Source: an optimization exercise on an open RTL-to-GDS flow (aim: small area and a short achievable clock period). Production flows keep margins and buffers that such runs may drop. In this exercise RTL edits were held to simulation tests only and were not proved equivalent to the original. Not every run is shown, and edits may drop behaviour that the tests do not exercise. Power and IR drop assume default switching activity.

===== run.sh =====
#!/bin/bash
# synth_recipe.tcl (not shown) runs the flow's synth.tcl, then flattens the netlist and writes it again
# the make line also repeats each setting of config.mk as NAME=value (left out here)
make -C /OpenROAD-flow-scripts/flow DESIGN_CONFIG=/design/flow/config.mk WORK_HOME=/design/flow/orfs CLKGATE_MAP_FILE= SYNTH_SCRIPT=/design/flow/synth_recipe.tcl finish

===== config.mk =====
export PLATFORM = sky130hd
export DESIGN_NAME = arp_reply
export DESIGN_NICKNAME = arp_reply
export VERILOG_FILES = /design/flow/design.v
export SDC_FILE = /design/flow/constraint.sdc
export NUM_CORES = 4
export LEC_CHECK = 0
export CAP_MARGIN = 20
export CORE_MARGIN = 2
export CORE_UTILIZATION = 40
export PLACE_DENSITY = 0.6
export SLEW_MARGIN = 20

===== constraint.sdc =====
create_clock -name core_clock -period 5.5 [get_ports {axis_aclk}]
set_input_delay 1.1000 -clock core_clock [delete_from_list [all_inputs] [get_ports {axis_aclk}]]
set_output_delay 1.1000 -clock core_clock [all_outputs]
set_load 0.01 [all_outputs]

===== design.v =====
`timescale 1 ns / 1 ps
module lutram_w #(
  parameter ADDR_WIDTH = 12,
  parameter DATA_WIDTH = 32,
  parameter WORDS = 4096
) (
  input  wire                  clk,
  input  wire                  we,
  input  wire [ADDR_WIDTH-1:0] r_addr,
  output wire [DATA_WIDTH-1:0] r_data,
  input  wire [ADDR_WIDTH-1:0] w_addr,
  input  wire [DATA_WIDTH-1:0] w_data
);
  (* ram_style = "DISTRIBUTED" *) reg [DATA_WIDTH-1:0] ram [WORDS-1:0];
  reg [ADDR_WIDTH-1:0] read_addr;
  always @(posedge clk) begin
    if (we) ram[w_addr] <= w_data;
  end
  always @(posedge clk) begin
    read_addr <= r_addr;
  end
  assign r_data = ram[read_addr];
endmodule
`timescale 1 ns / 1 ps
module axis_lut_fifo #(
  parameter AXIS_DATA_WIDTH=256,
  parameter AXIS_TUSER_WIDTH=128,
  parameter ADDR_WIDTH = 12
) (
  input  wire       aclk,
  input  wire       resetn,
  input  wire [AXIS_DATA_WIDTH - 1:0]   write_tdata,
  input  wire [AXIS_DATA_WIDTH/8 - 1:0] write_tkeep,
  input  wire [AXIS_TUSER_WIDTH - 1:0]  write_tuser,
  input  wire                           write_tvalid,
  input  wire                           write_tlast,
  output wire                           write_tready,
  output wire [AXIS_DATA_WIDTH - 1:0]   read_tdata,
  output wire [AXIS_DATA_WIDTH/8 - 1:0] read_tkeep,
  output wire [AXIS_TUSER_WIDTH - 1:0]  read_tuser,
  output wire                           read_tvalid,
  output wire                           read_tlast,
  input  wire                           read_tready
);
  localparam WORDS = 1 << ADDR_WIDTH;
  reg  [ADDR_WIDTH:0] write_ptr;
  reg  [ADDR_WIDTH:0] read_ptr;
  reg  [ADDR_WIDTH:0] next_read_ptr;
  wire                empty;
  wire                full;
  wire                we;
  wire                re;
  lutram_w #(
    .ADDR_WIDTH (ADDR_WIDTH),
    .DATA_WIDTH (AXIS_DATA_WIDTH + AXIS_DATA_WIDTH/8 + AXIS_TUSER_WIDTH + 1),
    .WORDS      (WORDS)
  )
  lutram_w_inst (
    .clk    (aclk),
    .we     (we),
    .r_addr (next_read_ptr[ADDR_WIDTH-1:0]),
    .r_data ({read_tdata, read_tkeep, read_tuser, read_tlast}),
    .w_addr (write_ptr[ADDR_WIDTH-1:0]),
    .w_data ({write_tdata, write_tkeep, write_tuser, write_tlast})
  );
  assign full = ((write_ptr[ADDR_WIDTH]  != read_ptr[ADDR_WIDTH])
                && (write_ptr[ADDR_WIDTH-1:0] == read_ptr[ADDR_WIDTH-1:0]));
  assign write_tready = ~full;
  assign we = write_tready & write_tvalid;
  always @(posedge aclk) begin
    if (!resetn)
      write_ptr <= 0;
    else
      if (we) write_ptr <= write_ptr + 1;
  end
  assign empty = (write_ptr == read_ptr);
  assign read_tvalid = ~empty;
  assign re = read_tready & read_tvalid;
  always @(posedge aclk) begin
    if (!resetn)
      read_ptr <= 0;
    else
      read_ptr <= next_read_ptr;
  end
  always @(*) begin
    if (re)
      next_read_ptr = read_ptr + 1;
    else
      next_read_ptr = read_ptr;
  end
endmodule
`timescale 1 ns / 1 ps
module arp_reply #(
  parameter AXIS_DATA_WIDTH   = 512,
  parameter AXIS_TUSER_WIDTH  = 256,
  parameter [47:0] MAC_ADDR_0 = 48'hDA_02_03_04_05_00,
  parameter [47:0] MAC_ADDR_1 = 48'hDA_02_03_04_05_01,
  parameter [47:0] MAC_ADDR_2 = 48'hDA_02_03_04_05_02,
  parameter [47:0] MAC_ADDR_3 = 48'hDA_02_03_04_05_03,
  parameter [31:0] IP_ADDR_0  = 32'hC0_A8_01_0a,
  parameter [31:0] IP_ADDR_1  = 32'hC0_A8_01_0b,
  parameter [31:0] IP_ADDR_2  = 32'hC0_A8_01_0c,
  parameter [31:0] IP_ADDR_3  = 32'hC0_A8_01_0d
)
(
  input  wire                           axis_aclk,
  input  wire                           axis_resetn,
  input  wire [AXIS_DATA_WIDTH - 1:0]   s_axis_tdata,
  input  wire [AXIS_DATA_WIDTH/8 - 1:0] s_axis_tkeep,
  input  wire [AXIS_TUSER_WIDTH - 1:0]  s_axis_tuser,
  input  wire                           s_axis_tvalid,
  output wire                           s_axis_tready,
  input  wire                           s_axis_tlast,
  output wire [AXIS_DATA_WIDTH - 1:0]   m_axis_tdata,
  output wire [AXIS_DATA_WIDTH/8 - 1:0] m_axis_tkeep,
  output wire [AXIS_TUSER_WIDTH - 1:0]  m_axis_tuser,
  output wire                           m_axis_tvalid,
  input  wire                           m_axis_tready,
  output wire                           m_axis_tlast
);
  localparam [15:0] TYPE_ARP = 16'h0806;
  localparam [47:0] BROADCAST_MAC_ADDR = 48'hFF_FF_FF_FF_FF_FF;
  localparam [15:0] OPER_RQST = 16'h1;
  localparam [0:0] HEADER = 0, PAYLOAD = 1;
  reg  state;
  wire we;
  wire valid;
  wire [AXIS_DATA_WIDTH - 1:0]   i_axis_tdata;
  wire [AXIS_DATA_WIDTH/8 - 1:0] i_axis_tkeep;
  wire [AXIS_TUSER_WIDTH-1:0]    i_axis_tuser;
  wire                           i_axis_tvalid;
  wire                           i_axis_tready;
  wire                           i_axis_tlast;
  reg  [AXIS_DATA_WIDTH - 1:0]   o_axis_tdata;
  wire [AXIS_DATA_WIDTH/8 - 1:0] o_axis_tkeep;
  wire [AXIS_TUSER_WIDTH-1:0]    o_axis_tuser;
  wire                           o_axis_tvalid;
  wire                           o_axis_tready;
  wire                           o_axis_tlast;
  wire [47:0] dest_mac_addr;   
  wire [47:0] src_mac_addr;    
  wire [15:0] eth_type;            
  wire [15:0] htype;           
  wire [15:0] ptype;           
  wire  [7:0] hlen;            
  wire  [7:0] plen;            
  wire [15:0] oper;            
  wire [47:0] sha;             
  wire [31:0] spa;             
  wire [47:0] tha;             
  wire [31:0] tpa;             
  axis_lut_fifo #(
    .AXIS_DATA_WIDTH  (AXIS_DATA_WIDTH),
    .AXIS_TUSER_WIDTH (AXIS_TUSER_WIDTH),
    .ADDR_WIDTH       (2)
  )
  axis_lut_fifo_pre (
    .aclk   (axis_aclk),
    .resetn (axis_resetn),
    .write_tdata  (s_axis_tdata ),
    .write_tkeep  (s_axis_tkeep ),
    .write_tuser  (s_axis_tuser ),
    .write_tvalid (s_axis_tvalid),
    .write_tlast  (s_axis_tlast ),
    .write_tready (s_axis_tready),
    .read_tdata   (i_axis_tdata ),
    .read_tkeep   (i_axis_tkeep ),
    .read_tuser   (i_axis_tuser ),
    .read_tvalid  (i_axis_tvalid),
    .read_tlast   (i_axis_tlast ),
    .read_tready  (i_axis_tready)
  );
  axis_lut_fifo #(
    .AXIS_DATA_WIDTH  (AXIS_DATA_WIDTH),
    .AXIS_TUSER_WIDTH (AXIS_TUSER_WIDTH),
    .ADDR_WIDTH (2)
  )
  axis_lut_fifo_post (
    .aclk   (axis_aclk),
    .resetn (axis_resetn),
    .write_tdata  (o_axis_tdata ),
    .write_tkeep  (o_axis_tkeep ),
    .write_tuser  (o_axis_tuser ),
    .write_tvalid (o_axis_tvalid),
    .write_tlast  (o_axis_tlast ),
    .write_tready (o_axis_tready),
    .read_tdata   (m_axis_tdata ),
    .read_tkeep   (m_axis_tkeep ),
    .read_tuser   (m_axis_tuser ),
    .read_tvalid  (m_axis_tvalid),
    .read_tlast   (m_axis_tlast ),
    .read_tready  (m_axis_tready)
  );
  assign valid = (eth_type == TYPE_ARP && oper == OPER_RQST
                && (dest_mac_addr == BROADCAST_MAC_ADDR
                  || dest_mac_addr == MAC_ADDR_0
                  || dest_mac_addr == MAC_ADDR_1
                  || dest_mac_addr == MAC_ADDR_2
                  || dest_mac_addr == MAC_ADDR_3)
                && (tpa == IP_ADDR_0
                  || tpa == IP_ADDR_1
                  || tpa == IP_ADDR_2
                  || tpa == IP_ADDR_3));
  assign we = ((state == HEADER && valid) || state == PAYLOAD);
  assign o_axis_tkeep  = i_axis_tkeep;
  assign o_axis_tvalid = i_axis_tvalid & we;
  assign o_axis_tlast  = i_axis_tlast;
  assign i_axis_tready = o_axis_tready;
  assign o_axis_tuser =
    {i_axis_tuser[255:160], i_axis_tuser[151:144], i_axis_tuser[151:144], i_axis_tuser[143:128],
     i_axis_tuser[127: 32], i_axis_tuser[ 23: 16], i_axis_tuser[ 23: 16], i_axis_tuser[ 15:  0]};
  always @(posedge axis_aclk) begin
    if (!axis_resetn)
      state <= HEADER;
    else begin
      if (i_axis_tready && i_axis_tvalid) begin
        if (i_axis_tlast)
          state <= HEADER;
        else
          if (we) state <= PAYLOAD;
      end
    end
  end
  assign dest_mac_addr =
    {
      i_axis_tdata [  7:  0],
      i_axis_tdata [ 15:  8],
      i_axis_tdata [ 23: 16],
      i_axis_tdata [ 31: 24],
      i_axis_tdata [ 39: 32],
      i_axis_tdata [ 47: 40]
    };
  assign src_mac_addr =
    {
      i_axis_tdata [ 55: 48],
      i_axis_tdata [ 63: 56],
      i_axis_tdata [ 71: 64],
      i_axis_tdata [ 79: 72],
      i_axis_tdata [ 87: 80],
      i_axis_tdata [ 95: 88]
    };
  assign eth_type =
    {
      i_axis_tdata [103: 96],
      i_axis_tdata [111:104]
    };
  assign htype =
    {
      i_axis_tdata [119:112],
      i_axis_tdata [127:120]
    };
  assign ptype =
    {
      i_axis_tdata [135:128],
      i_axis_tdata [143:136]
    };
  assign hlen = i_axis_tdata [151:144];
  assign plen = i_axis_tdata [159:152];
  assign oper =
    {
      i_axis_tdata [167:160],
      i_axis_tdata [175:168]
    };
  assign sha =
    {
      i_axis_tdata [183:176],
      i_axis_tdata [191:184],
      i_axis_tdata [199:192],
      i_axis_tdata [207:200],
      i_axis_tdata [215:208],
      i_axis_tdata [223:216]
    };
  assign spa =
    {
      i_axis_tdata [231:224],
      i_axis_tdata [239:232],
      i_axis_tdata [247:240],
      i_axis_tdata [255:248]
    };
  assign tha =
    {
      i_axis_tdata [263:256],
      i_axis_tdata [271:264],
      i_axis_tdata [279:272],
      i_axis_tdata [287:280],
      i_axis_tdata [295:288],
      i_axis_tdata [303:296]
    };
  assign tpa =
    {
      i_axis_tdata [311:304],
      i_axis_tdata [319:312],
      i_axis_tdata [327:320],
      i_axis_tdata [335:328]
    };
  always @(*) begin
    case (state)
      HEADER: begin
        {
          o_axis_tdata [  7:  0],
          o_axis_tdata [ 15:  8],
          o_axis_tdata [ 23: 16],
          o_axis_tdata [ 31: 24],
          o_axis_tdata [ 39: 32],
          o_axis_tdata [ 47: 40]
        }                         = src_mac_addr;          
        case (tpa)                                         
          IP_ADDR_0:
            {
              o_axis_tdata [ 55: 48],
              o_axis_tdata [ 63: 56],
              o_axis_tdata [ 71: 64],
              o_axis_tdata [ 79: 72],
              o_axis_tdata [ 87: 80],
              o_axis_tdata [ 95: 88]
            }                         = MAC_ADDR_0;
          IP_ADDR_1:
            {
              o_axis_tdata [ 55: 48],
              o_axis_tdata [ 63: 56],
              o_axis_tdata [ 71: 64],
              o_axis_tdata [ 79: 72],
              o_axis_tdata [ 87: 80],
              o_axis_tdata [ 95: 88]
            }                         = MAC_ADDR_1;
          IP_ADDR_2:
            {
              o_axis_tdata [ 55: 48],
              o_axis_tdata [ 63: 56],
              o_axis_tdata [ 71: 64],
              o_axis_tdata [ 79: 72],
              o_axis_tdata [ 87: 80],
              o_axis_tdata [ 95: 88]
            }                         = MAC_ADDR_2;
          IP_ADDR_3:
            {
              o_axis_tdata [ 55: 48],
              o_axis_tdata [ 63: 56],
              o_axis_tdata [ 71: 64],
              o_axis_tdata [ 79: 72],
              o_axis_tdata [ 87: 80],
              o_axis_tdata [ 95: 88]
            }                         = MAC_ADDR_3;
          default: o_axis_tdata [ 95: 48] = 48'h0;
        endcase
        {
          o_axis_tdata [103: 96],
          o_axis_tdata [111:104]
        }                         = eth_type;                  
        {
          o_axis_tdata [119:112],
          o_axis_tdata [127:120]
        }                         = htype;                 
        {
          o_axis_tdata [135:128],
          o_axis_tdata [143:136]
        }                         = ptype;                 
        o_axis_tdata [151:144]    = hlen;                  
        o_axis_tdata [159:152]    = plen;                  
        {
          o_axis_tdata [167:160],
          o_axis_tdata [175:168]
        }                         = 16'h2;                 
        case (tpa)                                         
          IP_ADDR_0:
            {
              o_axis_tdata [183:176],
              o_axis_tdata [191:184],
              o_axis_tdata [199:192],
              o_axis_tdata [207:200],
              o_axis_tdata [215:208],
              o_axis_tdata [223:216]
            }                         = MAC_ADDR_0;
          IP_ADDR_1:
            {
              o_axis_tdata [183:176],
              o_axis_tdata [191:184],
              o_axis_tdata [199:192],
              o_axis_tdata [207:200],
              o_axis_tdata [215:208],
              o_axis_tdata [223:216]
            }                         = MAC_ADDR_1;
          IP_ADDR_2:
            {
              o_axis_tdata [183:176],
              o_axis_tdata [191:184],
              o_axis_tdata [199:192],
              o_axis_tdata [207:200],
              o_axis_tdata [215:208],
              o_axis_tdata [223:216]
            }                         = MAC_ADDR_2;
          IP_ADDR_3:
            {
              o_axis_tdata [183:176],
              o_axis_tdata [191:184],
              o_axis_tdata [199:192],
              o_axis_tdata [207:200],
              o_axis_tdata [215:208],
              o_axis_tdata [223:216]
            }                         = MAC_ADDR_3;
          default: o_axis_tdata [223:176] = 48'h0;
        endcase
        {
          o_axis_tdata [231:224],
          o_axis_tdata [239:232],
          o_axis_tdata [247:240],
          o_axis_tdata [255:248]
        }                         = tpa;                   
        {
          o_axis_tdata [263:256],
          o_axis_tdata [271:264],
          o_axis_tdata [279:272],
          o_axis_tdata [287:280],
          o_axis_tdata [295:288],
          o_axis_tdata [303:296]
        }                         = sha;                   
        {
          o_axis_tdata [311:304],
          o_axis_tdata [319:312],
          o_axis_tdata [327:320],
          o_axis_tdata [335:328]
        }                         = spa;                   
        o_axis_tdata [511: 336] = i_axis_tdata [511:336];
        end
      PAYLOAD: o_axis_tdata = i_axis_tdata;
    endcase
  end
endmodule

**Run 1: met2 routing**

Bar = 200 microns.
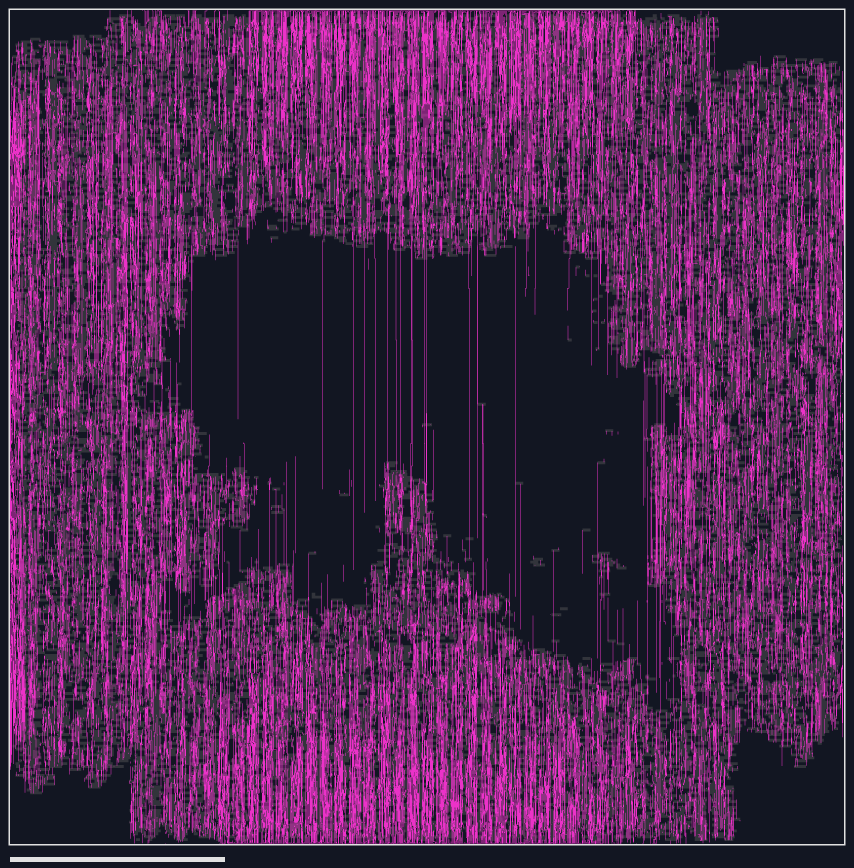
wire length on this layer = 324 mm
nets with wire on the layer = 11631
met2 Usage GRT: 35.1%
final WL: 648000 microns
vias after detailed routing: 109000

**Run 1: local utilization**

Bar = 200 microns. 39 x 39 tiles, from dark blue (low) to red (high), 0 to 100% covered.
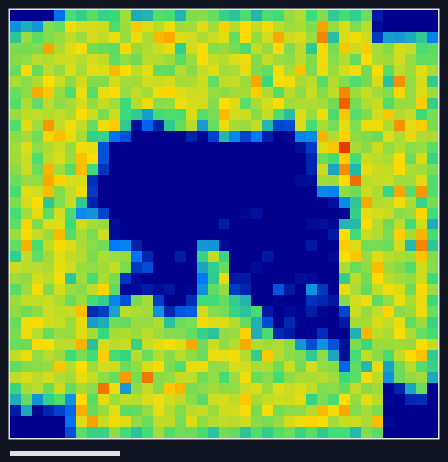
tiles over 75% full = 6.1%
fullest tile = 94%
nearly empty tiles = 20%
mean over tiles = 47%
emptiest ninth of the die = middle
final core occ: 48.9%
Initial Util: 40.2%
CORE AREA: 594000 sq um

==> impl_metrics.py, run 1 <==
metrics = {
    "status": {
        "status": "timing/DRC/antenna clean",
    },
    "synthesis": {
        "syn_area_sq_um": 239000,
        "synth_top_area_cell": "edfxtp_1",
        "synthXorXnorAreaFrac_pct": 0.0477,
        "synth_top_area_share_pct": 82.2,
        "ys_ff_latch": 6553,
        "synth.avg_cell_area_sq_um": 26.4,
    },
    "sta": {
        "slew_viol_final": 0,
        "tightest_slew_ns": 0.991,
        "setup_tns_ns": 0,
        "hold_violations": 0,
        "setup_viol": 0,
        "clock_skew_ns": 0.105,
        "fin_crit_ns": 5.18,
    },
    "global_routing": {
        "grt_usage_pct": 21.1,
        "grt.overflow.total": 0,
        "grt_max_degree": 151,
    },
    "clock_tree": {
        "worstSkewPairLatency_ns": 1.14,
        "cts.reportedPaths.clkPinSlew_ns": 0.06,
        "cts_tree": "done",
        "numCtsBuffers": 667,
        "postCtsSetupRepairBufs": 0,
    },
    "min_path": {
        "min_path_type": "reg2reg",
        "holdPathStages": 2,
    },
    "finish": {
        "instances_no_fill": 19900,
        "final_common_cell": "edfxtp_1",
    },
    "critical_path": {
        "rr_endpoint": "axis_lut_fifo_post.lutram_w_inst.ram[1][227]",
        "crit_path_frequent_cell": "buf_4",
        "rr_worst_depth": 12,
        "crit_path_top_delay_cell": "nor4_1",
        "start_kind": "register",
        "critPathCaptureType": "register",
    },
    "floorplanning": {
        "die_h_microns": 777,
        "dieArea_sq_um": 603000,
    },
    "routing": {
        "top_layer": "met5",
        "wl_met2_microns": 324000,
        "drtAntennaViolNets": 0,
        "route.detailed.drc": 0,
    },
    "placed_design": {
        "dp_hpwl_microns": 444000,
    },
    "run": {
        "maxCapViolCount": 0,
    },
}
**Run 1: cell placement**

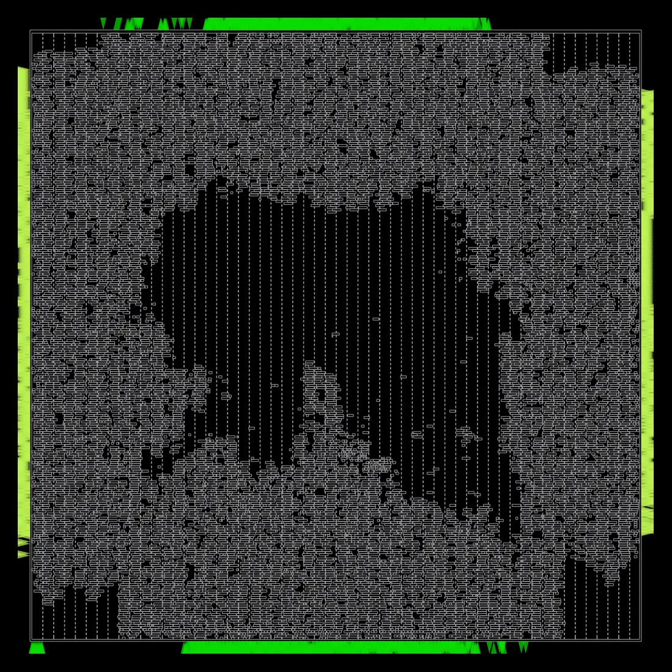
number of fill cells in the layout: 46700
sequential cell area share: 67.7%

**Run 1: placed cells, one color a class**

Fill, decap, tap and diode cells in gray.
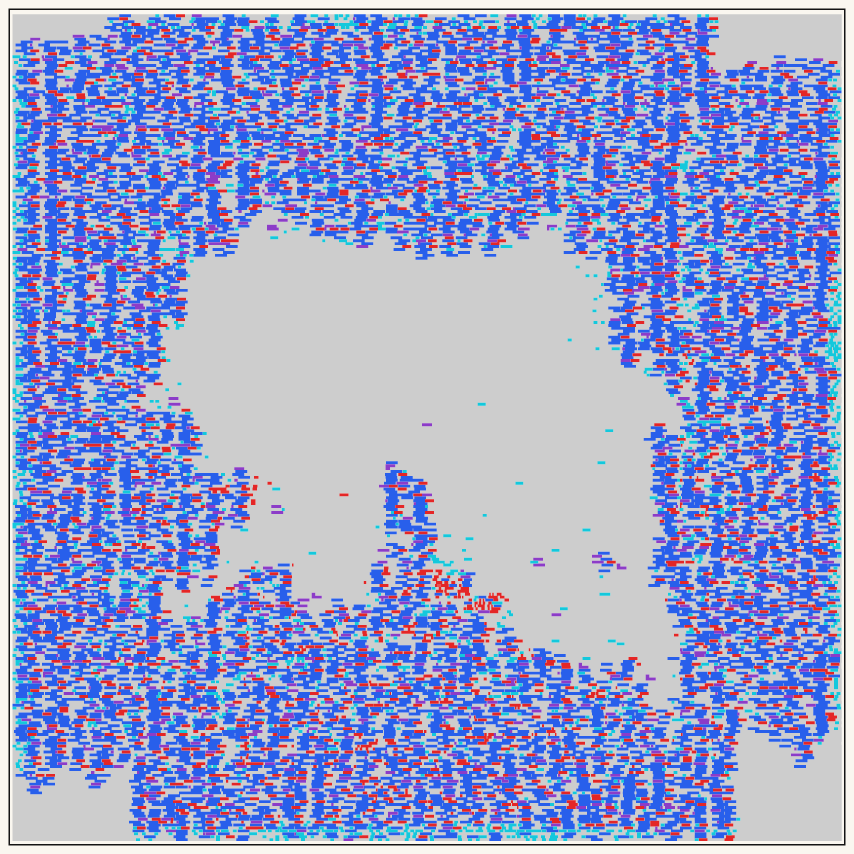
all other logic -> red  # cells 2069, share of their area 14%
other buffers and delay cells -> cyan  # cells 2088, share of their area 7.9%
flip-flops -> blue  # cells 6553, share of their area 70%
clock drivers and dummy loads -> purple  # cells 1191, share of their area 7.5%
Design Area, Final: 291000 sq um
number of cell rows: 283

[run 1: worst reg2reg max path, cell delays in order, from the launching register on]
cell and delay, ns:
dfxtp_4 0.56, buf_4 0.48, mux4_2 0.56, nor4_1 0.69, buf_4 0.24, nand4_1 0.08
or3_1 0.46, a211oi_4 0.34, buf_4 0.22, o21a_1 0.16, and2_4 0.22, buf_12 0.23
buf_12 0.53
[run 1: metrics by stage]
step	power (uW)	instance area, sq um	setup WS (ns)
2_1_floorplan	71400	239000	-9.15
3_3_place_gp	76000	269000	0.0663
3_5_place_dp	76700	269000	0.180
4_1_cts	120000	290000	0.150
5_1_grt	123000	290000	0.103
6_report	118000	291000	0.323
[run 1: area by class of cell]
type / instances / area (sq um) / share of cell area [%]
antenna: 140 / 350 / 0.121
clock buffer: 829 / 17300 / 5.96
clock inverter: 362 / 3800 / 1.31
inverter: 6 / 26.3 / 0.00904
multi-input combinational: 2063 / 40400 / 13.9
sequential: 6553 / 197000 / 67.7
tap: 7837 / 9810 / 3.38
timing repair buffer: 2088 / 22200 / 7.65
==> run 2: a larger rewrite; changed files in full <==
==> design.v <==
`timescale 1 ns / 1 ps
module arp_reply #(
  parameter AXIS_DATA_WIDTH   = 512,
  parameter AXIS_TUSER_WIDTH  = 256,
  parameter [47:0] MAC_ADDR_0 = 48'hDA_02_03_04_05_00,
  parameter [47:0] MAC_ADDR_1 = 48'hDA_02_03_04_05_01,
  parameter [47:0] MAC_ADDR_2 = 48'hDA_02_03_04_05_02,
  parameter [47:0] MAC_ADDR_3 = 48'hDA_02_03_04_05_03,
  parameter [31:0] IP_ADDR_0  = 32'hC0_A8_01_0a,
  parameter [31:0] IP_ADDR_1  = 32'hC0_A8_01_0b,
  parameter [31:0] IP_ADDR_2  = 32'hC0_A8_01_0c,
  parameter [31:0] IP_ADDR_3  = 32'hC0_A8_01_0d
)
(
  input  wire                           axis_aclk,
  input  wire                           axis_resetn,
  input  wire [AXIS_DATA_WIDTH - 1:0]   s_axis_tdata,
  input  wire [AXIS_DATA_WIDTH/8 - 1:0] s_axis_tkeep,
  input  wire [AXIS_TUSER_WIDTH - 1:0]  s_axis_tuser,
  input  wire                           s_axis_tvalid,
  output wire                           s_axis_tready,
  input  wire                           s_axis_tlast,
  output wire [AXIS_DATA_WIDTH - 1:0]   m_axis_tdata,
  output wire [AXIS_DATA_WIDTH/8 - 1:0] m_axis_tkeep,
  output wire [AXIS_TUSER_WIDTH - 1:0]  m_axis_tuser,
  output wire                           m_axis_tvalid,
  input  wire                           m_axis_tready,
  output wire                           m_axis_tlast
);
  localparam DW = 512;
  localparam KW = 64;
  localparam UW = 240;    
  localparam W  = DW + KW + UW + 1;
  localparam NS = 7;      
  wire [7:0] b [0:63];
  genvar g;
  generate
    for (g = 0; g < 64; g = g + 1) begin : bytes
      assign b[g] = s_axis_tdata[8*g +: 8];
    end
  endgenerate
  wire [47:0] dmac = {b[0], b[1], b[2], b[3], b[4], b[5]};
  wire [31:0] tpa  = {b[38], b[39], b[40], b[41]};
  wire type_ok = ({b[12], b[13]} == 16'h0806);
  wire oper_ok = ({b[20], b[21]} == 16'h0001);
  wire mac_ok  = (dmac == 48'hFF_FF_FF_FF_FF_FF) || (dmac == MAC_ADDR_0) ||
                 (dmac == MAC_ADDR_1) || (dmac == MAC_ADDR_2) || (dmac == MAC_ADDR_3);
  wire ip_ok   = (tpa == IP_ADDR_0) || (tpa == IP_ADDR_1) ||
                 (tpa == IP_ADDR_2) || (tpa == IP_ADDR_3);
  wire req     = type_ok & oper_ok & mac_ok & ip_ok;
  reg  hs;                  
  wire fwd_in = ~hs | req;
  reg [47:0] my_mac;
  always @(*) begin
    case (tpa)
      IP_ADDR_0: my_mac = MAC_ADDR_0;
      IP_ADDR_1: my_mac = MAC_ADDR_1;
      IP_ADDR_2: my_mac = MAC_ADDR_2;
      IP_ADDR_3: my_mac = MAC_ADDR_3;
      default:   my_mac = 48'h0;
    endcase
  end
  wire [DW-1:0] hdr;
  generate
    for (g = 0; g < 64; g = g + 1) begin : rew
      if (g < 6)
        assign hdr[8*g +: 8] = b[g + 6];
      else if (g < 12)
        assign hdr[8*g +: 8] = my_mac[8*(11 - g) +: 8];
      else if (g < 20)
        assign hdr[8*g +: 8] = b[g];
      else if (g == 20)
        assign hdr[8*g +: 8] = 8'h00;
      else if (g == 21)
        assign hdr[8*g +: 8] = 8'h02;
      else if (g < 28)
        assign hdr[8*g +: 8] = my_mac[8*(27 - g) +: 8];
      else if (g < 32)
        assign hdr[8*g +: 8] = b[g + 10];
      else if (g < 38)
        assign hdr[8*g +: 8] = b[g - 10];
      else if (g < 42)
        assign hdr[8*g +: 8] = b[g - 10];
      else
        assign hdr[8*g +: 8] = b[g];
    end
  endgenerate
  wire [UW-1:0] user_in = {s_axis_tuser[255:160], s_axis_tuser[151:128],
                           s_axis_tuser[127: 32], s_axis_tuser[ 23:  0]};
  wire [W-1:0] din = {s_axis_tlast, user_in, s_axis_tkeep,
                      hs ? hdr : s_axis_tdata};
  reg           rdy;        
  reg  [2:0]    pcnt;       
  reg  [3:0]    pf;         
  reg  [2:0]    qcnt;       
  reg           mv;         
  reg  [NS-1:0] wp;         
  reg  [NS-1:0] hp;         
  wire       acc   = s_axis_tvalid & rdy;
  wire       judge = (pcnt != 3'd0) & (qcnt != 3'd4);
  wire       jf    = judge & pf[0];
  wire       pop   = mv & m_axis_tready;
  wire [2:0] qn    = qcnt + {2'b0, jf} - {2'b0, pop};
  wire [2:0] pn    = pcnt + {2'b0, acc} - {2'b0, judge};
  wire       hmove = (pop | ~mv) & (qn != 3'd0);
  reg  [3:0] pf_n;
  always @(*) begin
    pf_n = judge ? {1'b0, pf[3:1]} : pf;
    if (acc) pf_n[pcnt - {2'b0, judge}] = fwd_in;
  end
  always @(posedge axis_aclk) begin
    if (!axis_resetn) begin
      hs   <= 1'b1;
      rdy  <= 1'b1;
      pcnt <= 3'd0;
      pf   <= 4'd0;
      qcnt <= 3'd0;
      mv   <= 1'b0;
      wp   <= {{(NS-1){1'b0}}, 1'b1};
      hp   <= {{(NS-1){1'b0}}, 1'b1};
    end else begin
      if (acc) hs <= s_axis_tlast | (hs & ~req);
      rdy  <= (pn != 3'd4);
      pcnt <= pn;
      pf   <= pf_n;
      qcnt <= qn;
      mv   <= (qn != 3'd0);
      if (acc & fwd_in) wp <= {wp[NS-2:0], wp[NS-1]};
      if (hmove)        hp <= {hp[NS-2:0], hp[NS-1]};
    end
  end
  reg  [W-1:0] slot [0:NS-1];
  reg  [W-1:0] sel;
  integer i;
  generate
    for (g = 0; g < NS; g = g + 1) begin : slots
      always @(posedge axis_aclk)
        if (wp[g] & rdy) slot[g] <= din;
    end
  endgenerate
  always @(*) begin
    sel = {W{1'b0}};
    for (i = 0; i < NS; i = i + 1)
      sel = sel | ({W{hp[i]}} & slot[i]);
  end
  reg [W-1:0] r;
  always @(posedge axis_aclk)
    if (m_axis_tready | ~mv) r <= sel;
  wire [UW-1:0] ur = r[DW+KW +: UW];
  assign m_axis_tdata  = r[DW-1:0];
  assign m_axis_tkeep  = r[DW +: KW];
  assign m_axis_tuser  = {ur[239:144], ur[143:136], ur[143:120],
                          ur[119: 24], ur[ 23: 16], ur[ 23:  0]};
  assign m_axis_tlast  = r[W-1];
  assign m_axis_tvalid = mv;
  assign s_axis_tready = rdy;
endmodule
**Run 2: met2 routing**

Bar = 200 microns.
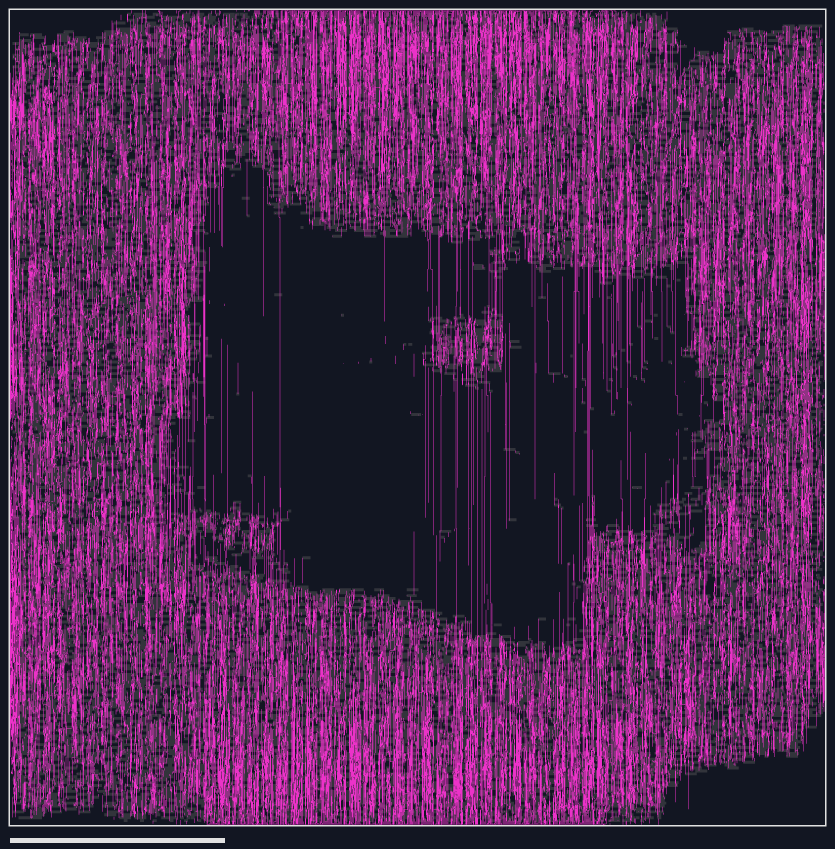
longest straight run = 392 microns
wire length on this layer = 337 mm
main direction = vertical
share of all routed wire = 48%
nets with wire on the layer = 11978
final WL: 706000 microns
vias after detailed routing: 124000
met2 Usage GRT: 37.5%

**Run 2: cell placement**

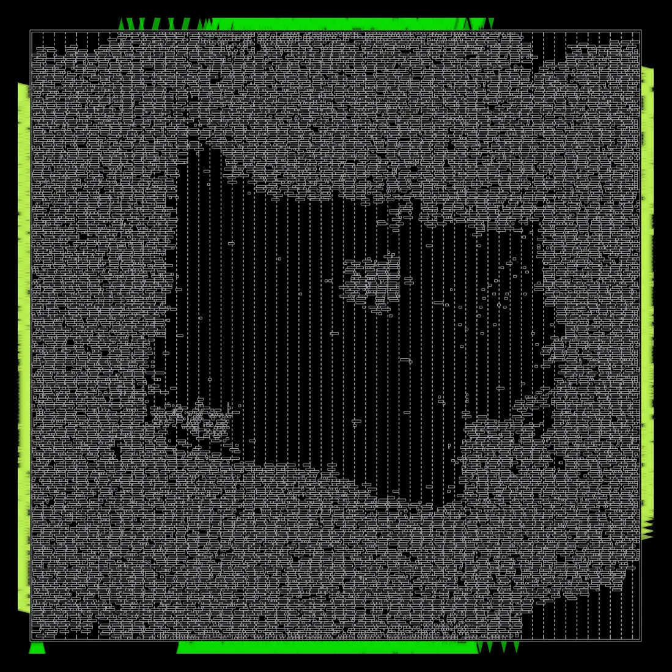
number of cell rows: 277
CORE AREA: 568000 sq um
Tapcells: 7533

**Run 2: local utilization**

Bar = 200 microns. 38 x 38 tiles, from dark blue (low) to red (high), 0 to 100% covered.
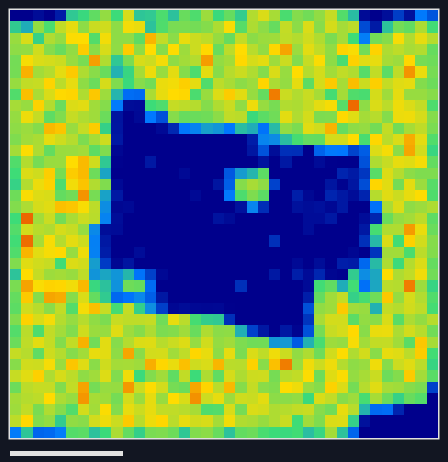
emptiest ninth of the die = middle
mean over tiles = 46%
tiles over 75% full = 6.8%
nearly empty tiles = 20%
fullest tile = 88%
final core occ: 48.6%
Initial Util: 40.1%

==> impl_metrics.py, run 2 <==
metrics = {
    "clock_tree": {
        "cts_tree": "done",
        "numCtsBuffers": 656,
        "worstSkewPairLatency_ns": 1.05,
        "cts.reportedPaths.clkPinSlew_ns": 0.06,
        "postCtsSetupRepairBufs": 0,
    },
    "routing": {
        "drt_iter0_markers": 17500,
        "route.detailed.drc": 0,
        "top_layer": "met5",
        "via_per_inst": 5.87,
        "wl_met2_microns": 337000,
        "drtAntennaViolNets": 0,
    },
    "synthesis": {
        "ys_ff_latch": 6563,
        "synthXorXnorAreaFrac_pct": 0.0269,
        "syn_area_sq_um": 228000,
        "synth_top_area_cell": "edfxtp_1",
        "synthesis.nets": 11800,
        "synth_top_area_share_pct": 86.1,
    },
    "critical_path": {
        "start_kind": "register",
        "critPathCaptureType": "output port",
        "cp.depth": 1,
        "crit_buf_inv": 1,
        "crit_path_top_delay_cell": "clkdlybuf4s50_1",
    },
    "sta": {
        "setup_viol": 0,
        "fin_crit_ns": 3.58,
        "relSlewSlack_pct": 26.8,
        "clock_skew_ns": 0.0686,
    },
    "finish": {
        "regArea_sq_um": 197000,
        "instances_no_fill": 21100,
        "fillCellCount": 46400,
        "multiInputGateArea_sq_um": 28300,
        "final_common_cell": "edfxtp_1",
    },
    "global_routing": {
        "grt_usage_pct": 23.4,
        "grt.overflow.total": 0,
        "antenna_found_initial": 241,
        "grt_max_degree": 128,
    },
    "status": {
        "status": "timing/DRC/antenna clean",
    },
    "floorplanning": {
        "die_h_microns": 759,
        "dieArea_sq_um": 576000,
    },
    "min_path": {
        "holdPathEnd": "r[219]",
        "holdPathStages": 2,
        "min_path_type": "reg2reg",
    },
    "run": {
        "maxCapViolCount": 0,
    },
    "placed_design": {
        "dp_hpwl_microns": 428000,
    },
}
-- run 2: area by class of cell --
type | count | share of cell area [%]
inverters | 36 | 0.0489
flip-flops and latches | 6563 | 71.2
diodes | 131 | 0.119
repair buffers | 1950 | 7.37
multi-input cells | 3709 | 10.2
clock buffers | 817 | 6.19
well taps | 7533 | 3.41
clock inverters | 373 | 1.40
-- run 2: through the flow --
step | utilization, % | area, sq um | power [uW] | setup TNS (ns) | setup slack [ns]
global placement | 44.9 | 255000 | 90200 | 0 | 0.683
global route | 48.6 | 276000 | 137000 | 0 | 1.64
finish | 48.6 | 276000 | 133000 | 0 | 1.92
CTS | 48.6 | 276000 | 134000 | 0 | 1.75
floorplan | - | 228000 | 73400 | -6265.92 | -1.10
detailed placement | 44.9 | 255000 | 90200 | 0 | 0.676
-- run 2: power groups by stage --
stage	clock network (uW)	registers, uW	logic, uW
6_report	43500	63700	25500
5_1_grt	46100	63900	26800
4_1_cts	44100	63800	25600
3_5_place_dp	0	64700	25500
3_3_place_gp	0	64800	25400
2_1_floorplan	0	64600	8880
-- run 2: per-layer routing --
metal	GRT usage, %	vias up
met3	6.51	1147
li1	-	51400
met1	30.8	64700
met4	8.00	114
met5	0	-
met2	37.5	6557
==> inputs of run 3 (changes only) <==
--- a/config.mk
+++ b/config.mk
@@ -7,6 +7,9 @@
 export LEC_CHECK = 0
 export CAP_MARGIN = 20
 export CORE_MARGIN = 2
-export CORE_UTILIZATION = 40
-export PLACE_DENSITY = 0.6
+export CORE_UTILIZATION = 60
+export CTS_CLUSTER_DIAMETER = 100
+export CTS_CLUSTER_SIZE = 30
+export PLACE_DENSITY = 0.7
+export SETUP_SLACK_MARGIN = 2.5
 export SLEW_MARGIN = 20
**Run 3: local utilization**

Bar = 200 microns. 31 x 31 tiles, from dark blue (low) to red (high), 0 to 100% covered.
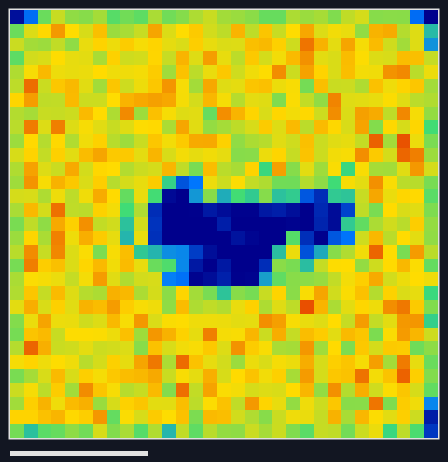
emptiest ninth of the die = middle
nearly empty tiles = 4.0%
tiles over 75% full = 30%
mean over tiles = 65%
fullest tile = 91%
Initial Util: 60.2%
CORE AREA: 379000 sq um
final core occ: 68.0%

**Run 3: placed cells, one color a class**

Fill, decap, tap and diode cells in gray.
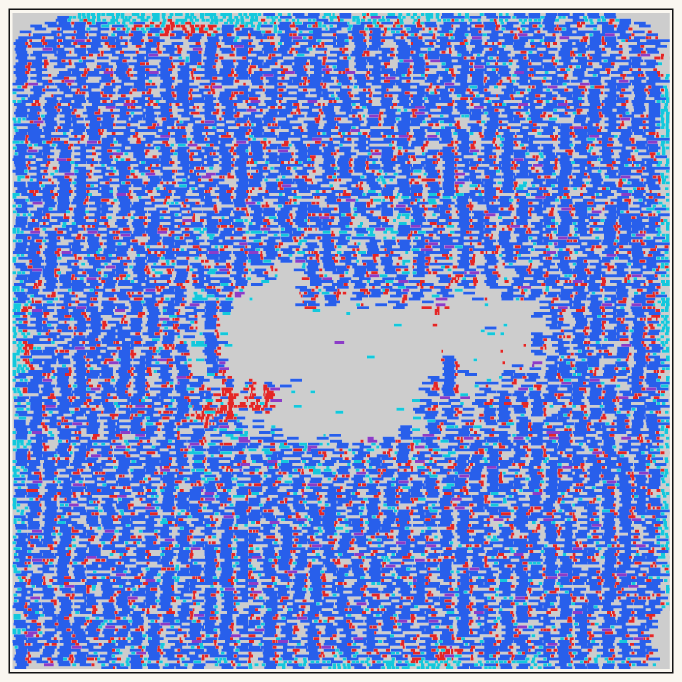
all other logic -> red  # cells 3745, share of their area 11%
flip-flops -> blue  # cells 6563, share of their area 78%
other buffers and delay cells -> cyan  # cells 1872, share of their area 7.5%
clock drivers and dummy loads -> purple  # cells 274, share of their area 2.6%
number of cell rows: 226
Design Area, Final: 258000 sq um
sequential cell area share: 76.4%

**Run 3: cell placement**

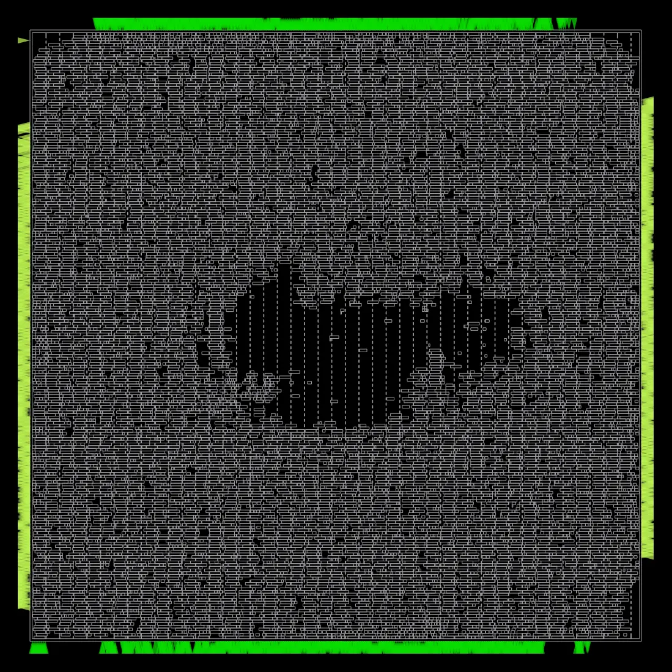
FFs & Latches: 6563
Tapcells: 5016
number of fill cells in the layout: 23800
Non-Filler Instances: 17600

==> impl_metrics.py, run 3 <==
metrics = {
    "status": {
        "status": "timing/DRC/antenna clean",
    },
    "sta": {
        "clock_skew_ns": 0.0544,
        "slew_viol_final": 0,
        "worst_slack_ns": 2.48,
        "hold_violations": 0,
        "tightest_slew_ns": 1.28,
        "setup_viol": 0,
        "fin_crit_ns": 3.02,
    },
    "min_path": {
        "holdPathEnd": "r[538]",
        "holdPathStages": 2,
        "min_path_type": "reg2reg",
    },
    "synthesis": {
        "ys_ff_latch": 6563,
        "syn_area_sq_um": 228000,
        "synth_top_area_share_pct": 86.1,
        "synthesis.nets": 11800,
        "synth_top_area_cell": "edfxtp_1",
        "synthXorXnorAreaFrac_pct": 0.0269,
        "synth.avg_cell_area_sq_um": 20.7,
    },
    "routing": {
        "via_count": 122000,
        "drtAntennaViolNets": 0,
        "via_per_inst": 6.93,
        "route.detailed.drc": 0,
        "wl_met2_microns": 305000,
        "drt_wl_total_microns": 652000,
        "drt_iter0_markers": 20500,
    },
    "global_routing": {
        "grt.overflow.total": 0,
        "grtUsageMet1_pct": 44.2,
        "grt_use_met2_pct": 50.0,
        "antenna_found_initial": 232,
        "grt_usage_pct": 32.9,
        "grt-busiest-layer": "met2",
    },
    "finish": {
        "final_common_cell": "edfxtp_1",
        "multiInputGateArea_sq_um": 28500,
        "clkbuf_count": 255,
        "buffer_area_share_pct": 7.32,
        "regArea_sq_um": 197000,
        "clk_share_pct": 2.53,
        "largest_class": "sequential cells",
        "multi_input_comb_cells": 3709,
        "n_all_buffers": 1872,
        "antenna_cells": 151,
        "multi_input_area_share_pct": 11.1,
        "inverters_excl_clock": 36,
    },
    "clock_tree": {
        "cts.reportedPaths.clkPinSlew_ns": 0.11,
        "worstSkewPairLatency_ns": 0.99,
        "numCtsBuffers": 244,
        "cts_tree": "done",
    },
    "critical_path": {
        "start_kind": "input port",
        "critPathCaptureType": "register",
        "rr_worst_depth": 14,
        "cp.depth": 7,
        "crit_buf_inv": 2,
    },
    "floorplanning": {
        "die_h_microns": 620,
        "dieArea_sq_um": 385000,
    },
    "placed_design": {
        "dp_hpwl_microns": 382000,
        "place_ws_ns": 0.733,
    },
}
==> run 3: kinds of logic (layout without fill, tap and decap cells) <==
family	count (synthesis)	count (layout)
simple gates	1013	1013
buf+inv	729	2182
fa+ha+maj	8	8
other cells	0	151
flops	6563	6563
compound gates	2492	2492
mux	189	189
xor+xnor	7	7
==> run 3: worst min-delay path, delay by kind of cell, from the launching register on <==
family          cells  cell delay, ns
flops               1            0.34
simple gates        1            0.07
compound gates      1            0.07
==> run 3: per-stage QoR <==
stage                     area [sq um]  util [%]  power (uW)  hold slack [ns]  setup TNS, ns
after floorplan                 228000         -       73400            0.517       -6234.19
after global placement          251000      66.3       88500            0.523              0
after detailed placement        251000      66.4       88700            0.529              0
after CTS                       257000      67.9      108000            0.532              0
after global routing            257000      68.0      111000            0.564              0
final                           258000      68.0      108000            0.534              0
==> run 3: power by group <==
group	switching (uW)	leakage (uW)	internal, uW
combinational	15300	0.0176	7980
sequential	2260	0.0618	60400
clock	13900	0.00319	8190
total	31400	0.0826	76600
==> run 3: repair_timing <==
item,CTS,global route
resized for setup,1012,28
setup buffers,8,1
setup endpoints to repair,1036,201
pin swaps,3,4
==> inputs of run 4 (changes only) <==
==> flow/run.sh (new file) <==
#!/bin/bash
# The standard layout, with plain buffers on the ports instead of the delay
# cells buffer_ports picks by default. Everything else is standard.sh.
set -euo pipefail
export BUFFER_PORTS_ARGS="-buffer_cell sky130_fd_sc_hd__buf_2"
bash standard.sh finish > standard_flow.log 2>&1
==> standard.sh (new file) <==
#!/bin/bash
# synth_recipe.tcl (not shown) runs the flow's synth.tcl, then flattens the netlist and writes it again
# the make line also repeats each setting of config.mk as NAME=value (left out here)
make -C /OpenROAD-flow-scripts/flow DESIGN_CONFIG=/design/flow/config.mk WORK_HOME=/design/flow/orfs CLKGATE_MAP_FILE= SYNTH_SCRIPT=/design/flow/synth_recipe.tcl "${@:-finish}"
--- a/config.mk
+++ b/config.mk
@@ -11,5 +11,5 @@
 export CTS_CLUSTER_DIAMETER = 100
 export CTS_CLUSTER_SIZE = 30
 export PLACE_DENSITY = 0.7
-export SETUP_SLACK_MARGIN = 2.5
+export SETUP_SLACK_MARGIN = 2.75
 export SLEW_MARGIN = 20
removed: run.sh
**Run 4: cell placement**

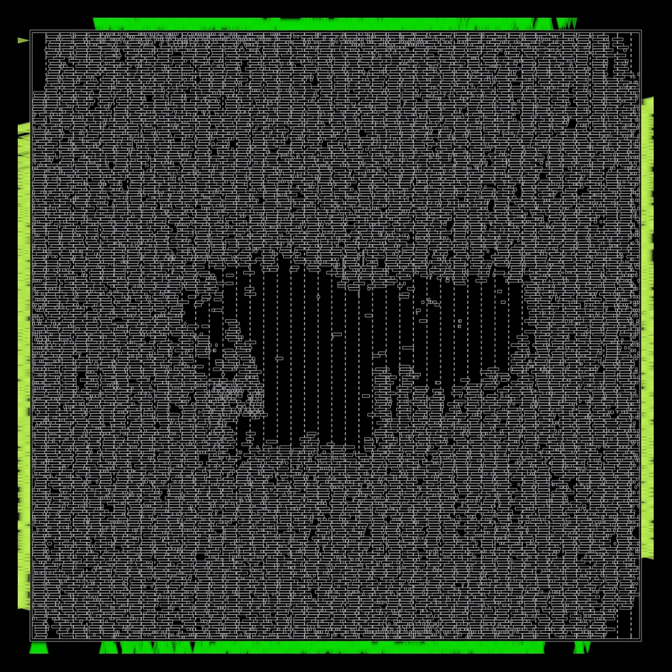
Non-Filler Instances: 17700
final core occ: 66.4%
sequential cell area share: 78.3%
number of fill cells in the layout: 24200

**Run 4: placed cells, one color a class**

Fill, decap, tap and diode cells in gray.
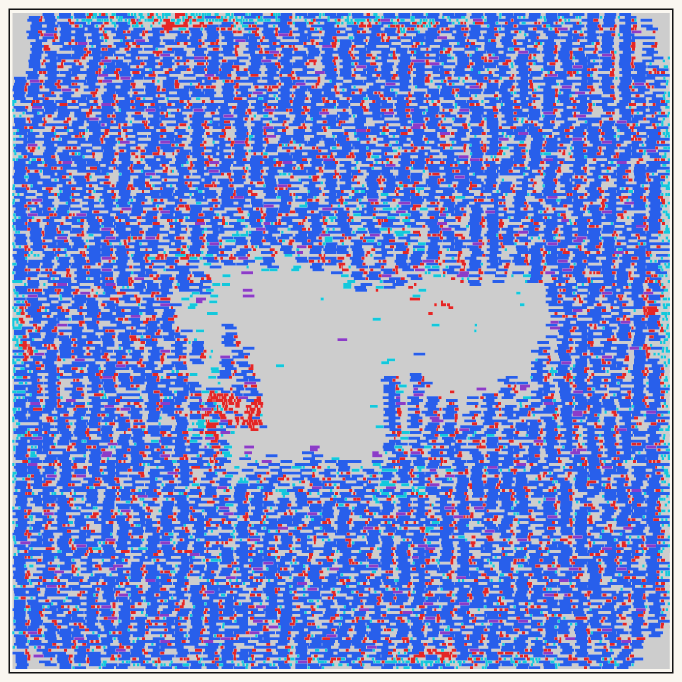
clock drivers and dummy loads -> purple  # cells 306, share of their area 3.0%
flip-flops -> blue  # cells 6563, share of their area 80%
all other logic -> red  # cells 3745, share of their area 12%
other buffers and delay cells -> cyan  # cells 1866, share of their area 4.8%
Design Area, Final: 251000 sq um

**Run 4: met2 routing**

Bar = 200 microns.
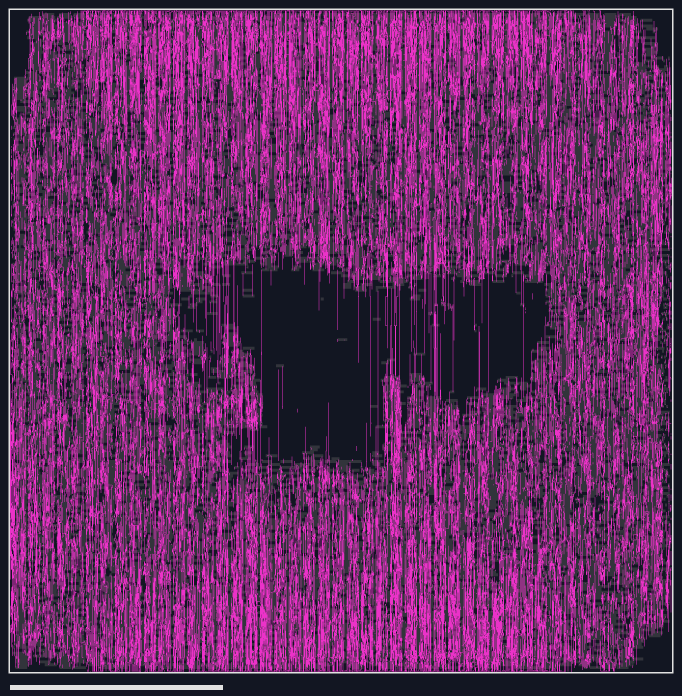
nets with wire on the layer = 11769
wire length on this layer = 298 mm
met2 Usage GRT: 48.6%
final WL: 641000 microns
vias after detailed routing: 123000

==> impl_metrics.py, run 4 <==
metrics = {
    "routing": {
        "wl_met2_microns": 298000,
        "drtAntennaViolNets": 0,
        "drt_iter0_markers": 21500,
        "route.detailed.drc": 0,
    },
    "synthesis": {
        "synth.avg_cell_area_sq_um": 20.7,
        "syn_area_sq_um": 228000,
        "synthXorXnorAreaFrac_pct": 0.0269,
        "ys_ff_latch": 6563,
        "synthesis.nets": 11800,
    },
    "clock_tree": {
        "cts_resized": 123,
        "cts.reportedPaths.clkPinSlew_ns": 0.11,
        "postCtsSetupRepairBufs": 9,
        "cts_tree": "done",
    },
    "sta": {
        "fin_crit_ns": 2.91,
        "clock_skew_ns": 0.0548,
        "slew_viol_final": 0,
        "relSlewSlack_pct": 26.7,
        "worst_hold_slack_ns": 0.379,
    },
    "global_routing": {
        "grt-busiest-layer": "met2",
        "grt.overflow.total": 0,
        "antenna_found_initial": 315,
        "globalRouteMet3Util_pct": 7.90,
        "grt_usage_pct": 32.3,
    },
    "critical_path": {
        "cp.depth": 1,
        "crit_buf_inv": 1,
        "start_kind": "register",
        "crit_path_top_delay_cell": "edfxtp_1",
    },
    "placed_design": {
        "place_ws_ns": 1.24,
        "dp_hpwl_microns": 372000,
    },
    "finish": {
        "final_common_cell": "edfxtp_1",
        "multiInputGateArea_sq_um": 28500,
    },
    "min_path": {
        "min_path_type": "in2reg",
        "holdPathStages": 1,
    },
    "run": {
        "maxCapViolCount": 0,
    },
    "floorplanning": {
        "core_area_sq_um": 379000,
        "dieArea_sq_um": 385000,
    },
    "status": {
        "status": "timing/DRC/antenna clean",
    },
}
## run 4: cell count changes in the layout (fill, tap and decap cells not counted), sizes merged
| cell | delta |
|---|---|
| buf | +1637 |
| dlygate4sd2 | -752 |
| clkdlybuf4s50 | -814 |
| diode | +62 |
| clkdlybuf4s15 | -75 |
| clkbuf | +17 |
| bufinv | +2 |
| inv | +8 |
| clkinvlp | +1 |
| clkinv | +2 |
## run 4: power by group
part	switching, uW	internal (uW)
Combinational	15000	7050
Clock	14100	9270
Sequential	2330	60400
## run 4: through the flow
step           TNS [ns]  total power, uW
2_1_floorplan  -6234.19            73400
3_3_place_gp          0            84700
3_5_place_dp          0            85000
4_1_cts               0           108000
5_1_grt               0           111000
6_report              0           108000
## run 4: cell type report
| class | count | area share [%] |
|---|---|---|
| Clock inverter | 32 | 0.218 |
| Inverter | 36 | 0.0538 |
| Sequential cell | 6563 | 78.3 |
| Multi-Input combinational cell | 3709 | 11.3 |
| Antenna cell | 213 | 0.212 |
| Clock buffer | 274 | 2.72 |
| Tap cell | 5016 | 2.50 |
| Timing Repair Buffer | 1866 | 4.66 |
==> inputs of run 5 (changes only) <==
==> run.sh (new file) <==
#!/bin/bash
# synth_recipe.tcl (not shown) runs the flow's synth.tcl, then flattens the netlist and writes it again
# the make line also repeats each setting of config.mk as NAME=value (left out here)
make -C /OpenROAD-flow-scripts/flow DESIGN_CONFIG=/design/flow/config.mk WORK_HOME=/design/flow/orfs CLKGATE_MAP_FILE= SYNTH_SCRIPT=/design/flow/synth_recipe.tcl finish
--- a/config.mk
+++ b/config.mk
@@ -7,9 +7,9 @@
 export LEC_CHECK = 0
 export CAP_MARGIN = 20
 export CORE_MARGIN = 2
-export CORE_UTILIZATION = 60
-export CTS_CLUSTER_DIAMETER = 100
-export CTS_CLUSTER_SIZE = 30
-export PLACE_DENSITY = 0.7
+export CORE_UTILIZATION = 70
+export CTS_CLUSTER_DIAMETER = 80
+export CTS_CLUSTER_SIZE = 24
+export PLACE_DENSITY = 0.8
 export SETUP_SLACK_MARGIN = 2.75
 export SLEW_MARGIN = 20
removed: flow/run.sh
removed: standard.sh
**Run 5: cell placement**

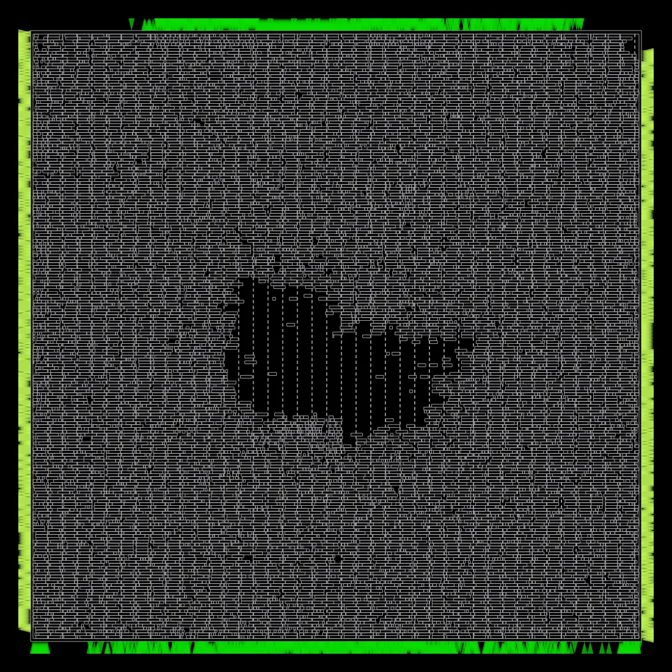
Non-Filler Instances: 17100
number of fill cells in the layout: 15600
number of cell rows: 209
CORE AREA: 324000 sq um
final core occ: 79.4%

**Run 5: placed cells, one color a class**

Fill, decap, tap and diode cells in gray.
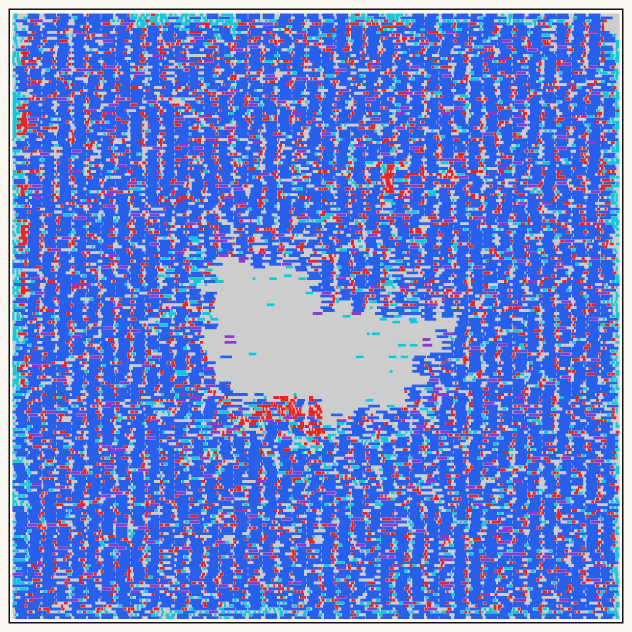
clock drivers and dummy loads -> purple  # cells 351, share of their area 3.4%
other buffers and delay cells -> cyan  # cells 1868, share of their area 6.9%
all other logic -> red  # cells 3745, share of their area 11%
flip-flops -> blue  # cells 6563, share of their area 78%
Design Area, Final: 257000 sq um
sequential cell area share: 76.5%

**Run 5: local utilization**

Bar = 200 microns. 29 x 29 tiles, from dark blue (low) to red (high), 0 to 100% covered.
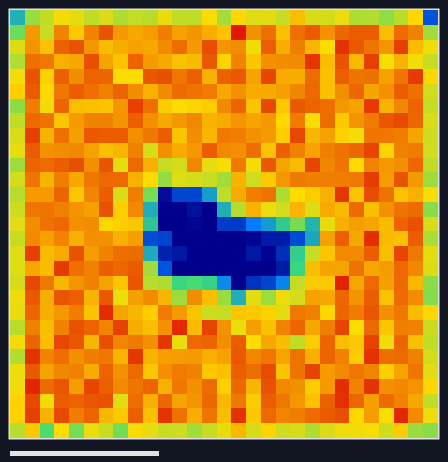
tiles over 75% full = 74%
mean over tiles = 76%
fullest tile = 97%
nearly empty tiles = 3.1%
Initial Util: 70.3%

==> impl_metrics.py, run 5 <==
metrics = {
    "sta": {
        "tightest_slew_ns": 1.17,
        "setup_viol": 0,
        "hold_violations": 0,
        "slew_viol_final": 0,
    },
    "routing": {
        "drtAntennaViolNets": 0,
        "route.detailed.drc": 0,
    },
    "global_routing": {
        "grtUsageMet1_pct": 50.7,
        "grt_use_met2_pct": 57.4,
        "globalRouteMet3Util_pct": 11.1,
    },
    "status": {
        "status": "timing/DRC/antenna clean",
    },
    "critical_path": {
        "crit_buf_inv": 1,
        "crit_path_top_delay_cell": "edfxtp_1",
        "cp.depth": 1,
    },
    "pwr": {
        "maxPowerGroup": "registers",
        "p_int_uw": 78800,
        "power_switching_uw": 32400,
        "powerSeq_uw": 63000,
        "pg_clk_uw": 25000,
    },
    "synthesis": {
        "ys_ff_latch": 6563,
        "synth_top_area_cell": "edfxtp_1",
        "synth_top_area_share_pct": 86.1,
        "synth.avg_cell_area_sq_um": 20.7,
        "synthXorXnorAreaFrac_pct": 0.0269,
    },
    "floorplanning": {
        "die_h_microns": 575,
    },
    "min_path": {
        "holdPathStages": 2,
    },
    "clock_tree": {
        "cts_resized": 3139,
        "worstSkewPairLatency_ns": 0.99,
        "cts_tree": "done",
        "postCtsSetupRepairBufs": 10,
        "cts.reportedPaths.clkPinSlew_ns": 0.09,
    },
    "placed_design": {
        "place_area_sq_um": 250000,
    },
    "run": {
        "maxCapViolCount": 0,
    },
}
-- run 5: layout make-up --
type,count,area [sq um]
Sequential cell,6563,197000
Multi-Input combinational cell,3709,28500
Clock buffer,320,7900
Antenna cell,235,588
Timing Repair Buffer,1868,17300
Clock inverter,31,556
Tap cell,4325,5410
Inverter,36,135
Fill cell,15600,66800
-- run 5: worst paths after layout --
check / from / to / slack [ns]
worst max register to register: pcnt[2] / hp[3] / 2.80
worst min register to register: slot[6][637] / r[637] / 0.53
worst min-delay path: slot[6][637] / r[637] / 0.53
worst max-delay path: r[747] / m_axis_tuser[187] / 2.53
-- run 5: through the flow --
step | setup TNS [ns] | power (uW) | hold slack [ns] | std cells | setup WS, ns
after floorplan | -6234.19 | 73400 | 0.517 | 11000 | -1.09
after global placement | 0 | 87900 | 0.523 | 16500 | 0.648
after detailed placement | 0 | 88400 | 0.529 | 16500 | 0.685
after CTS | 0 | 110000 | 0.526 | 16800 | 2.50
after global routing | 0 | 114000 | 0.555 | 17000 | 2.47
final | 0 | 111000 | 0.528 | 17100 | 2.53
==> inputs of run 6 (changes only) <==
--- a/design.v
+++ b/design.v
@@ -138,14 +138,15 @@
         if (wp[g] & rdy) slot[g] <= din;
     end
   endgenerate
+  reg  [W-1:0] r;
+  wire         hold = mv & ~m_axis_tready;
   always @(*) begin
-    sel = {W{1'b0}};
+    sel = {W{hold}} & r;
     for (i = 0; i < NS; i = i + 1)
-      sel = sel | ({W{hp[i]}} & slot[i]);
+      sel = sel | ({W{hp[i] & ~hold}} & slot[i]);
   end
-  reg [W-1:0] r;
   always @(posedge axis_aclk)
-    if (m_axis_tready | ~mv) r <= sel;
+    r <= sel;
   wire [UW-1:0] ur = r[DW+KW +: UW];
   assign m_axis_tdata  = r[DW-1:0];
   assign m_axis_tkeep  = r[DW +: KW];
==> flow/run.sh (new file) <==
#!/bin/bash
# The standard layout, with plain buffers on the ports instead of the delay
# cells buffer_ports picks by default. Everything else is standard.sh.
set -euo pipefail
export BUFFER_PORTS_ARGS="-buffer_cell sky130_fd_sc_hd__buf_2"
bash standard.sh finish > standard_flow.log 2>&1
==> standard.sh (new file) <==
#!/bin/bash
# synth_recipe.tcl (not shown) runs the flow's synth.tcl, then flattens the netlist and writes it again
# the make line also repeats each setting of config.mk as NAME=value (left out here)
make -C /OpenROAD-flow-scripts/flow DESIGN_CONFIG=/design/flow/config.mk WORK_HOME=/design/flow/orfs CLKGATE_MAP_FILE= SYNTH_SCRIPT=/design/flow/synth_recipe.tcl "${@:-finish}"
--- a/config.mk
+++ b/config.mk
@@ -11,5 +11,5 @@
 export CTS_CLUSTER_DIAMETER = 80
 export CTS_CLUSTER_SIZE = 24
 export PLACE_DENSITY = 0.8
-export SETUP_SLACK_MARGIN = 2.75
+export SETUP_SLACK_MARGIN = 2.9
 export SLEW_MARGIN = 20
removed: run.sh
**Run 6: cell placement**

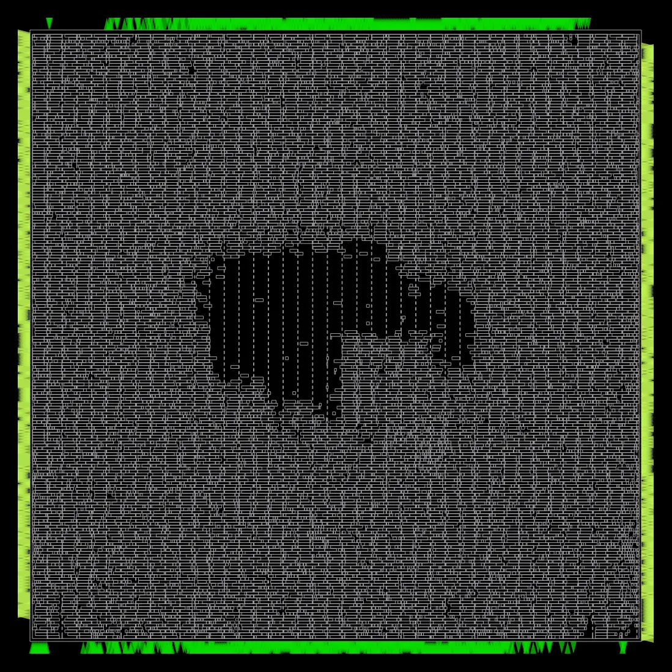
Non-Filler Instances: 18300
final core occ: 79.8%

**Run 6: local utilization**

Bar = 200 microns. 29 x 29 tiles, from dark blue (low) to red (high), 0 to 100% covered.
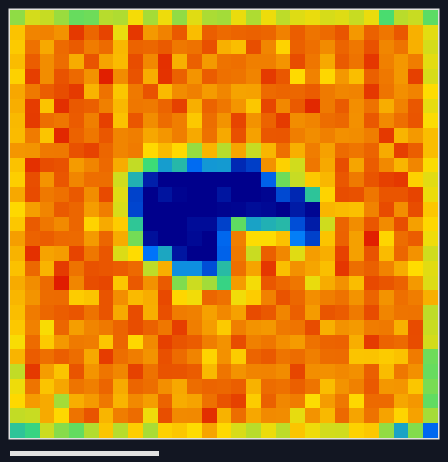
nearly empty tiles = 3.9%
mean over tiles = 76%
emptiest ninth of the die = middle
fullest tile = 97%
tiles over 75% full = 78%
Initial Util: 70.4%
CORE AREA: 321000 sq um

**Run 6: placed cells, one color a class**

Fill, decap, tap and diode cells in gray.
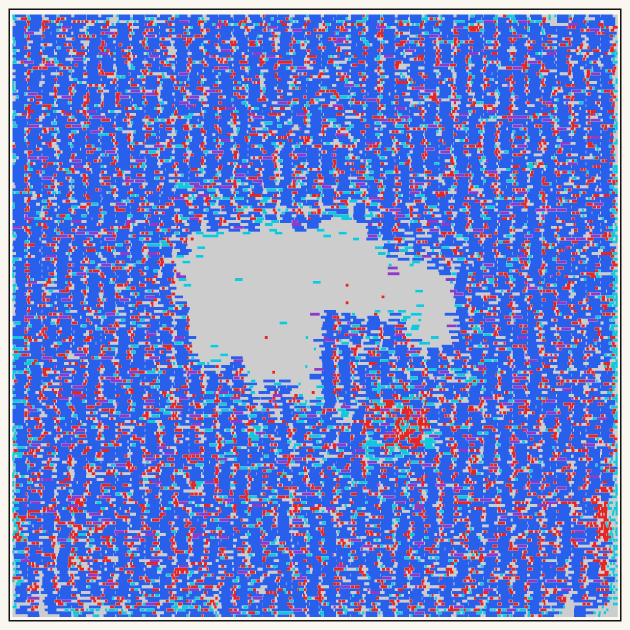
flip-flops -> blue  # cells 6563, share of their area 76%
other buffers and delay cells -> cyan  # cells 1991, share of their area 6.6%
clock drivers and dummy loads -> purple  # cells 565, share of their area 3.7%
all other logic -> red  # cells 4587, share of their area 14%
number of cell rows: 208
sequential cell area share: 73.9%
Design Area, Final: 257000 sq um

==> impl_metrics.py, run 6 <==
metrics = {
    "pwr": {
        "power.total_uw": 116000,
        "p_int_uw": 80900,
        "power_switching_uw": 34600,
        "pg_clk_uw": 26200,
        "pwr-share-comb_pct": 23.9,
        "powerSeq_uw": 61800,
    },
    "sta": {
        "setup_viol": 0,
        "tightest_slew_ns": 1.25,
        "setup_tns_ns": 0,
    },
    "critical_path": {
        "crit_buf_inv": 2,
        "timing.rr.start": "mv",
        "start_kind": "register",
        "critPathCaptureType": "register",
        "cp.depth": 7,
    },
    "finish": {
        "fillCellCount": 15000,
        "largest_class": "sequential cells",
        "multi_input_area_share_pct": 13.5,
        "nFlopsAndLatches": 6563,
        "clk_share_pct": 3.65,
    },
    "floorplanning": {
        "tap_cells": 4305,
    },
    "run": {
        "maxCapViolCount": 0,
    },
    "placed_design": {
        "dp_hpwl_microns": 381000,
        "place_ws_ns": 1.27,
    },
    "min_path": {
        "holdCritStartpoint": "s_axis_tuser[189]",
    },
    "clock_tree": {
        "worstSkewPairLatency_ns": 1.01,
    },
    "global_routing": {
        "grt.overflow.total": 0,
        "antenna_found_initial": 365,
    },
    "routing": {
        "via_per_inst": 7.31,
        "route.detailed.drc": 0,
    },
    "synthesis": {
        "ys_ff_latch": 6563,
    },
    "status": {
        "status": "timing/DRC/antenna clean",
    },
}
[run 6: cell count changes after synthesis, sizes merged, moves of 98 or more]
cell / previous run / this run
edfxtp: 6536 / 5719
a222oi: 817 / 1
dfxtp: 27 / 844
a221oi: 0 / 817
buf: 45 / 143
a22o: 0 / 815
[run 6: repair_timing]
action                                  in CTS  in global routing
pin swaps                                   11                  7
cloned                                       9                  4
buffers inserted                           107                 12
hold buffers                                 0                  0
resized for setup                         1795                 82
endpoints found under the setup margin    1224                496
[run 6: logic make-up after synthesis]
family	after synthesis	synth area share (%)
compound gates	3311	11.9
xor+xnor	7	0.0271
fa+ha+maj	8	0.0509
buf+inv	819	1.44
flops	6563	83.3
mux	185	0.918
simple gates	1028	2.36
[run 6: final timing paths]
kind	endpoint	slack, ns
worst max-delay path	r[385]	2.78
worst max register to register	r[385]	2.78
worst min-delay path	slot[1][749]	0.33
worst min register to register	r[127]	0.44
[run 6: per-layer routing]
layer  share of wire [%]  global-route usage [%]
met4                 8.5                    28.0
met3                  14                    12.2
met5                0.13                       0
met1                  31                    50.0
met2                  46                    58.8
==> inputs of run 7 (changes only) <==
--- a/config.mk
+++ b/config.mk
@@ -7,9 +7,9 @@
 export LEC_CHECK = 0
 export CAP_MARGIN = 20
 export CORE_MARGIN = 2
-export CORE_UTILIZATION = 70
+export CORE_UTILIZATION = 78
 export CTS_CLUSTER_DIAMETER = 80
 export CTS_CLUSTER_SIZE = 24
-export PLACE_DENSITY = 0.8
+export PLACE_DENSITY = 0.88
 export SETUP_SLACK_MARGIN = 2.9
 export SLEW_MARGIN = 20
==> impl_metrics.py, run 7 <==
metrics = {
    "synthesis": {
        "synthesis.nets": 12800,
        "synthMostInstantiatedCell": "edfxtp_1",
        "synth_edf_count": 5719,
        "ys_seq_area_share_pct": 83.3,
        "synth_common_cells": "edfxtp_1 (5719), a22oi_1 (1633), dfxtp_1 (844), nand3_1 (828), a221oi_1 (817)",
        "synth_top_area_cell": "edfxtp_1",
        "syn_area_sq_um": 226000,
        "synth_top_area_share_pct": 75.9,
        "ys_ff_latch": 6563,
        "synth.avg_cell_area_sq_um": 19.0,
    },
    "clock_tree": {
        "hold_buffers": 0,
        "numCtsBuffers": 316,
        "cts_root_buf": "clkbuf_16",
        "postCtsSetupRepairBufs": 232,
        "cts_resized": 2088,
    },
    "placed_design": {
        "dp_hpwl_microns": 393000,
        "place_area_sq_um": 240000,
        "place_ws_ns": 1.32,
    },
    "global_routing": {
        "grt_usage_pct": 74.1,
        "grt.overflow.total": 9,
        "antenna_found_initial": 404,
        "grt_max_degree": 161,
    },
    "status": {
        "error_line": "[ERROR GRT-0232] Routing congestion too high. Check the congestion heatmap in the GUI.",
        "status": "stopped before the end",
        "haltStage": "global routing",
    },
    "floorplanning": {
        "start_util_pct": 78.5,
        "die_h_microns": 543,
        "row_count": 197,
        "io_pins": 1672,
    },
    "sta": {
        "worstEpCategory": "sequential cell input",
    },
}
run 7: stage by stage:
step / std cells / TNS, ns
after floorplan: 11900 / -6383.82
after global placement: 16800 / 0
after detailed placement: 16800 / 0
after CTS: 17600 / 0
run 7: how the worst max path moves through the flow:
| stage | slack (ns) | start | cells past startpoint | to |
|---|---|---|---|---|
| after floorplan | -1.12 | rdy | 2 | slot[0][0] |
| after CTS | 2.79 | r[713] | 1 | m_axis_tuser[145] |
| after global placement | 1.50 | s_axis_tdata[333] | 7 | slot[5][88] |
| after detailed placement | 1.32 | s_axis_tdata[333] | 7 | slot[5][177] |
run 7: kinds of logic after synthesis:
logic type	share of synthesized area, %
multiplexers	0.918
adder cells (fa/ha/maj)	0.0509
XOR/XNOR	0.0271
AND/OR/NAND/NOR	2.36
flip-flops	83.3
buffers and inverters	1.44
AO/OA/AOI/OAI	11.9
run 7: routing by layer:
metal  track usage, %  overflow
met5             31.6         0
met1             74.1         0
met2             88.7         1
met3             60.5         3
met4             74.1         5
run 7: power groups by stage:
stage               Combinational, uW  Clock (uW)  Sequential, uW
floorplan                       10600           0           62300
detailed placement              23200           0           61700
global placement                22200           0           61300
CTS                             28300       26500           62000
==> inputs of run 8 (changes only) <==
==> config.mk (replaced) <==
export PLATFORM = sky130hd
export DESIGN_NAME = arp_reply
export DESIGN_NICKNAME = arp_reply
export VERILOG_FILES = /design/flow/design.v
export SDC_FILE = /design/flow/constraint.sdc
export NUM_CORES = 4
export LEC_CHECK = 0
export CAP_MARGIN = 20
export CORE_MARGIN = 2
export CORE_UTILIZATION = 70
export CTS_CLUSTER_DIAMETER = 90
export CTS_CLUSTER_SIZE = 28
export PLACE_DENSITY = 0.8
export SETUP_SLACK_MARGIN = 2.85
export SLEW_MARGIN = 20
**Run 8: local utilization**

Bar = 200 microns. 29 x 29 tiles, from dark blue (low) to red (high), 0 to 100% covered.
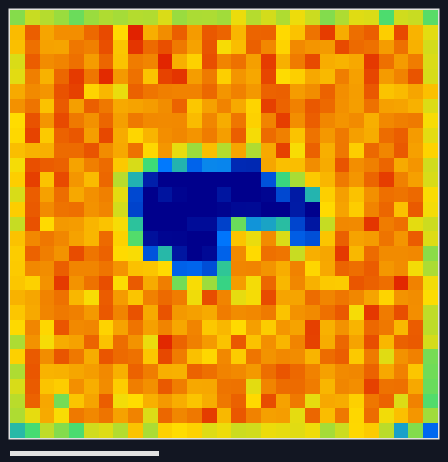
fullest tile = 96%
nearly empty tiles = 4.0%
mean over tiles = 75%
tiles over 75% full = 75%
final core occ: 78.2%

**Run 8: placed cells, one color a class**

Fill, decap, tap and diode cells in gray.
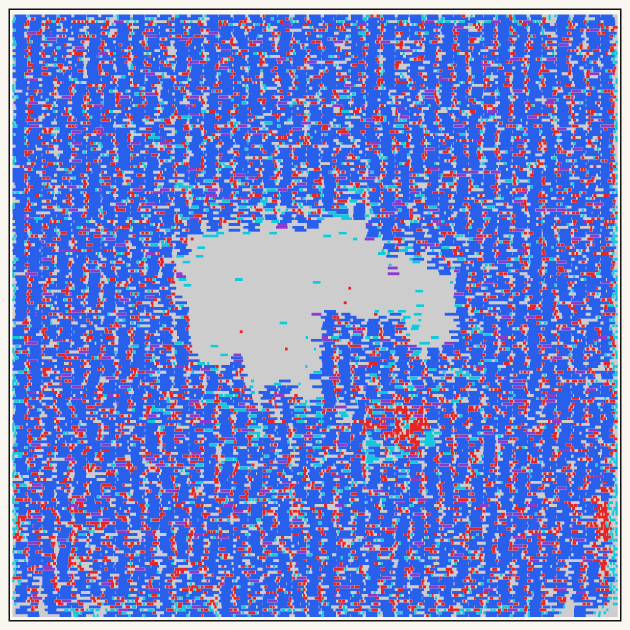
other buffers and delay cells -> cyan  # cells 1905, share of their area 5.4%
all other logic -> red  # cells 4584, share of their area 14%
flip-flops -> blue  # cells 6563, share of their area 77%
clock drivers and dummy loads -> purple  # cells 490, share of their area 3.4%
Design Area, Final: 251000 sq um
sequential cell area share: 75.1%

**Run 8: cell placement**

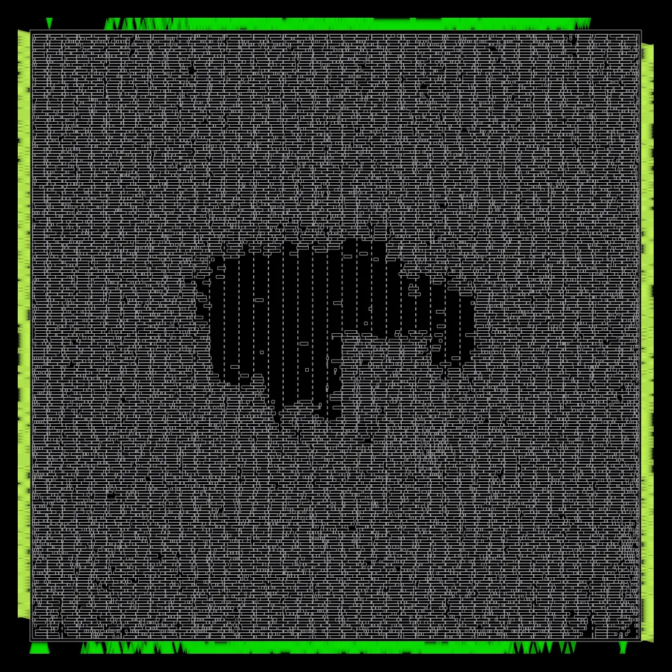
number of fill cells in the layout: 16000
Tapcells: 4305

==> impl_metrics.py, run 8 <==
metrics = {
    "sta": {
        "worst_hold_slack_ns": 0.373,
        "clock_skew_ns": 0.0503,
        "hold_violations": 0,
        "worst_slack_ns": 2.83,
    },
    "pwr": {
        "clockPowerShare_pct": 22.2,
        "power_switching_uw": 33400,
        "pwr-share-comb_pct": 22.8,
        "pg_clk_uw": 24600,
        "p_int_uw": 77400,
        "maxPowerGroup": "registers",
        "p_sw_share_pct": 30.1,
    },
    "clock_tree": {
        "cts_tree": "done",
        "numCtsBuffers": 277,
        "hold_buffers": 0,
        "cts.reportedPaths.clkPinSlew_ns": 0.11,
    },
    "critical_path": {
        "critPathCaptureType": "register",
        "setup.worst_path.start": "wp[2]",
        "crit_path_top_delay_cell": "and2_4",
        "timing.rr.start": "wp[2]",
        "rr_worst_depth": 3,
        "cp.depth": 3,
    },
    "routing": {
        "via_per_inst": 7.27,
        "route.detailed.drc": 0,
        "drtAntennaViolNets": 0,
        "via_count": 132000,
    },
    "global_routing": {
        "grt_max_degree": 136,
        "antenna_found_initial": 354,
    },
    "floorplanning": {
        "start_util_pct": 70.4,
        "io_pins": 1672,
    },
    "synthesis": {
        "synth_common_cells": "edfxtp_1 (5719), a22oi_1 (1633), dfxtp_1 (844), nand3_1 (828), a221oi_1 (817)",
        "synthMostInstantiatedCell": "edfxtp_1",
        "ys_seq_area_share_pct": 83.3,
        "synth.avg_cell_area_sq_um": 19.0,
    },
    "run": {
        "maxCapViolCount": 0,
    },
    "finish": {
        "final_common_cell": "edfxtp_1",
    },
    "min_path": {
        "min_path_type": "in2reg",
        "holdCritStartpoint": "s_axis_tuser[209]",
        "holdPathStages": 1,
    },
    "status": {
        "status": "timing/DRC/antenna clean",
    },
}
run 8: worst paths after layout:
| kind | end |
|---|---|
| hold / removal | slot[2][769] |
| hold reg to reg | r[522] |
| setup reg to reg | slot[2][24] |
| setup / recovery | slot[2][24] |
run 8: cells by family after synthesis:
family | synth area share [%]
buf+inv | 1.44
mux | 0.918
compound gates | 11.9
flops | 83.3
simple gates | 2.36
fa+ha+maj | 0.0509
xor+xnor | 0.0271
run 8: layout make-up:
class	instances	area, sq um	share of cell area, %
antenna	271	678	0.270
clock buffer	463	7850	3.12
multi-input combinational	4549	34700	13.8
inverter	35	131	0.0522
timing repair buffer	1905	13300	5.29
clock inverter	27	474	0.189
sequential	6563	189000	75.1
tap	4305	5390	2.14
run 8: routing by layer:
layer | vias up | track usage, % | wire [microns]
met1 | 66200 | 49.3 | 211000
met2 | 10700 | 57.4 | 300000
met5 | - | 0.0441 | 987
li1 | 52800 | - | -
met4 | 156 | 26.7 | 53600
met3 | 1832 | 11.8 | 91900
run 8: timing repair:
action | CTS | global route
hold endpoints to repair | 0 | 0
pin swaps | 9 | 10
gates cloned | 7 | 3
resized for setup | 633 | 60
setup buffers | 23 | 10
endpoints found under the setup margin | 713 | 705
==> inputs of run 9 (changes only) <==
--- a/design.v
+++ b/design.v
@@ -130,8 +130,7 @@
     end
   end
   reg  [W-1:0] slot [0:NS-1];
-  reg  [W-1:0] sel;
-  integer i;
+  wire [W-1:0] sel;
   generate
     for (g = 0; g < NS; g = g + 1) begin : slots
       always @(posedge axis_aclk)
@@ -140,11 +139,17 @@
   endgenerate
   reg  [W-1:0] r;
   wire         hold = mv & ~m_axis_tready;
-  always @(*) begin
-    sel = {W{hold}} & r;
-    for (i = 0; i < NS; i = i + 1)
-      sel = sel | ({W{hp[i] & ~hold}} & slot[i]);
-  end
+  wire [NS:0] sel_en = {hold, hp & {NS{~hold}}};
+  generate
+    for (g = 0; g < W; g = g + 1) begin : rsel
+      arp_reply_sel8 u_sel (
+        .s (sel_en),
+        .d ({r[g], slot[6][g], slot[5][g], slot[4][g], slot[3][g],
+             slot[2][g], slot[1][g], slot[0][g]}),
+        .y (sel[g])
+      );
+    end
+  endgenerate
   always @(posedge axis_aclk)
     r <= sel;
   wire [UW-1:0] ur = r[DW+KW +: UW];
@@ -156,3 +161,20 @@
   assign m_axis_tvalid = mv;
   assign s_axis_tready = rdy;
 endmodule
+module arp_reply_sel8 (
+  input  wire [7:0] s,
+  input  wire [7:0] d,
+  output wire       y
+);
+  wire n0, n1;
+  arp_reply_aoi222 u_g0 (.a(s[2:0]), .b(d[2:0]), .y(n0));
+  arp_reply_aoi222 u_g1 (.a(s[5:3]), .b(d[5:3]), .y(n1));
+  assign y = ~(n0 & n1 & ~(s[6] & d[6]) & ~(s[7] & d[7]));
+endmodule
+module arp_reply_aoi222 (
+  input  wire [2:0] a,
+  input  wire [2:0] b,
+  output wire       y
+);
+  assign y = ~((a[0] & b[0]) | (a[1] & b[1]) | (a[2] & b[2]));
+endmodule
--- a/config.mk
+++ b/config.mk
@@ -8,8 +8,9 @@
 export CAP_MARGIN = 20
 export CORE_MARGIN = 2
 export CORE_UTILIZATION = 70
-export CTS_CLUSTER_DIAMETER = 90
-export CTS_CLUSTER_SIZE = 28
+export CTS_CLUSTER_DIAMETER = 80
+export CTS_CLUSTER_SIZE = 24
 export PLACE_DENSITY = 0.8
-export SETUP_SLACK_MARGIN = 2.85
+export SETUP_SLACK_MARGIN = 2.9
 export SLEW_MARGIN = 20
+export SYNTH_HIERARCHICAL = 1
**Run 9: met2 routing**

Bar = 200 microns.
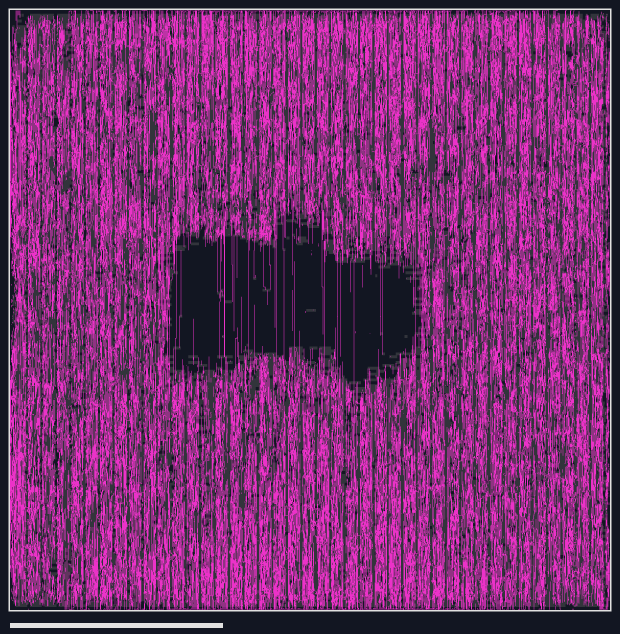
main direction = vertical
wire length on this layer = 303 mm
met2 Usage GRT: 59.4%
vias after detailed routing: 132000
final WL: 659000 microns

**Run 9: local utilization**

Bar = 200 microns. 28 x 28 tiles, from dark blue (low) to red (high), 0 to 100% covered.
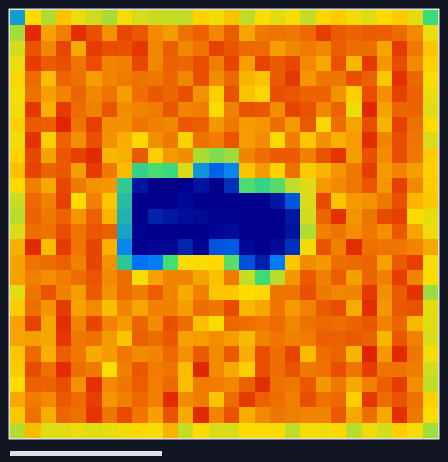
emptiest ninth of the die = middle
fullest tile = 96%
tiles over 75% full = 79%
final core occ: 80.6%
Initial Util: 70.3%
CORE AREA: 312000 sq um

**Run 9: placed cells, one color a class**

Fill, decap, tap and diode cells in gray.
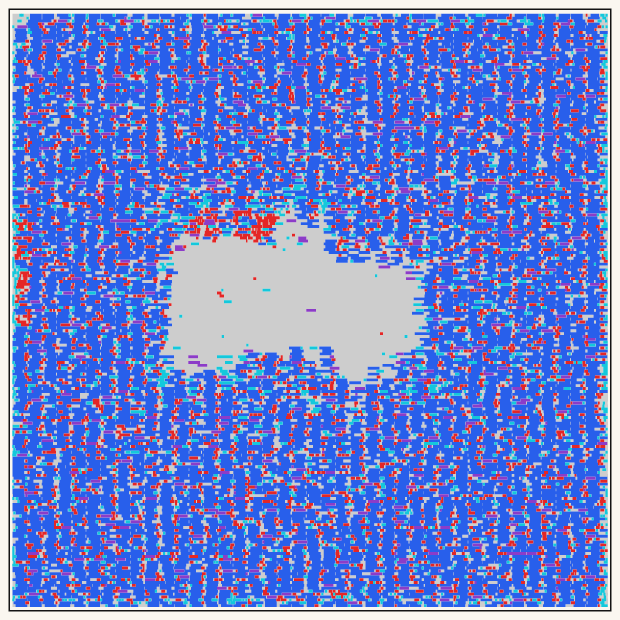
clock drivers and dummy loads -> purple  # cells 572, share of their area 3.9%
other buffers and delay cells -> cyan  # cells 1986, share of their area 6.4%
all other logic -> red  # cells 3761, share of their area 13%
flip-flops -> blue  # cells 6563, share of their area 77%
Design Area, Final: 251000 sq um
sequential cell area share: 75.4%
number of cell rows: 205

==> impl_metrics.py, run 9 <==
metrics = {
    "status": {
        "status": "timing/DRC/antenna clean",
    },
    "sta": {
        "tightest_slew_ns": 1.14,
        "setup_tns_ns": 0,
        "clock_skew_ns": 0.0491,
        "setup_viol": 0,
        "fin_crit_ns": 2.70,
        "relSlewSlack_pct": 23.9,
        "slew_viol_final": 0,
    },
    "floorplanning": {
        "die_h_microns": 564,
        "io_pins": 1672,
        "tap_cells": 4140,
        "dieArea_sq_um": 318000,
    },
    "critical_path": {
        "rr_worst_depth": 5,
        "cp-endpoint": "hs",
        "start_kind": "input port",
        "timing.rr.start": "mv",
        "crit_path_top_delay_cell": "nor4_2",
        "rrSetupSlack_ns": 2.81,
    },
    "min_path": {
        "holdCritStartpoint": "s_axis_tdata[416]",
        "holdPathEnd": "slot[1][416]",
        "holdPathStages": 1,
    },
    "global_routing": {
        "grt_max_degree": 131,
        "grt_usage_pct": 39.5,
        "antenna_found_initial": 328,
        "grt.overflow.total": 0,
    },
    "finish": {
        "buffer_area_share_pct": 6.29,
        "regArea_sq_um": 190000,
        "clk_share_pct": 3.76,
        "multi_input_comb_cells": 3725,
        "inverters_excl_clock": 36,
        "multiInputGateArea_sq_um": 30600,
        "antenna_cells": 263,
        "clkbuf_count": 540,
        "final_common_cell": "edfxtp_1",
        "n_all_buffers": 1986,
        "largest_class": "sequential cells",
    },
    "synthesis": {
        "synth.avg_cell_area_sq_um": 21.1,
        "synth_common_cells": "edfxtp_1 (5719), a222oi_1 (1634), dfxtp_1 (844), nand3_1 (829), a22oi_1 (817)",
        "syn_area_sq_um": 219000,
        "ys_seq_area_share_pct": 86.0,
        "synth_top_area_share_pct": 78.3,
        "synth_edf_count": 5719,
    },
    "run": {
        "maxCapViolCount": 0,
    },
    "clock_tree": {
        "worstSkewPairLatency_ns": 0.99,
        "cts.reportedPaths.clkPinSlew_ns": 0.09,
        "numCtsBuffers": 317,
        "cts_root_buf": "clkbuf_16",
    },
    "placed_design": {
        "place_area_sq_um": 236000,
        "dp_hpwl_microns": 371000,
    },
    "routing": {
        "via_per_inst": 7.61,
        "drtAntennaViolNets": 0,
    },
    "pwr": {
        "power.total_uw": 114000,
    },
}
==> run 9: what timing repair did <==
item	CTS	global route
resized for setup	1665	97
endpoints found under the setup margin	1280	188
setup buffers	84	14
pin swaps	6	11
cloned	0	6
==> run 9: metrics by stage <==
stage / worst slack (ns) / instances
after floorplan: -6.08 / 10400
after global placement: 0.663 / 16300
after detailed placement: 1.00 / 16300
after CTS: 2.79 / 17000
after global routing: 2.79 / 17200
final: 2.80 / 17300
==> run 9: metal layers <==
layer	track usage, %	wire, microns
met1	49.6	200000
met2	59.4	303000
met3	12.7	103000
met4	27.1	52700
met5	0	903
==> run 9: logic make-up after synthesis <==
kind of cell    share of synthesized area (%)
buf+inv                                 0.195
simple gates                             2.42
fa+ha+maj                              0.0525
flops                                    86.0
compound gates                           10.4
mux                                     0.947
xor+xnor                               0.0279
==> run 9: Yosys stat by module (local to each module, per instance) <==
module	cells inside	cell area, sq um
arp_reply_sel8	2	12.5
arp_reply	7107	193000
arp_reply_aoi222	1	10.0
==> run 9: where the power goes <==
part	total, uW	switching, uW	internal (uW)
Clock	26400	15100	11300
Combinational	26300	15900	10400
Sequential	61600	2950	58600

==> screenshots <==
Met2 routing.
Bar = 200 microns.
picture 1
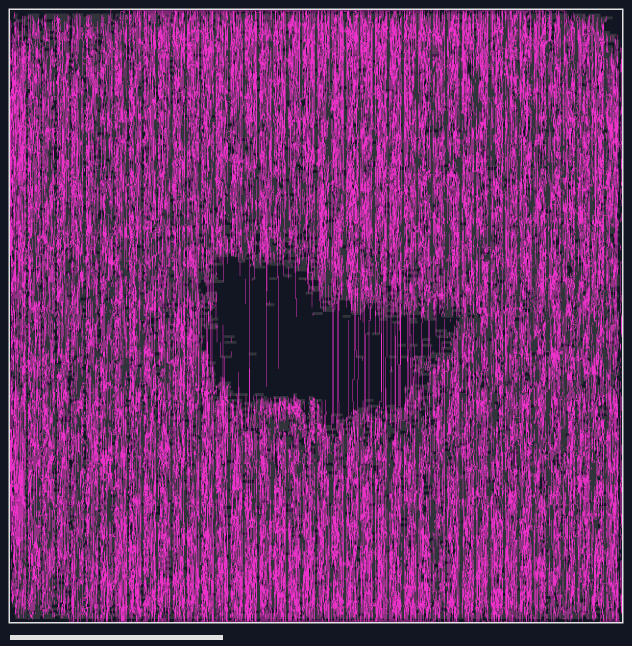
picture 2
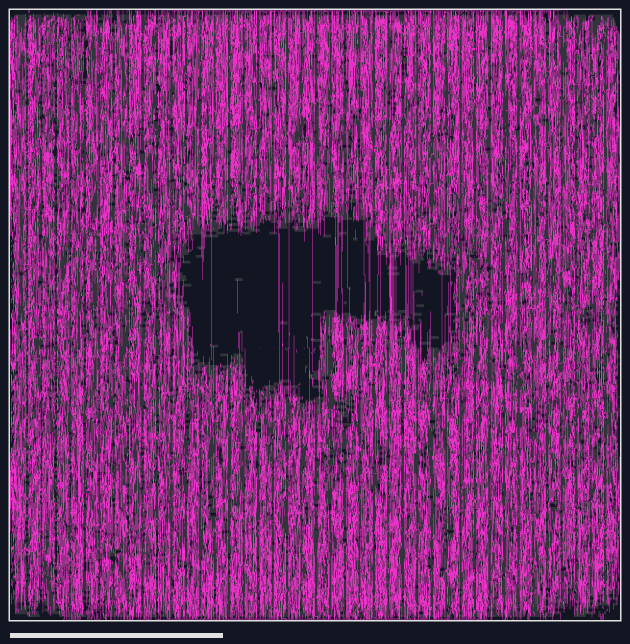
picture 3
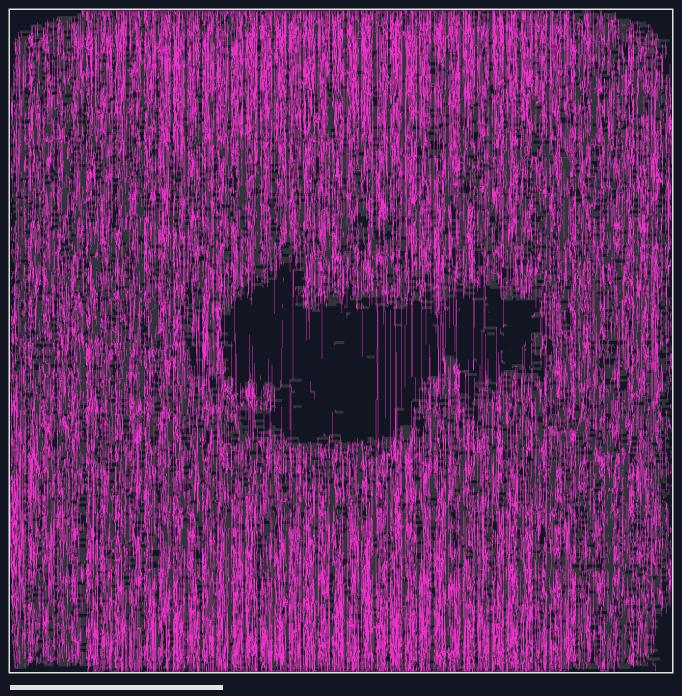
The one with the largest die is picture 3.
Picture 1 is run 5.
Picture 3 is run 3.
Picture 2 is run 8.

## afterwards: timing with drivers on the ports
How much do the figures lean on ideal ports? The routed layouts below were timed once more, with nothing changed but the port constraints.
Step 1, drivers: a clkbuf_16 drives axis_aclk and a buf_2 each remaining input, both assumed.
Step 2 adds t to the input delays and takes it off the output delays; t is the mean of the earliest and latest rising clock arrival at the registers after step 1. Input paths then give back, and output paths get back, about the clock's delay inside the block.
Slacks: ideal ports / drivers / drivers and shift; pairs: ideal ports / drivers.
| run | t, ns | setup slack, ns | clock arrival spread, ns | cell pins on the clock port's net |
|---|---|---|---|---|
| run 1 | 1.202 | 0.323 / 0.314 / 0.323 | 0.132 / 0.132 | 1 |
| run 2 | 1.167 | 1.918 / 1.782 / 0.893 | 0.103 / 0.103 | 1 |
| run 3 | 1.095 | 2.475 / 2.423 / 1.467 | 0.082 / 0.083 | 1 |
| run 4 | 1.058 | 2.594 / 2.474 / 1.761 | 0.063 / 0.063 | 1 |
| run 5 | 1.066 | 2.534 / 2.417 / 1.538 | 0.081 / 0.081 | 1 |
| run 6 | 1.082 | 2.784 / 2.754 / 1.715 | 0.107 / 0.107 | 1 |
| run 8 | 1.062 | 2.832 / 2.745 / 1.819 | 0.068 / 0.068 | 1 |
| run 9 | 1.059 | 2.799 / 2.724 / 1.683 | 0.076 / 0.076 | 1 |
After both steps every run listed still meets setup and hold. For run 9, which loses most, drivers alone change the setup slack by -0.075 ns; drivers and shift together by -1.116 ns.
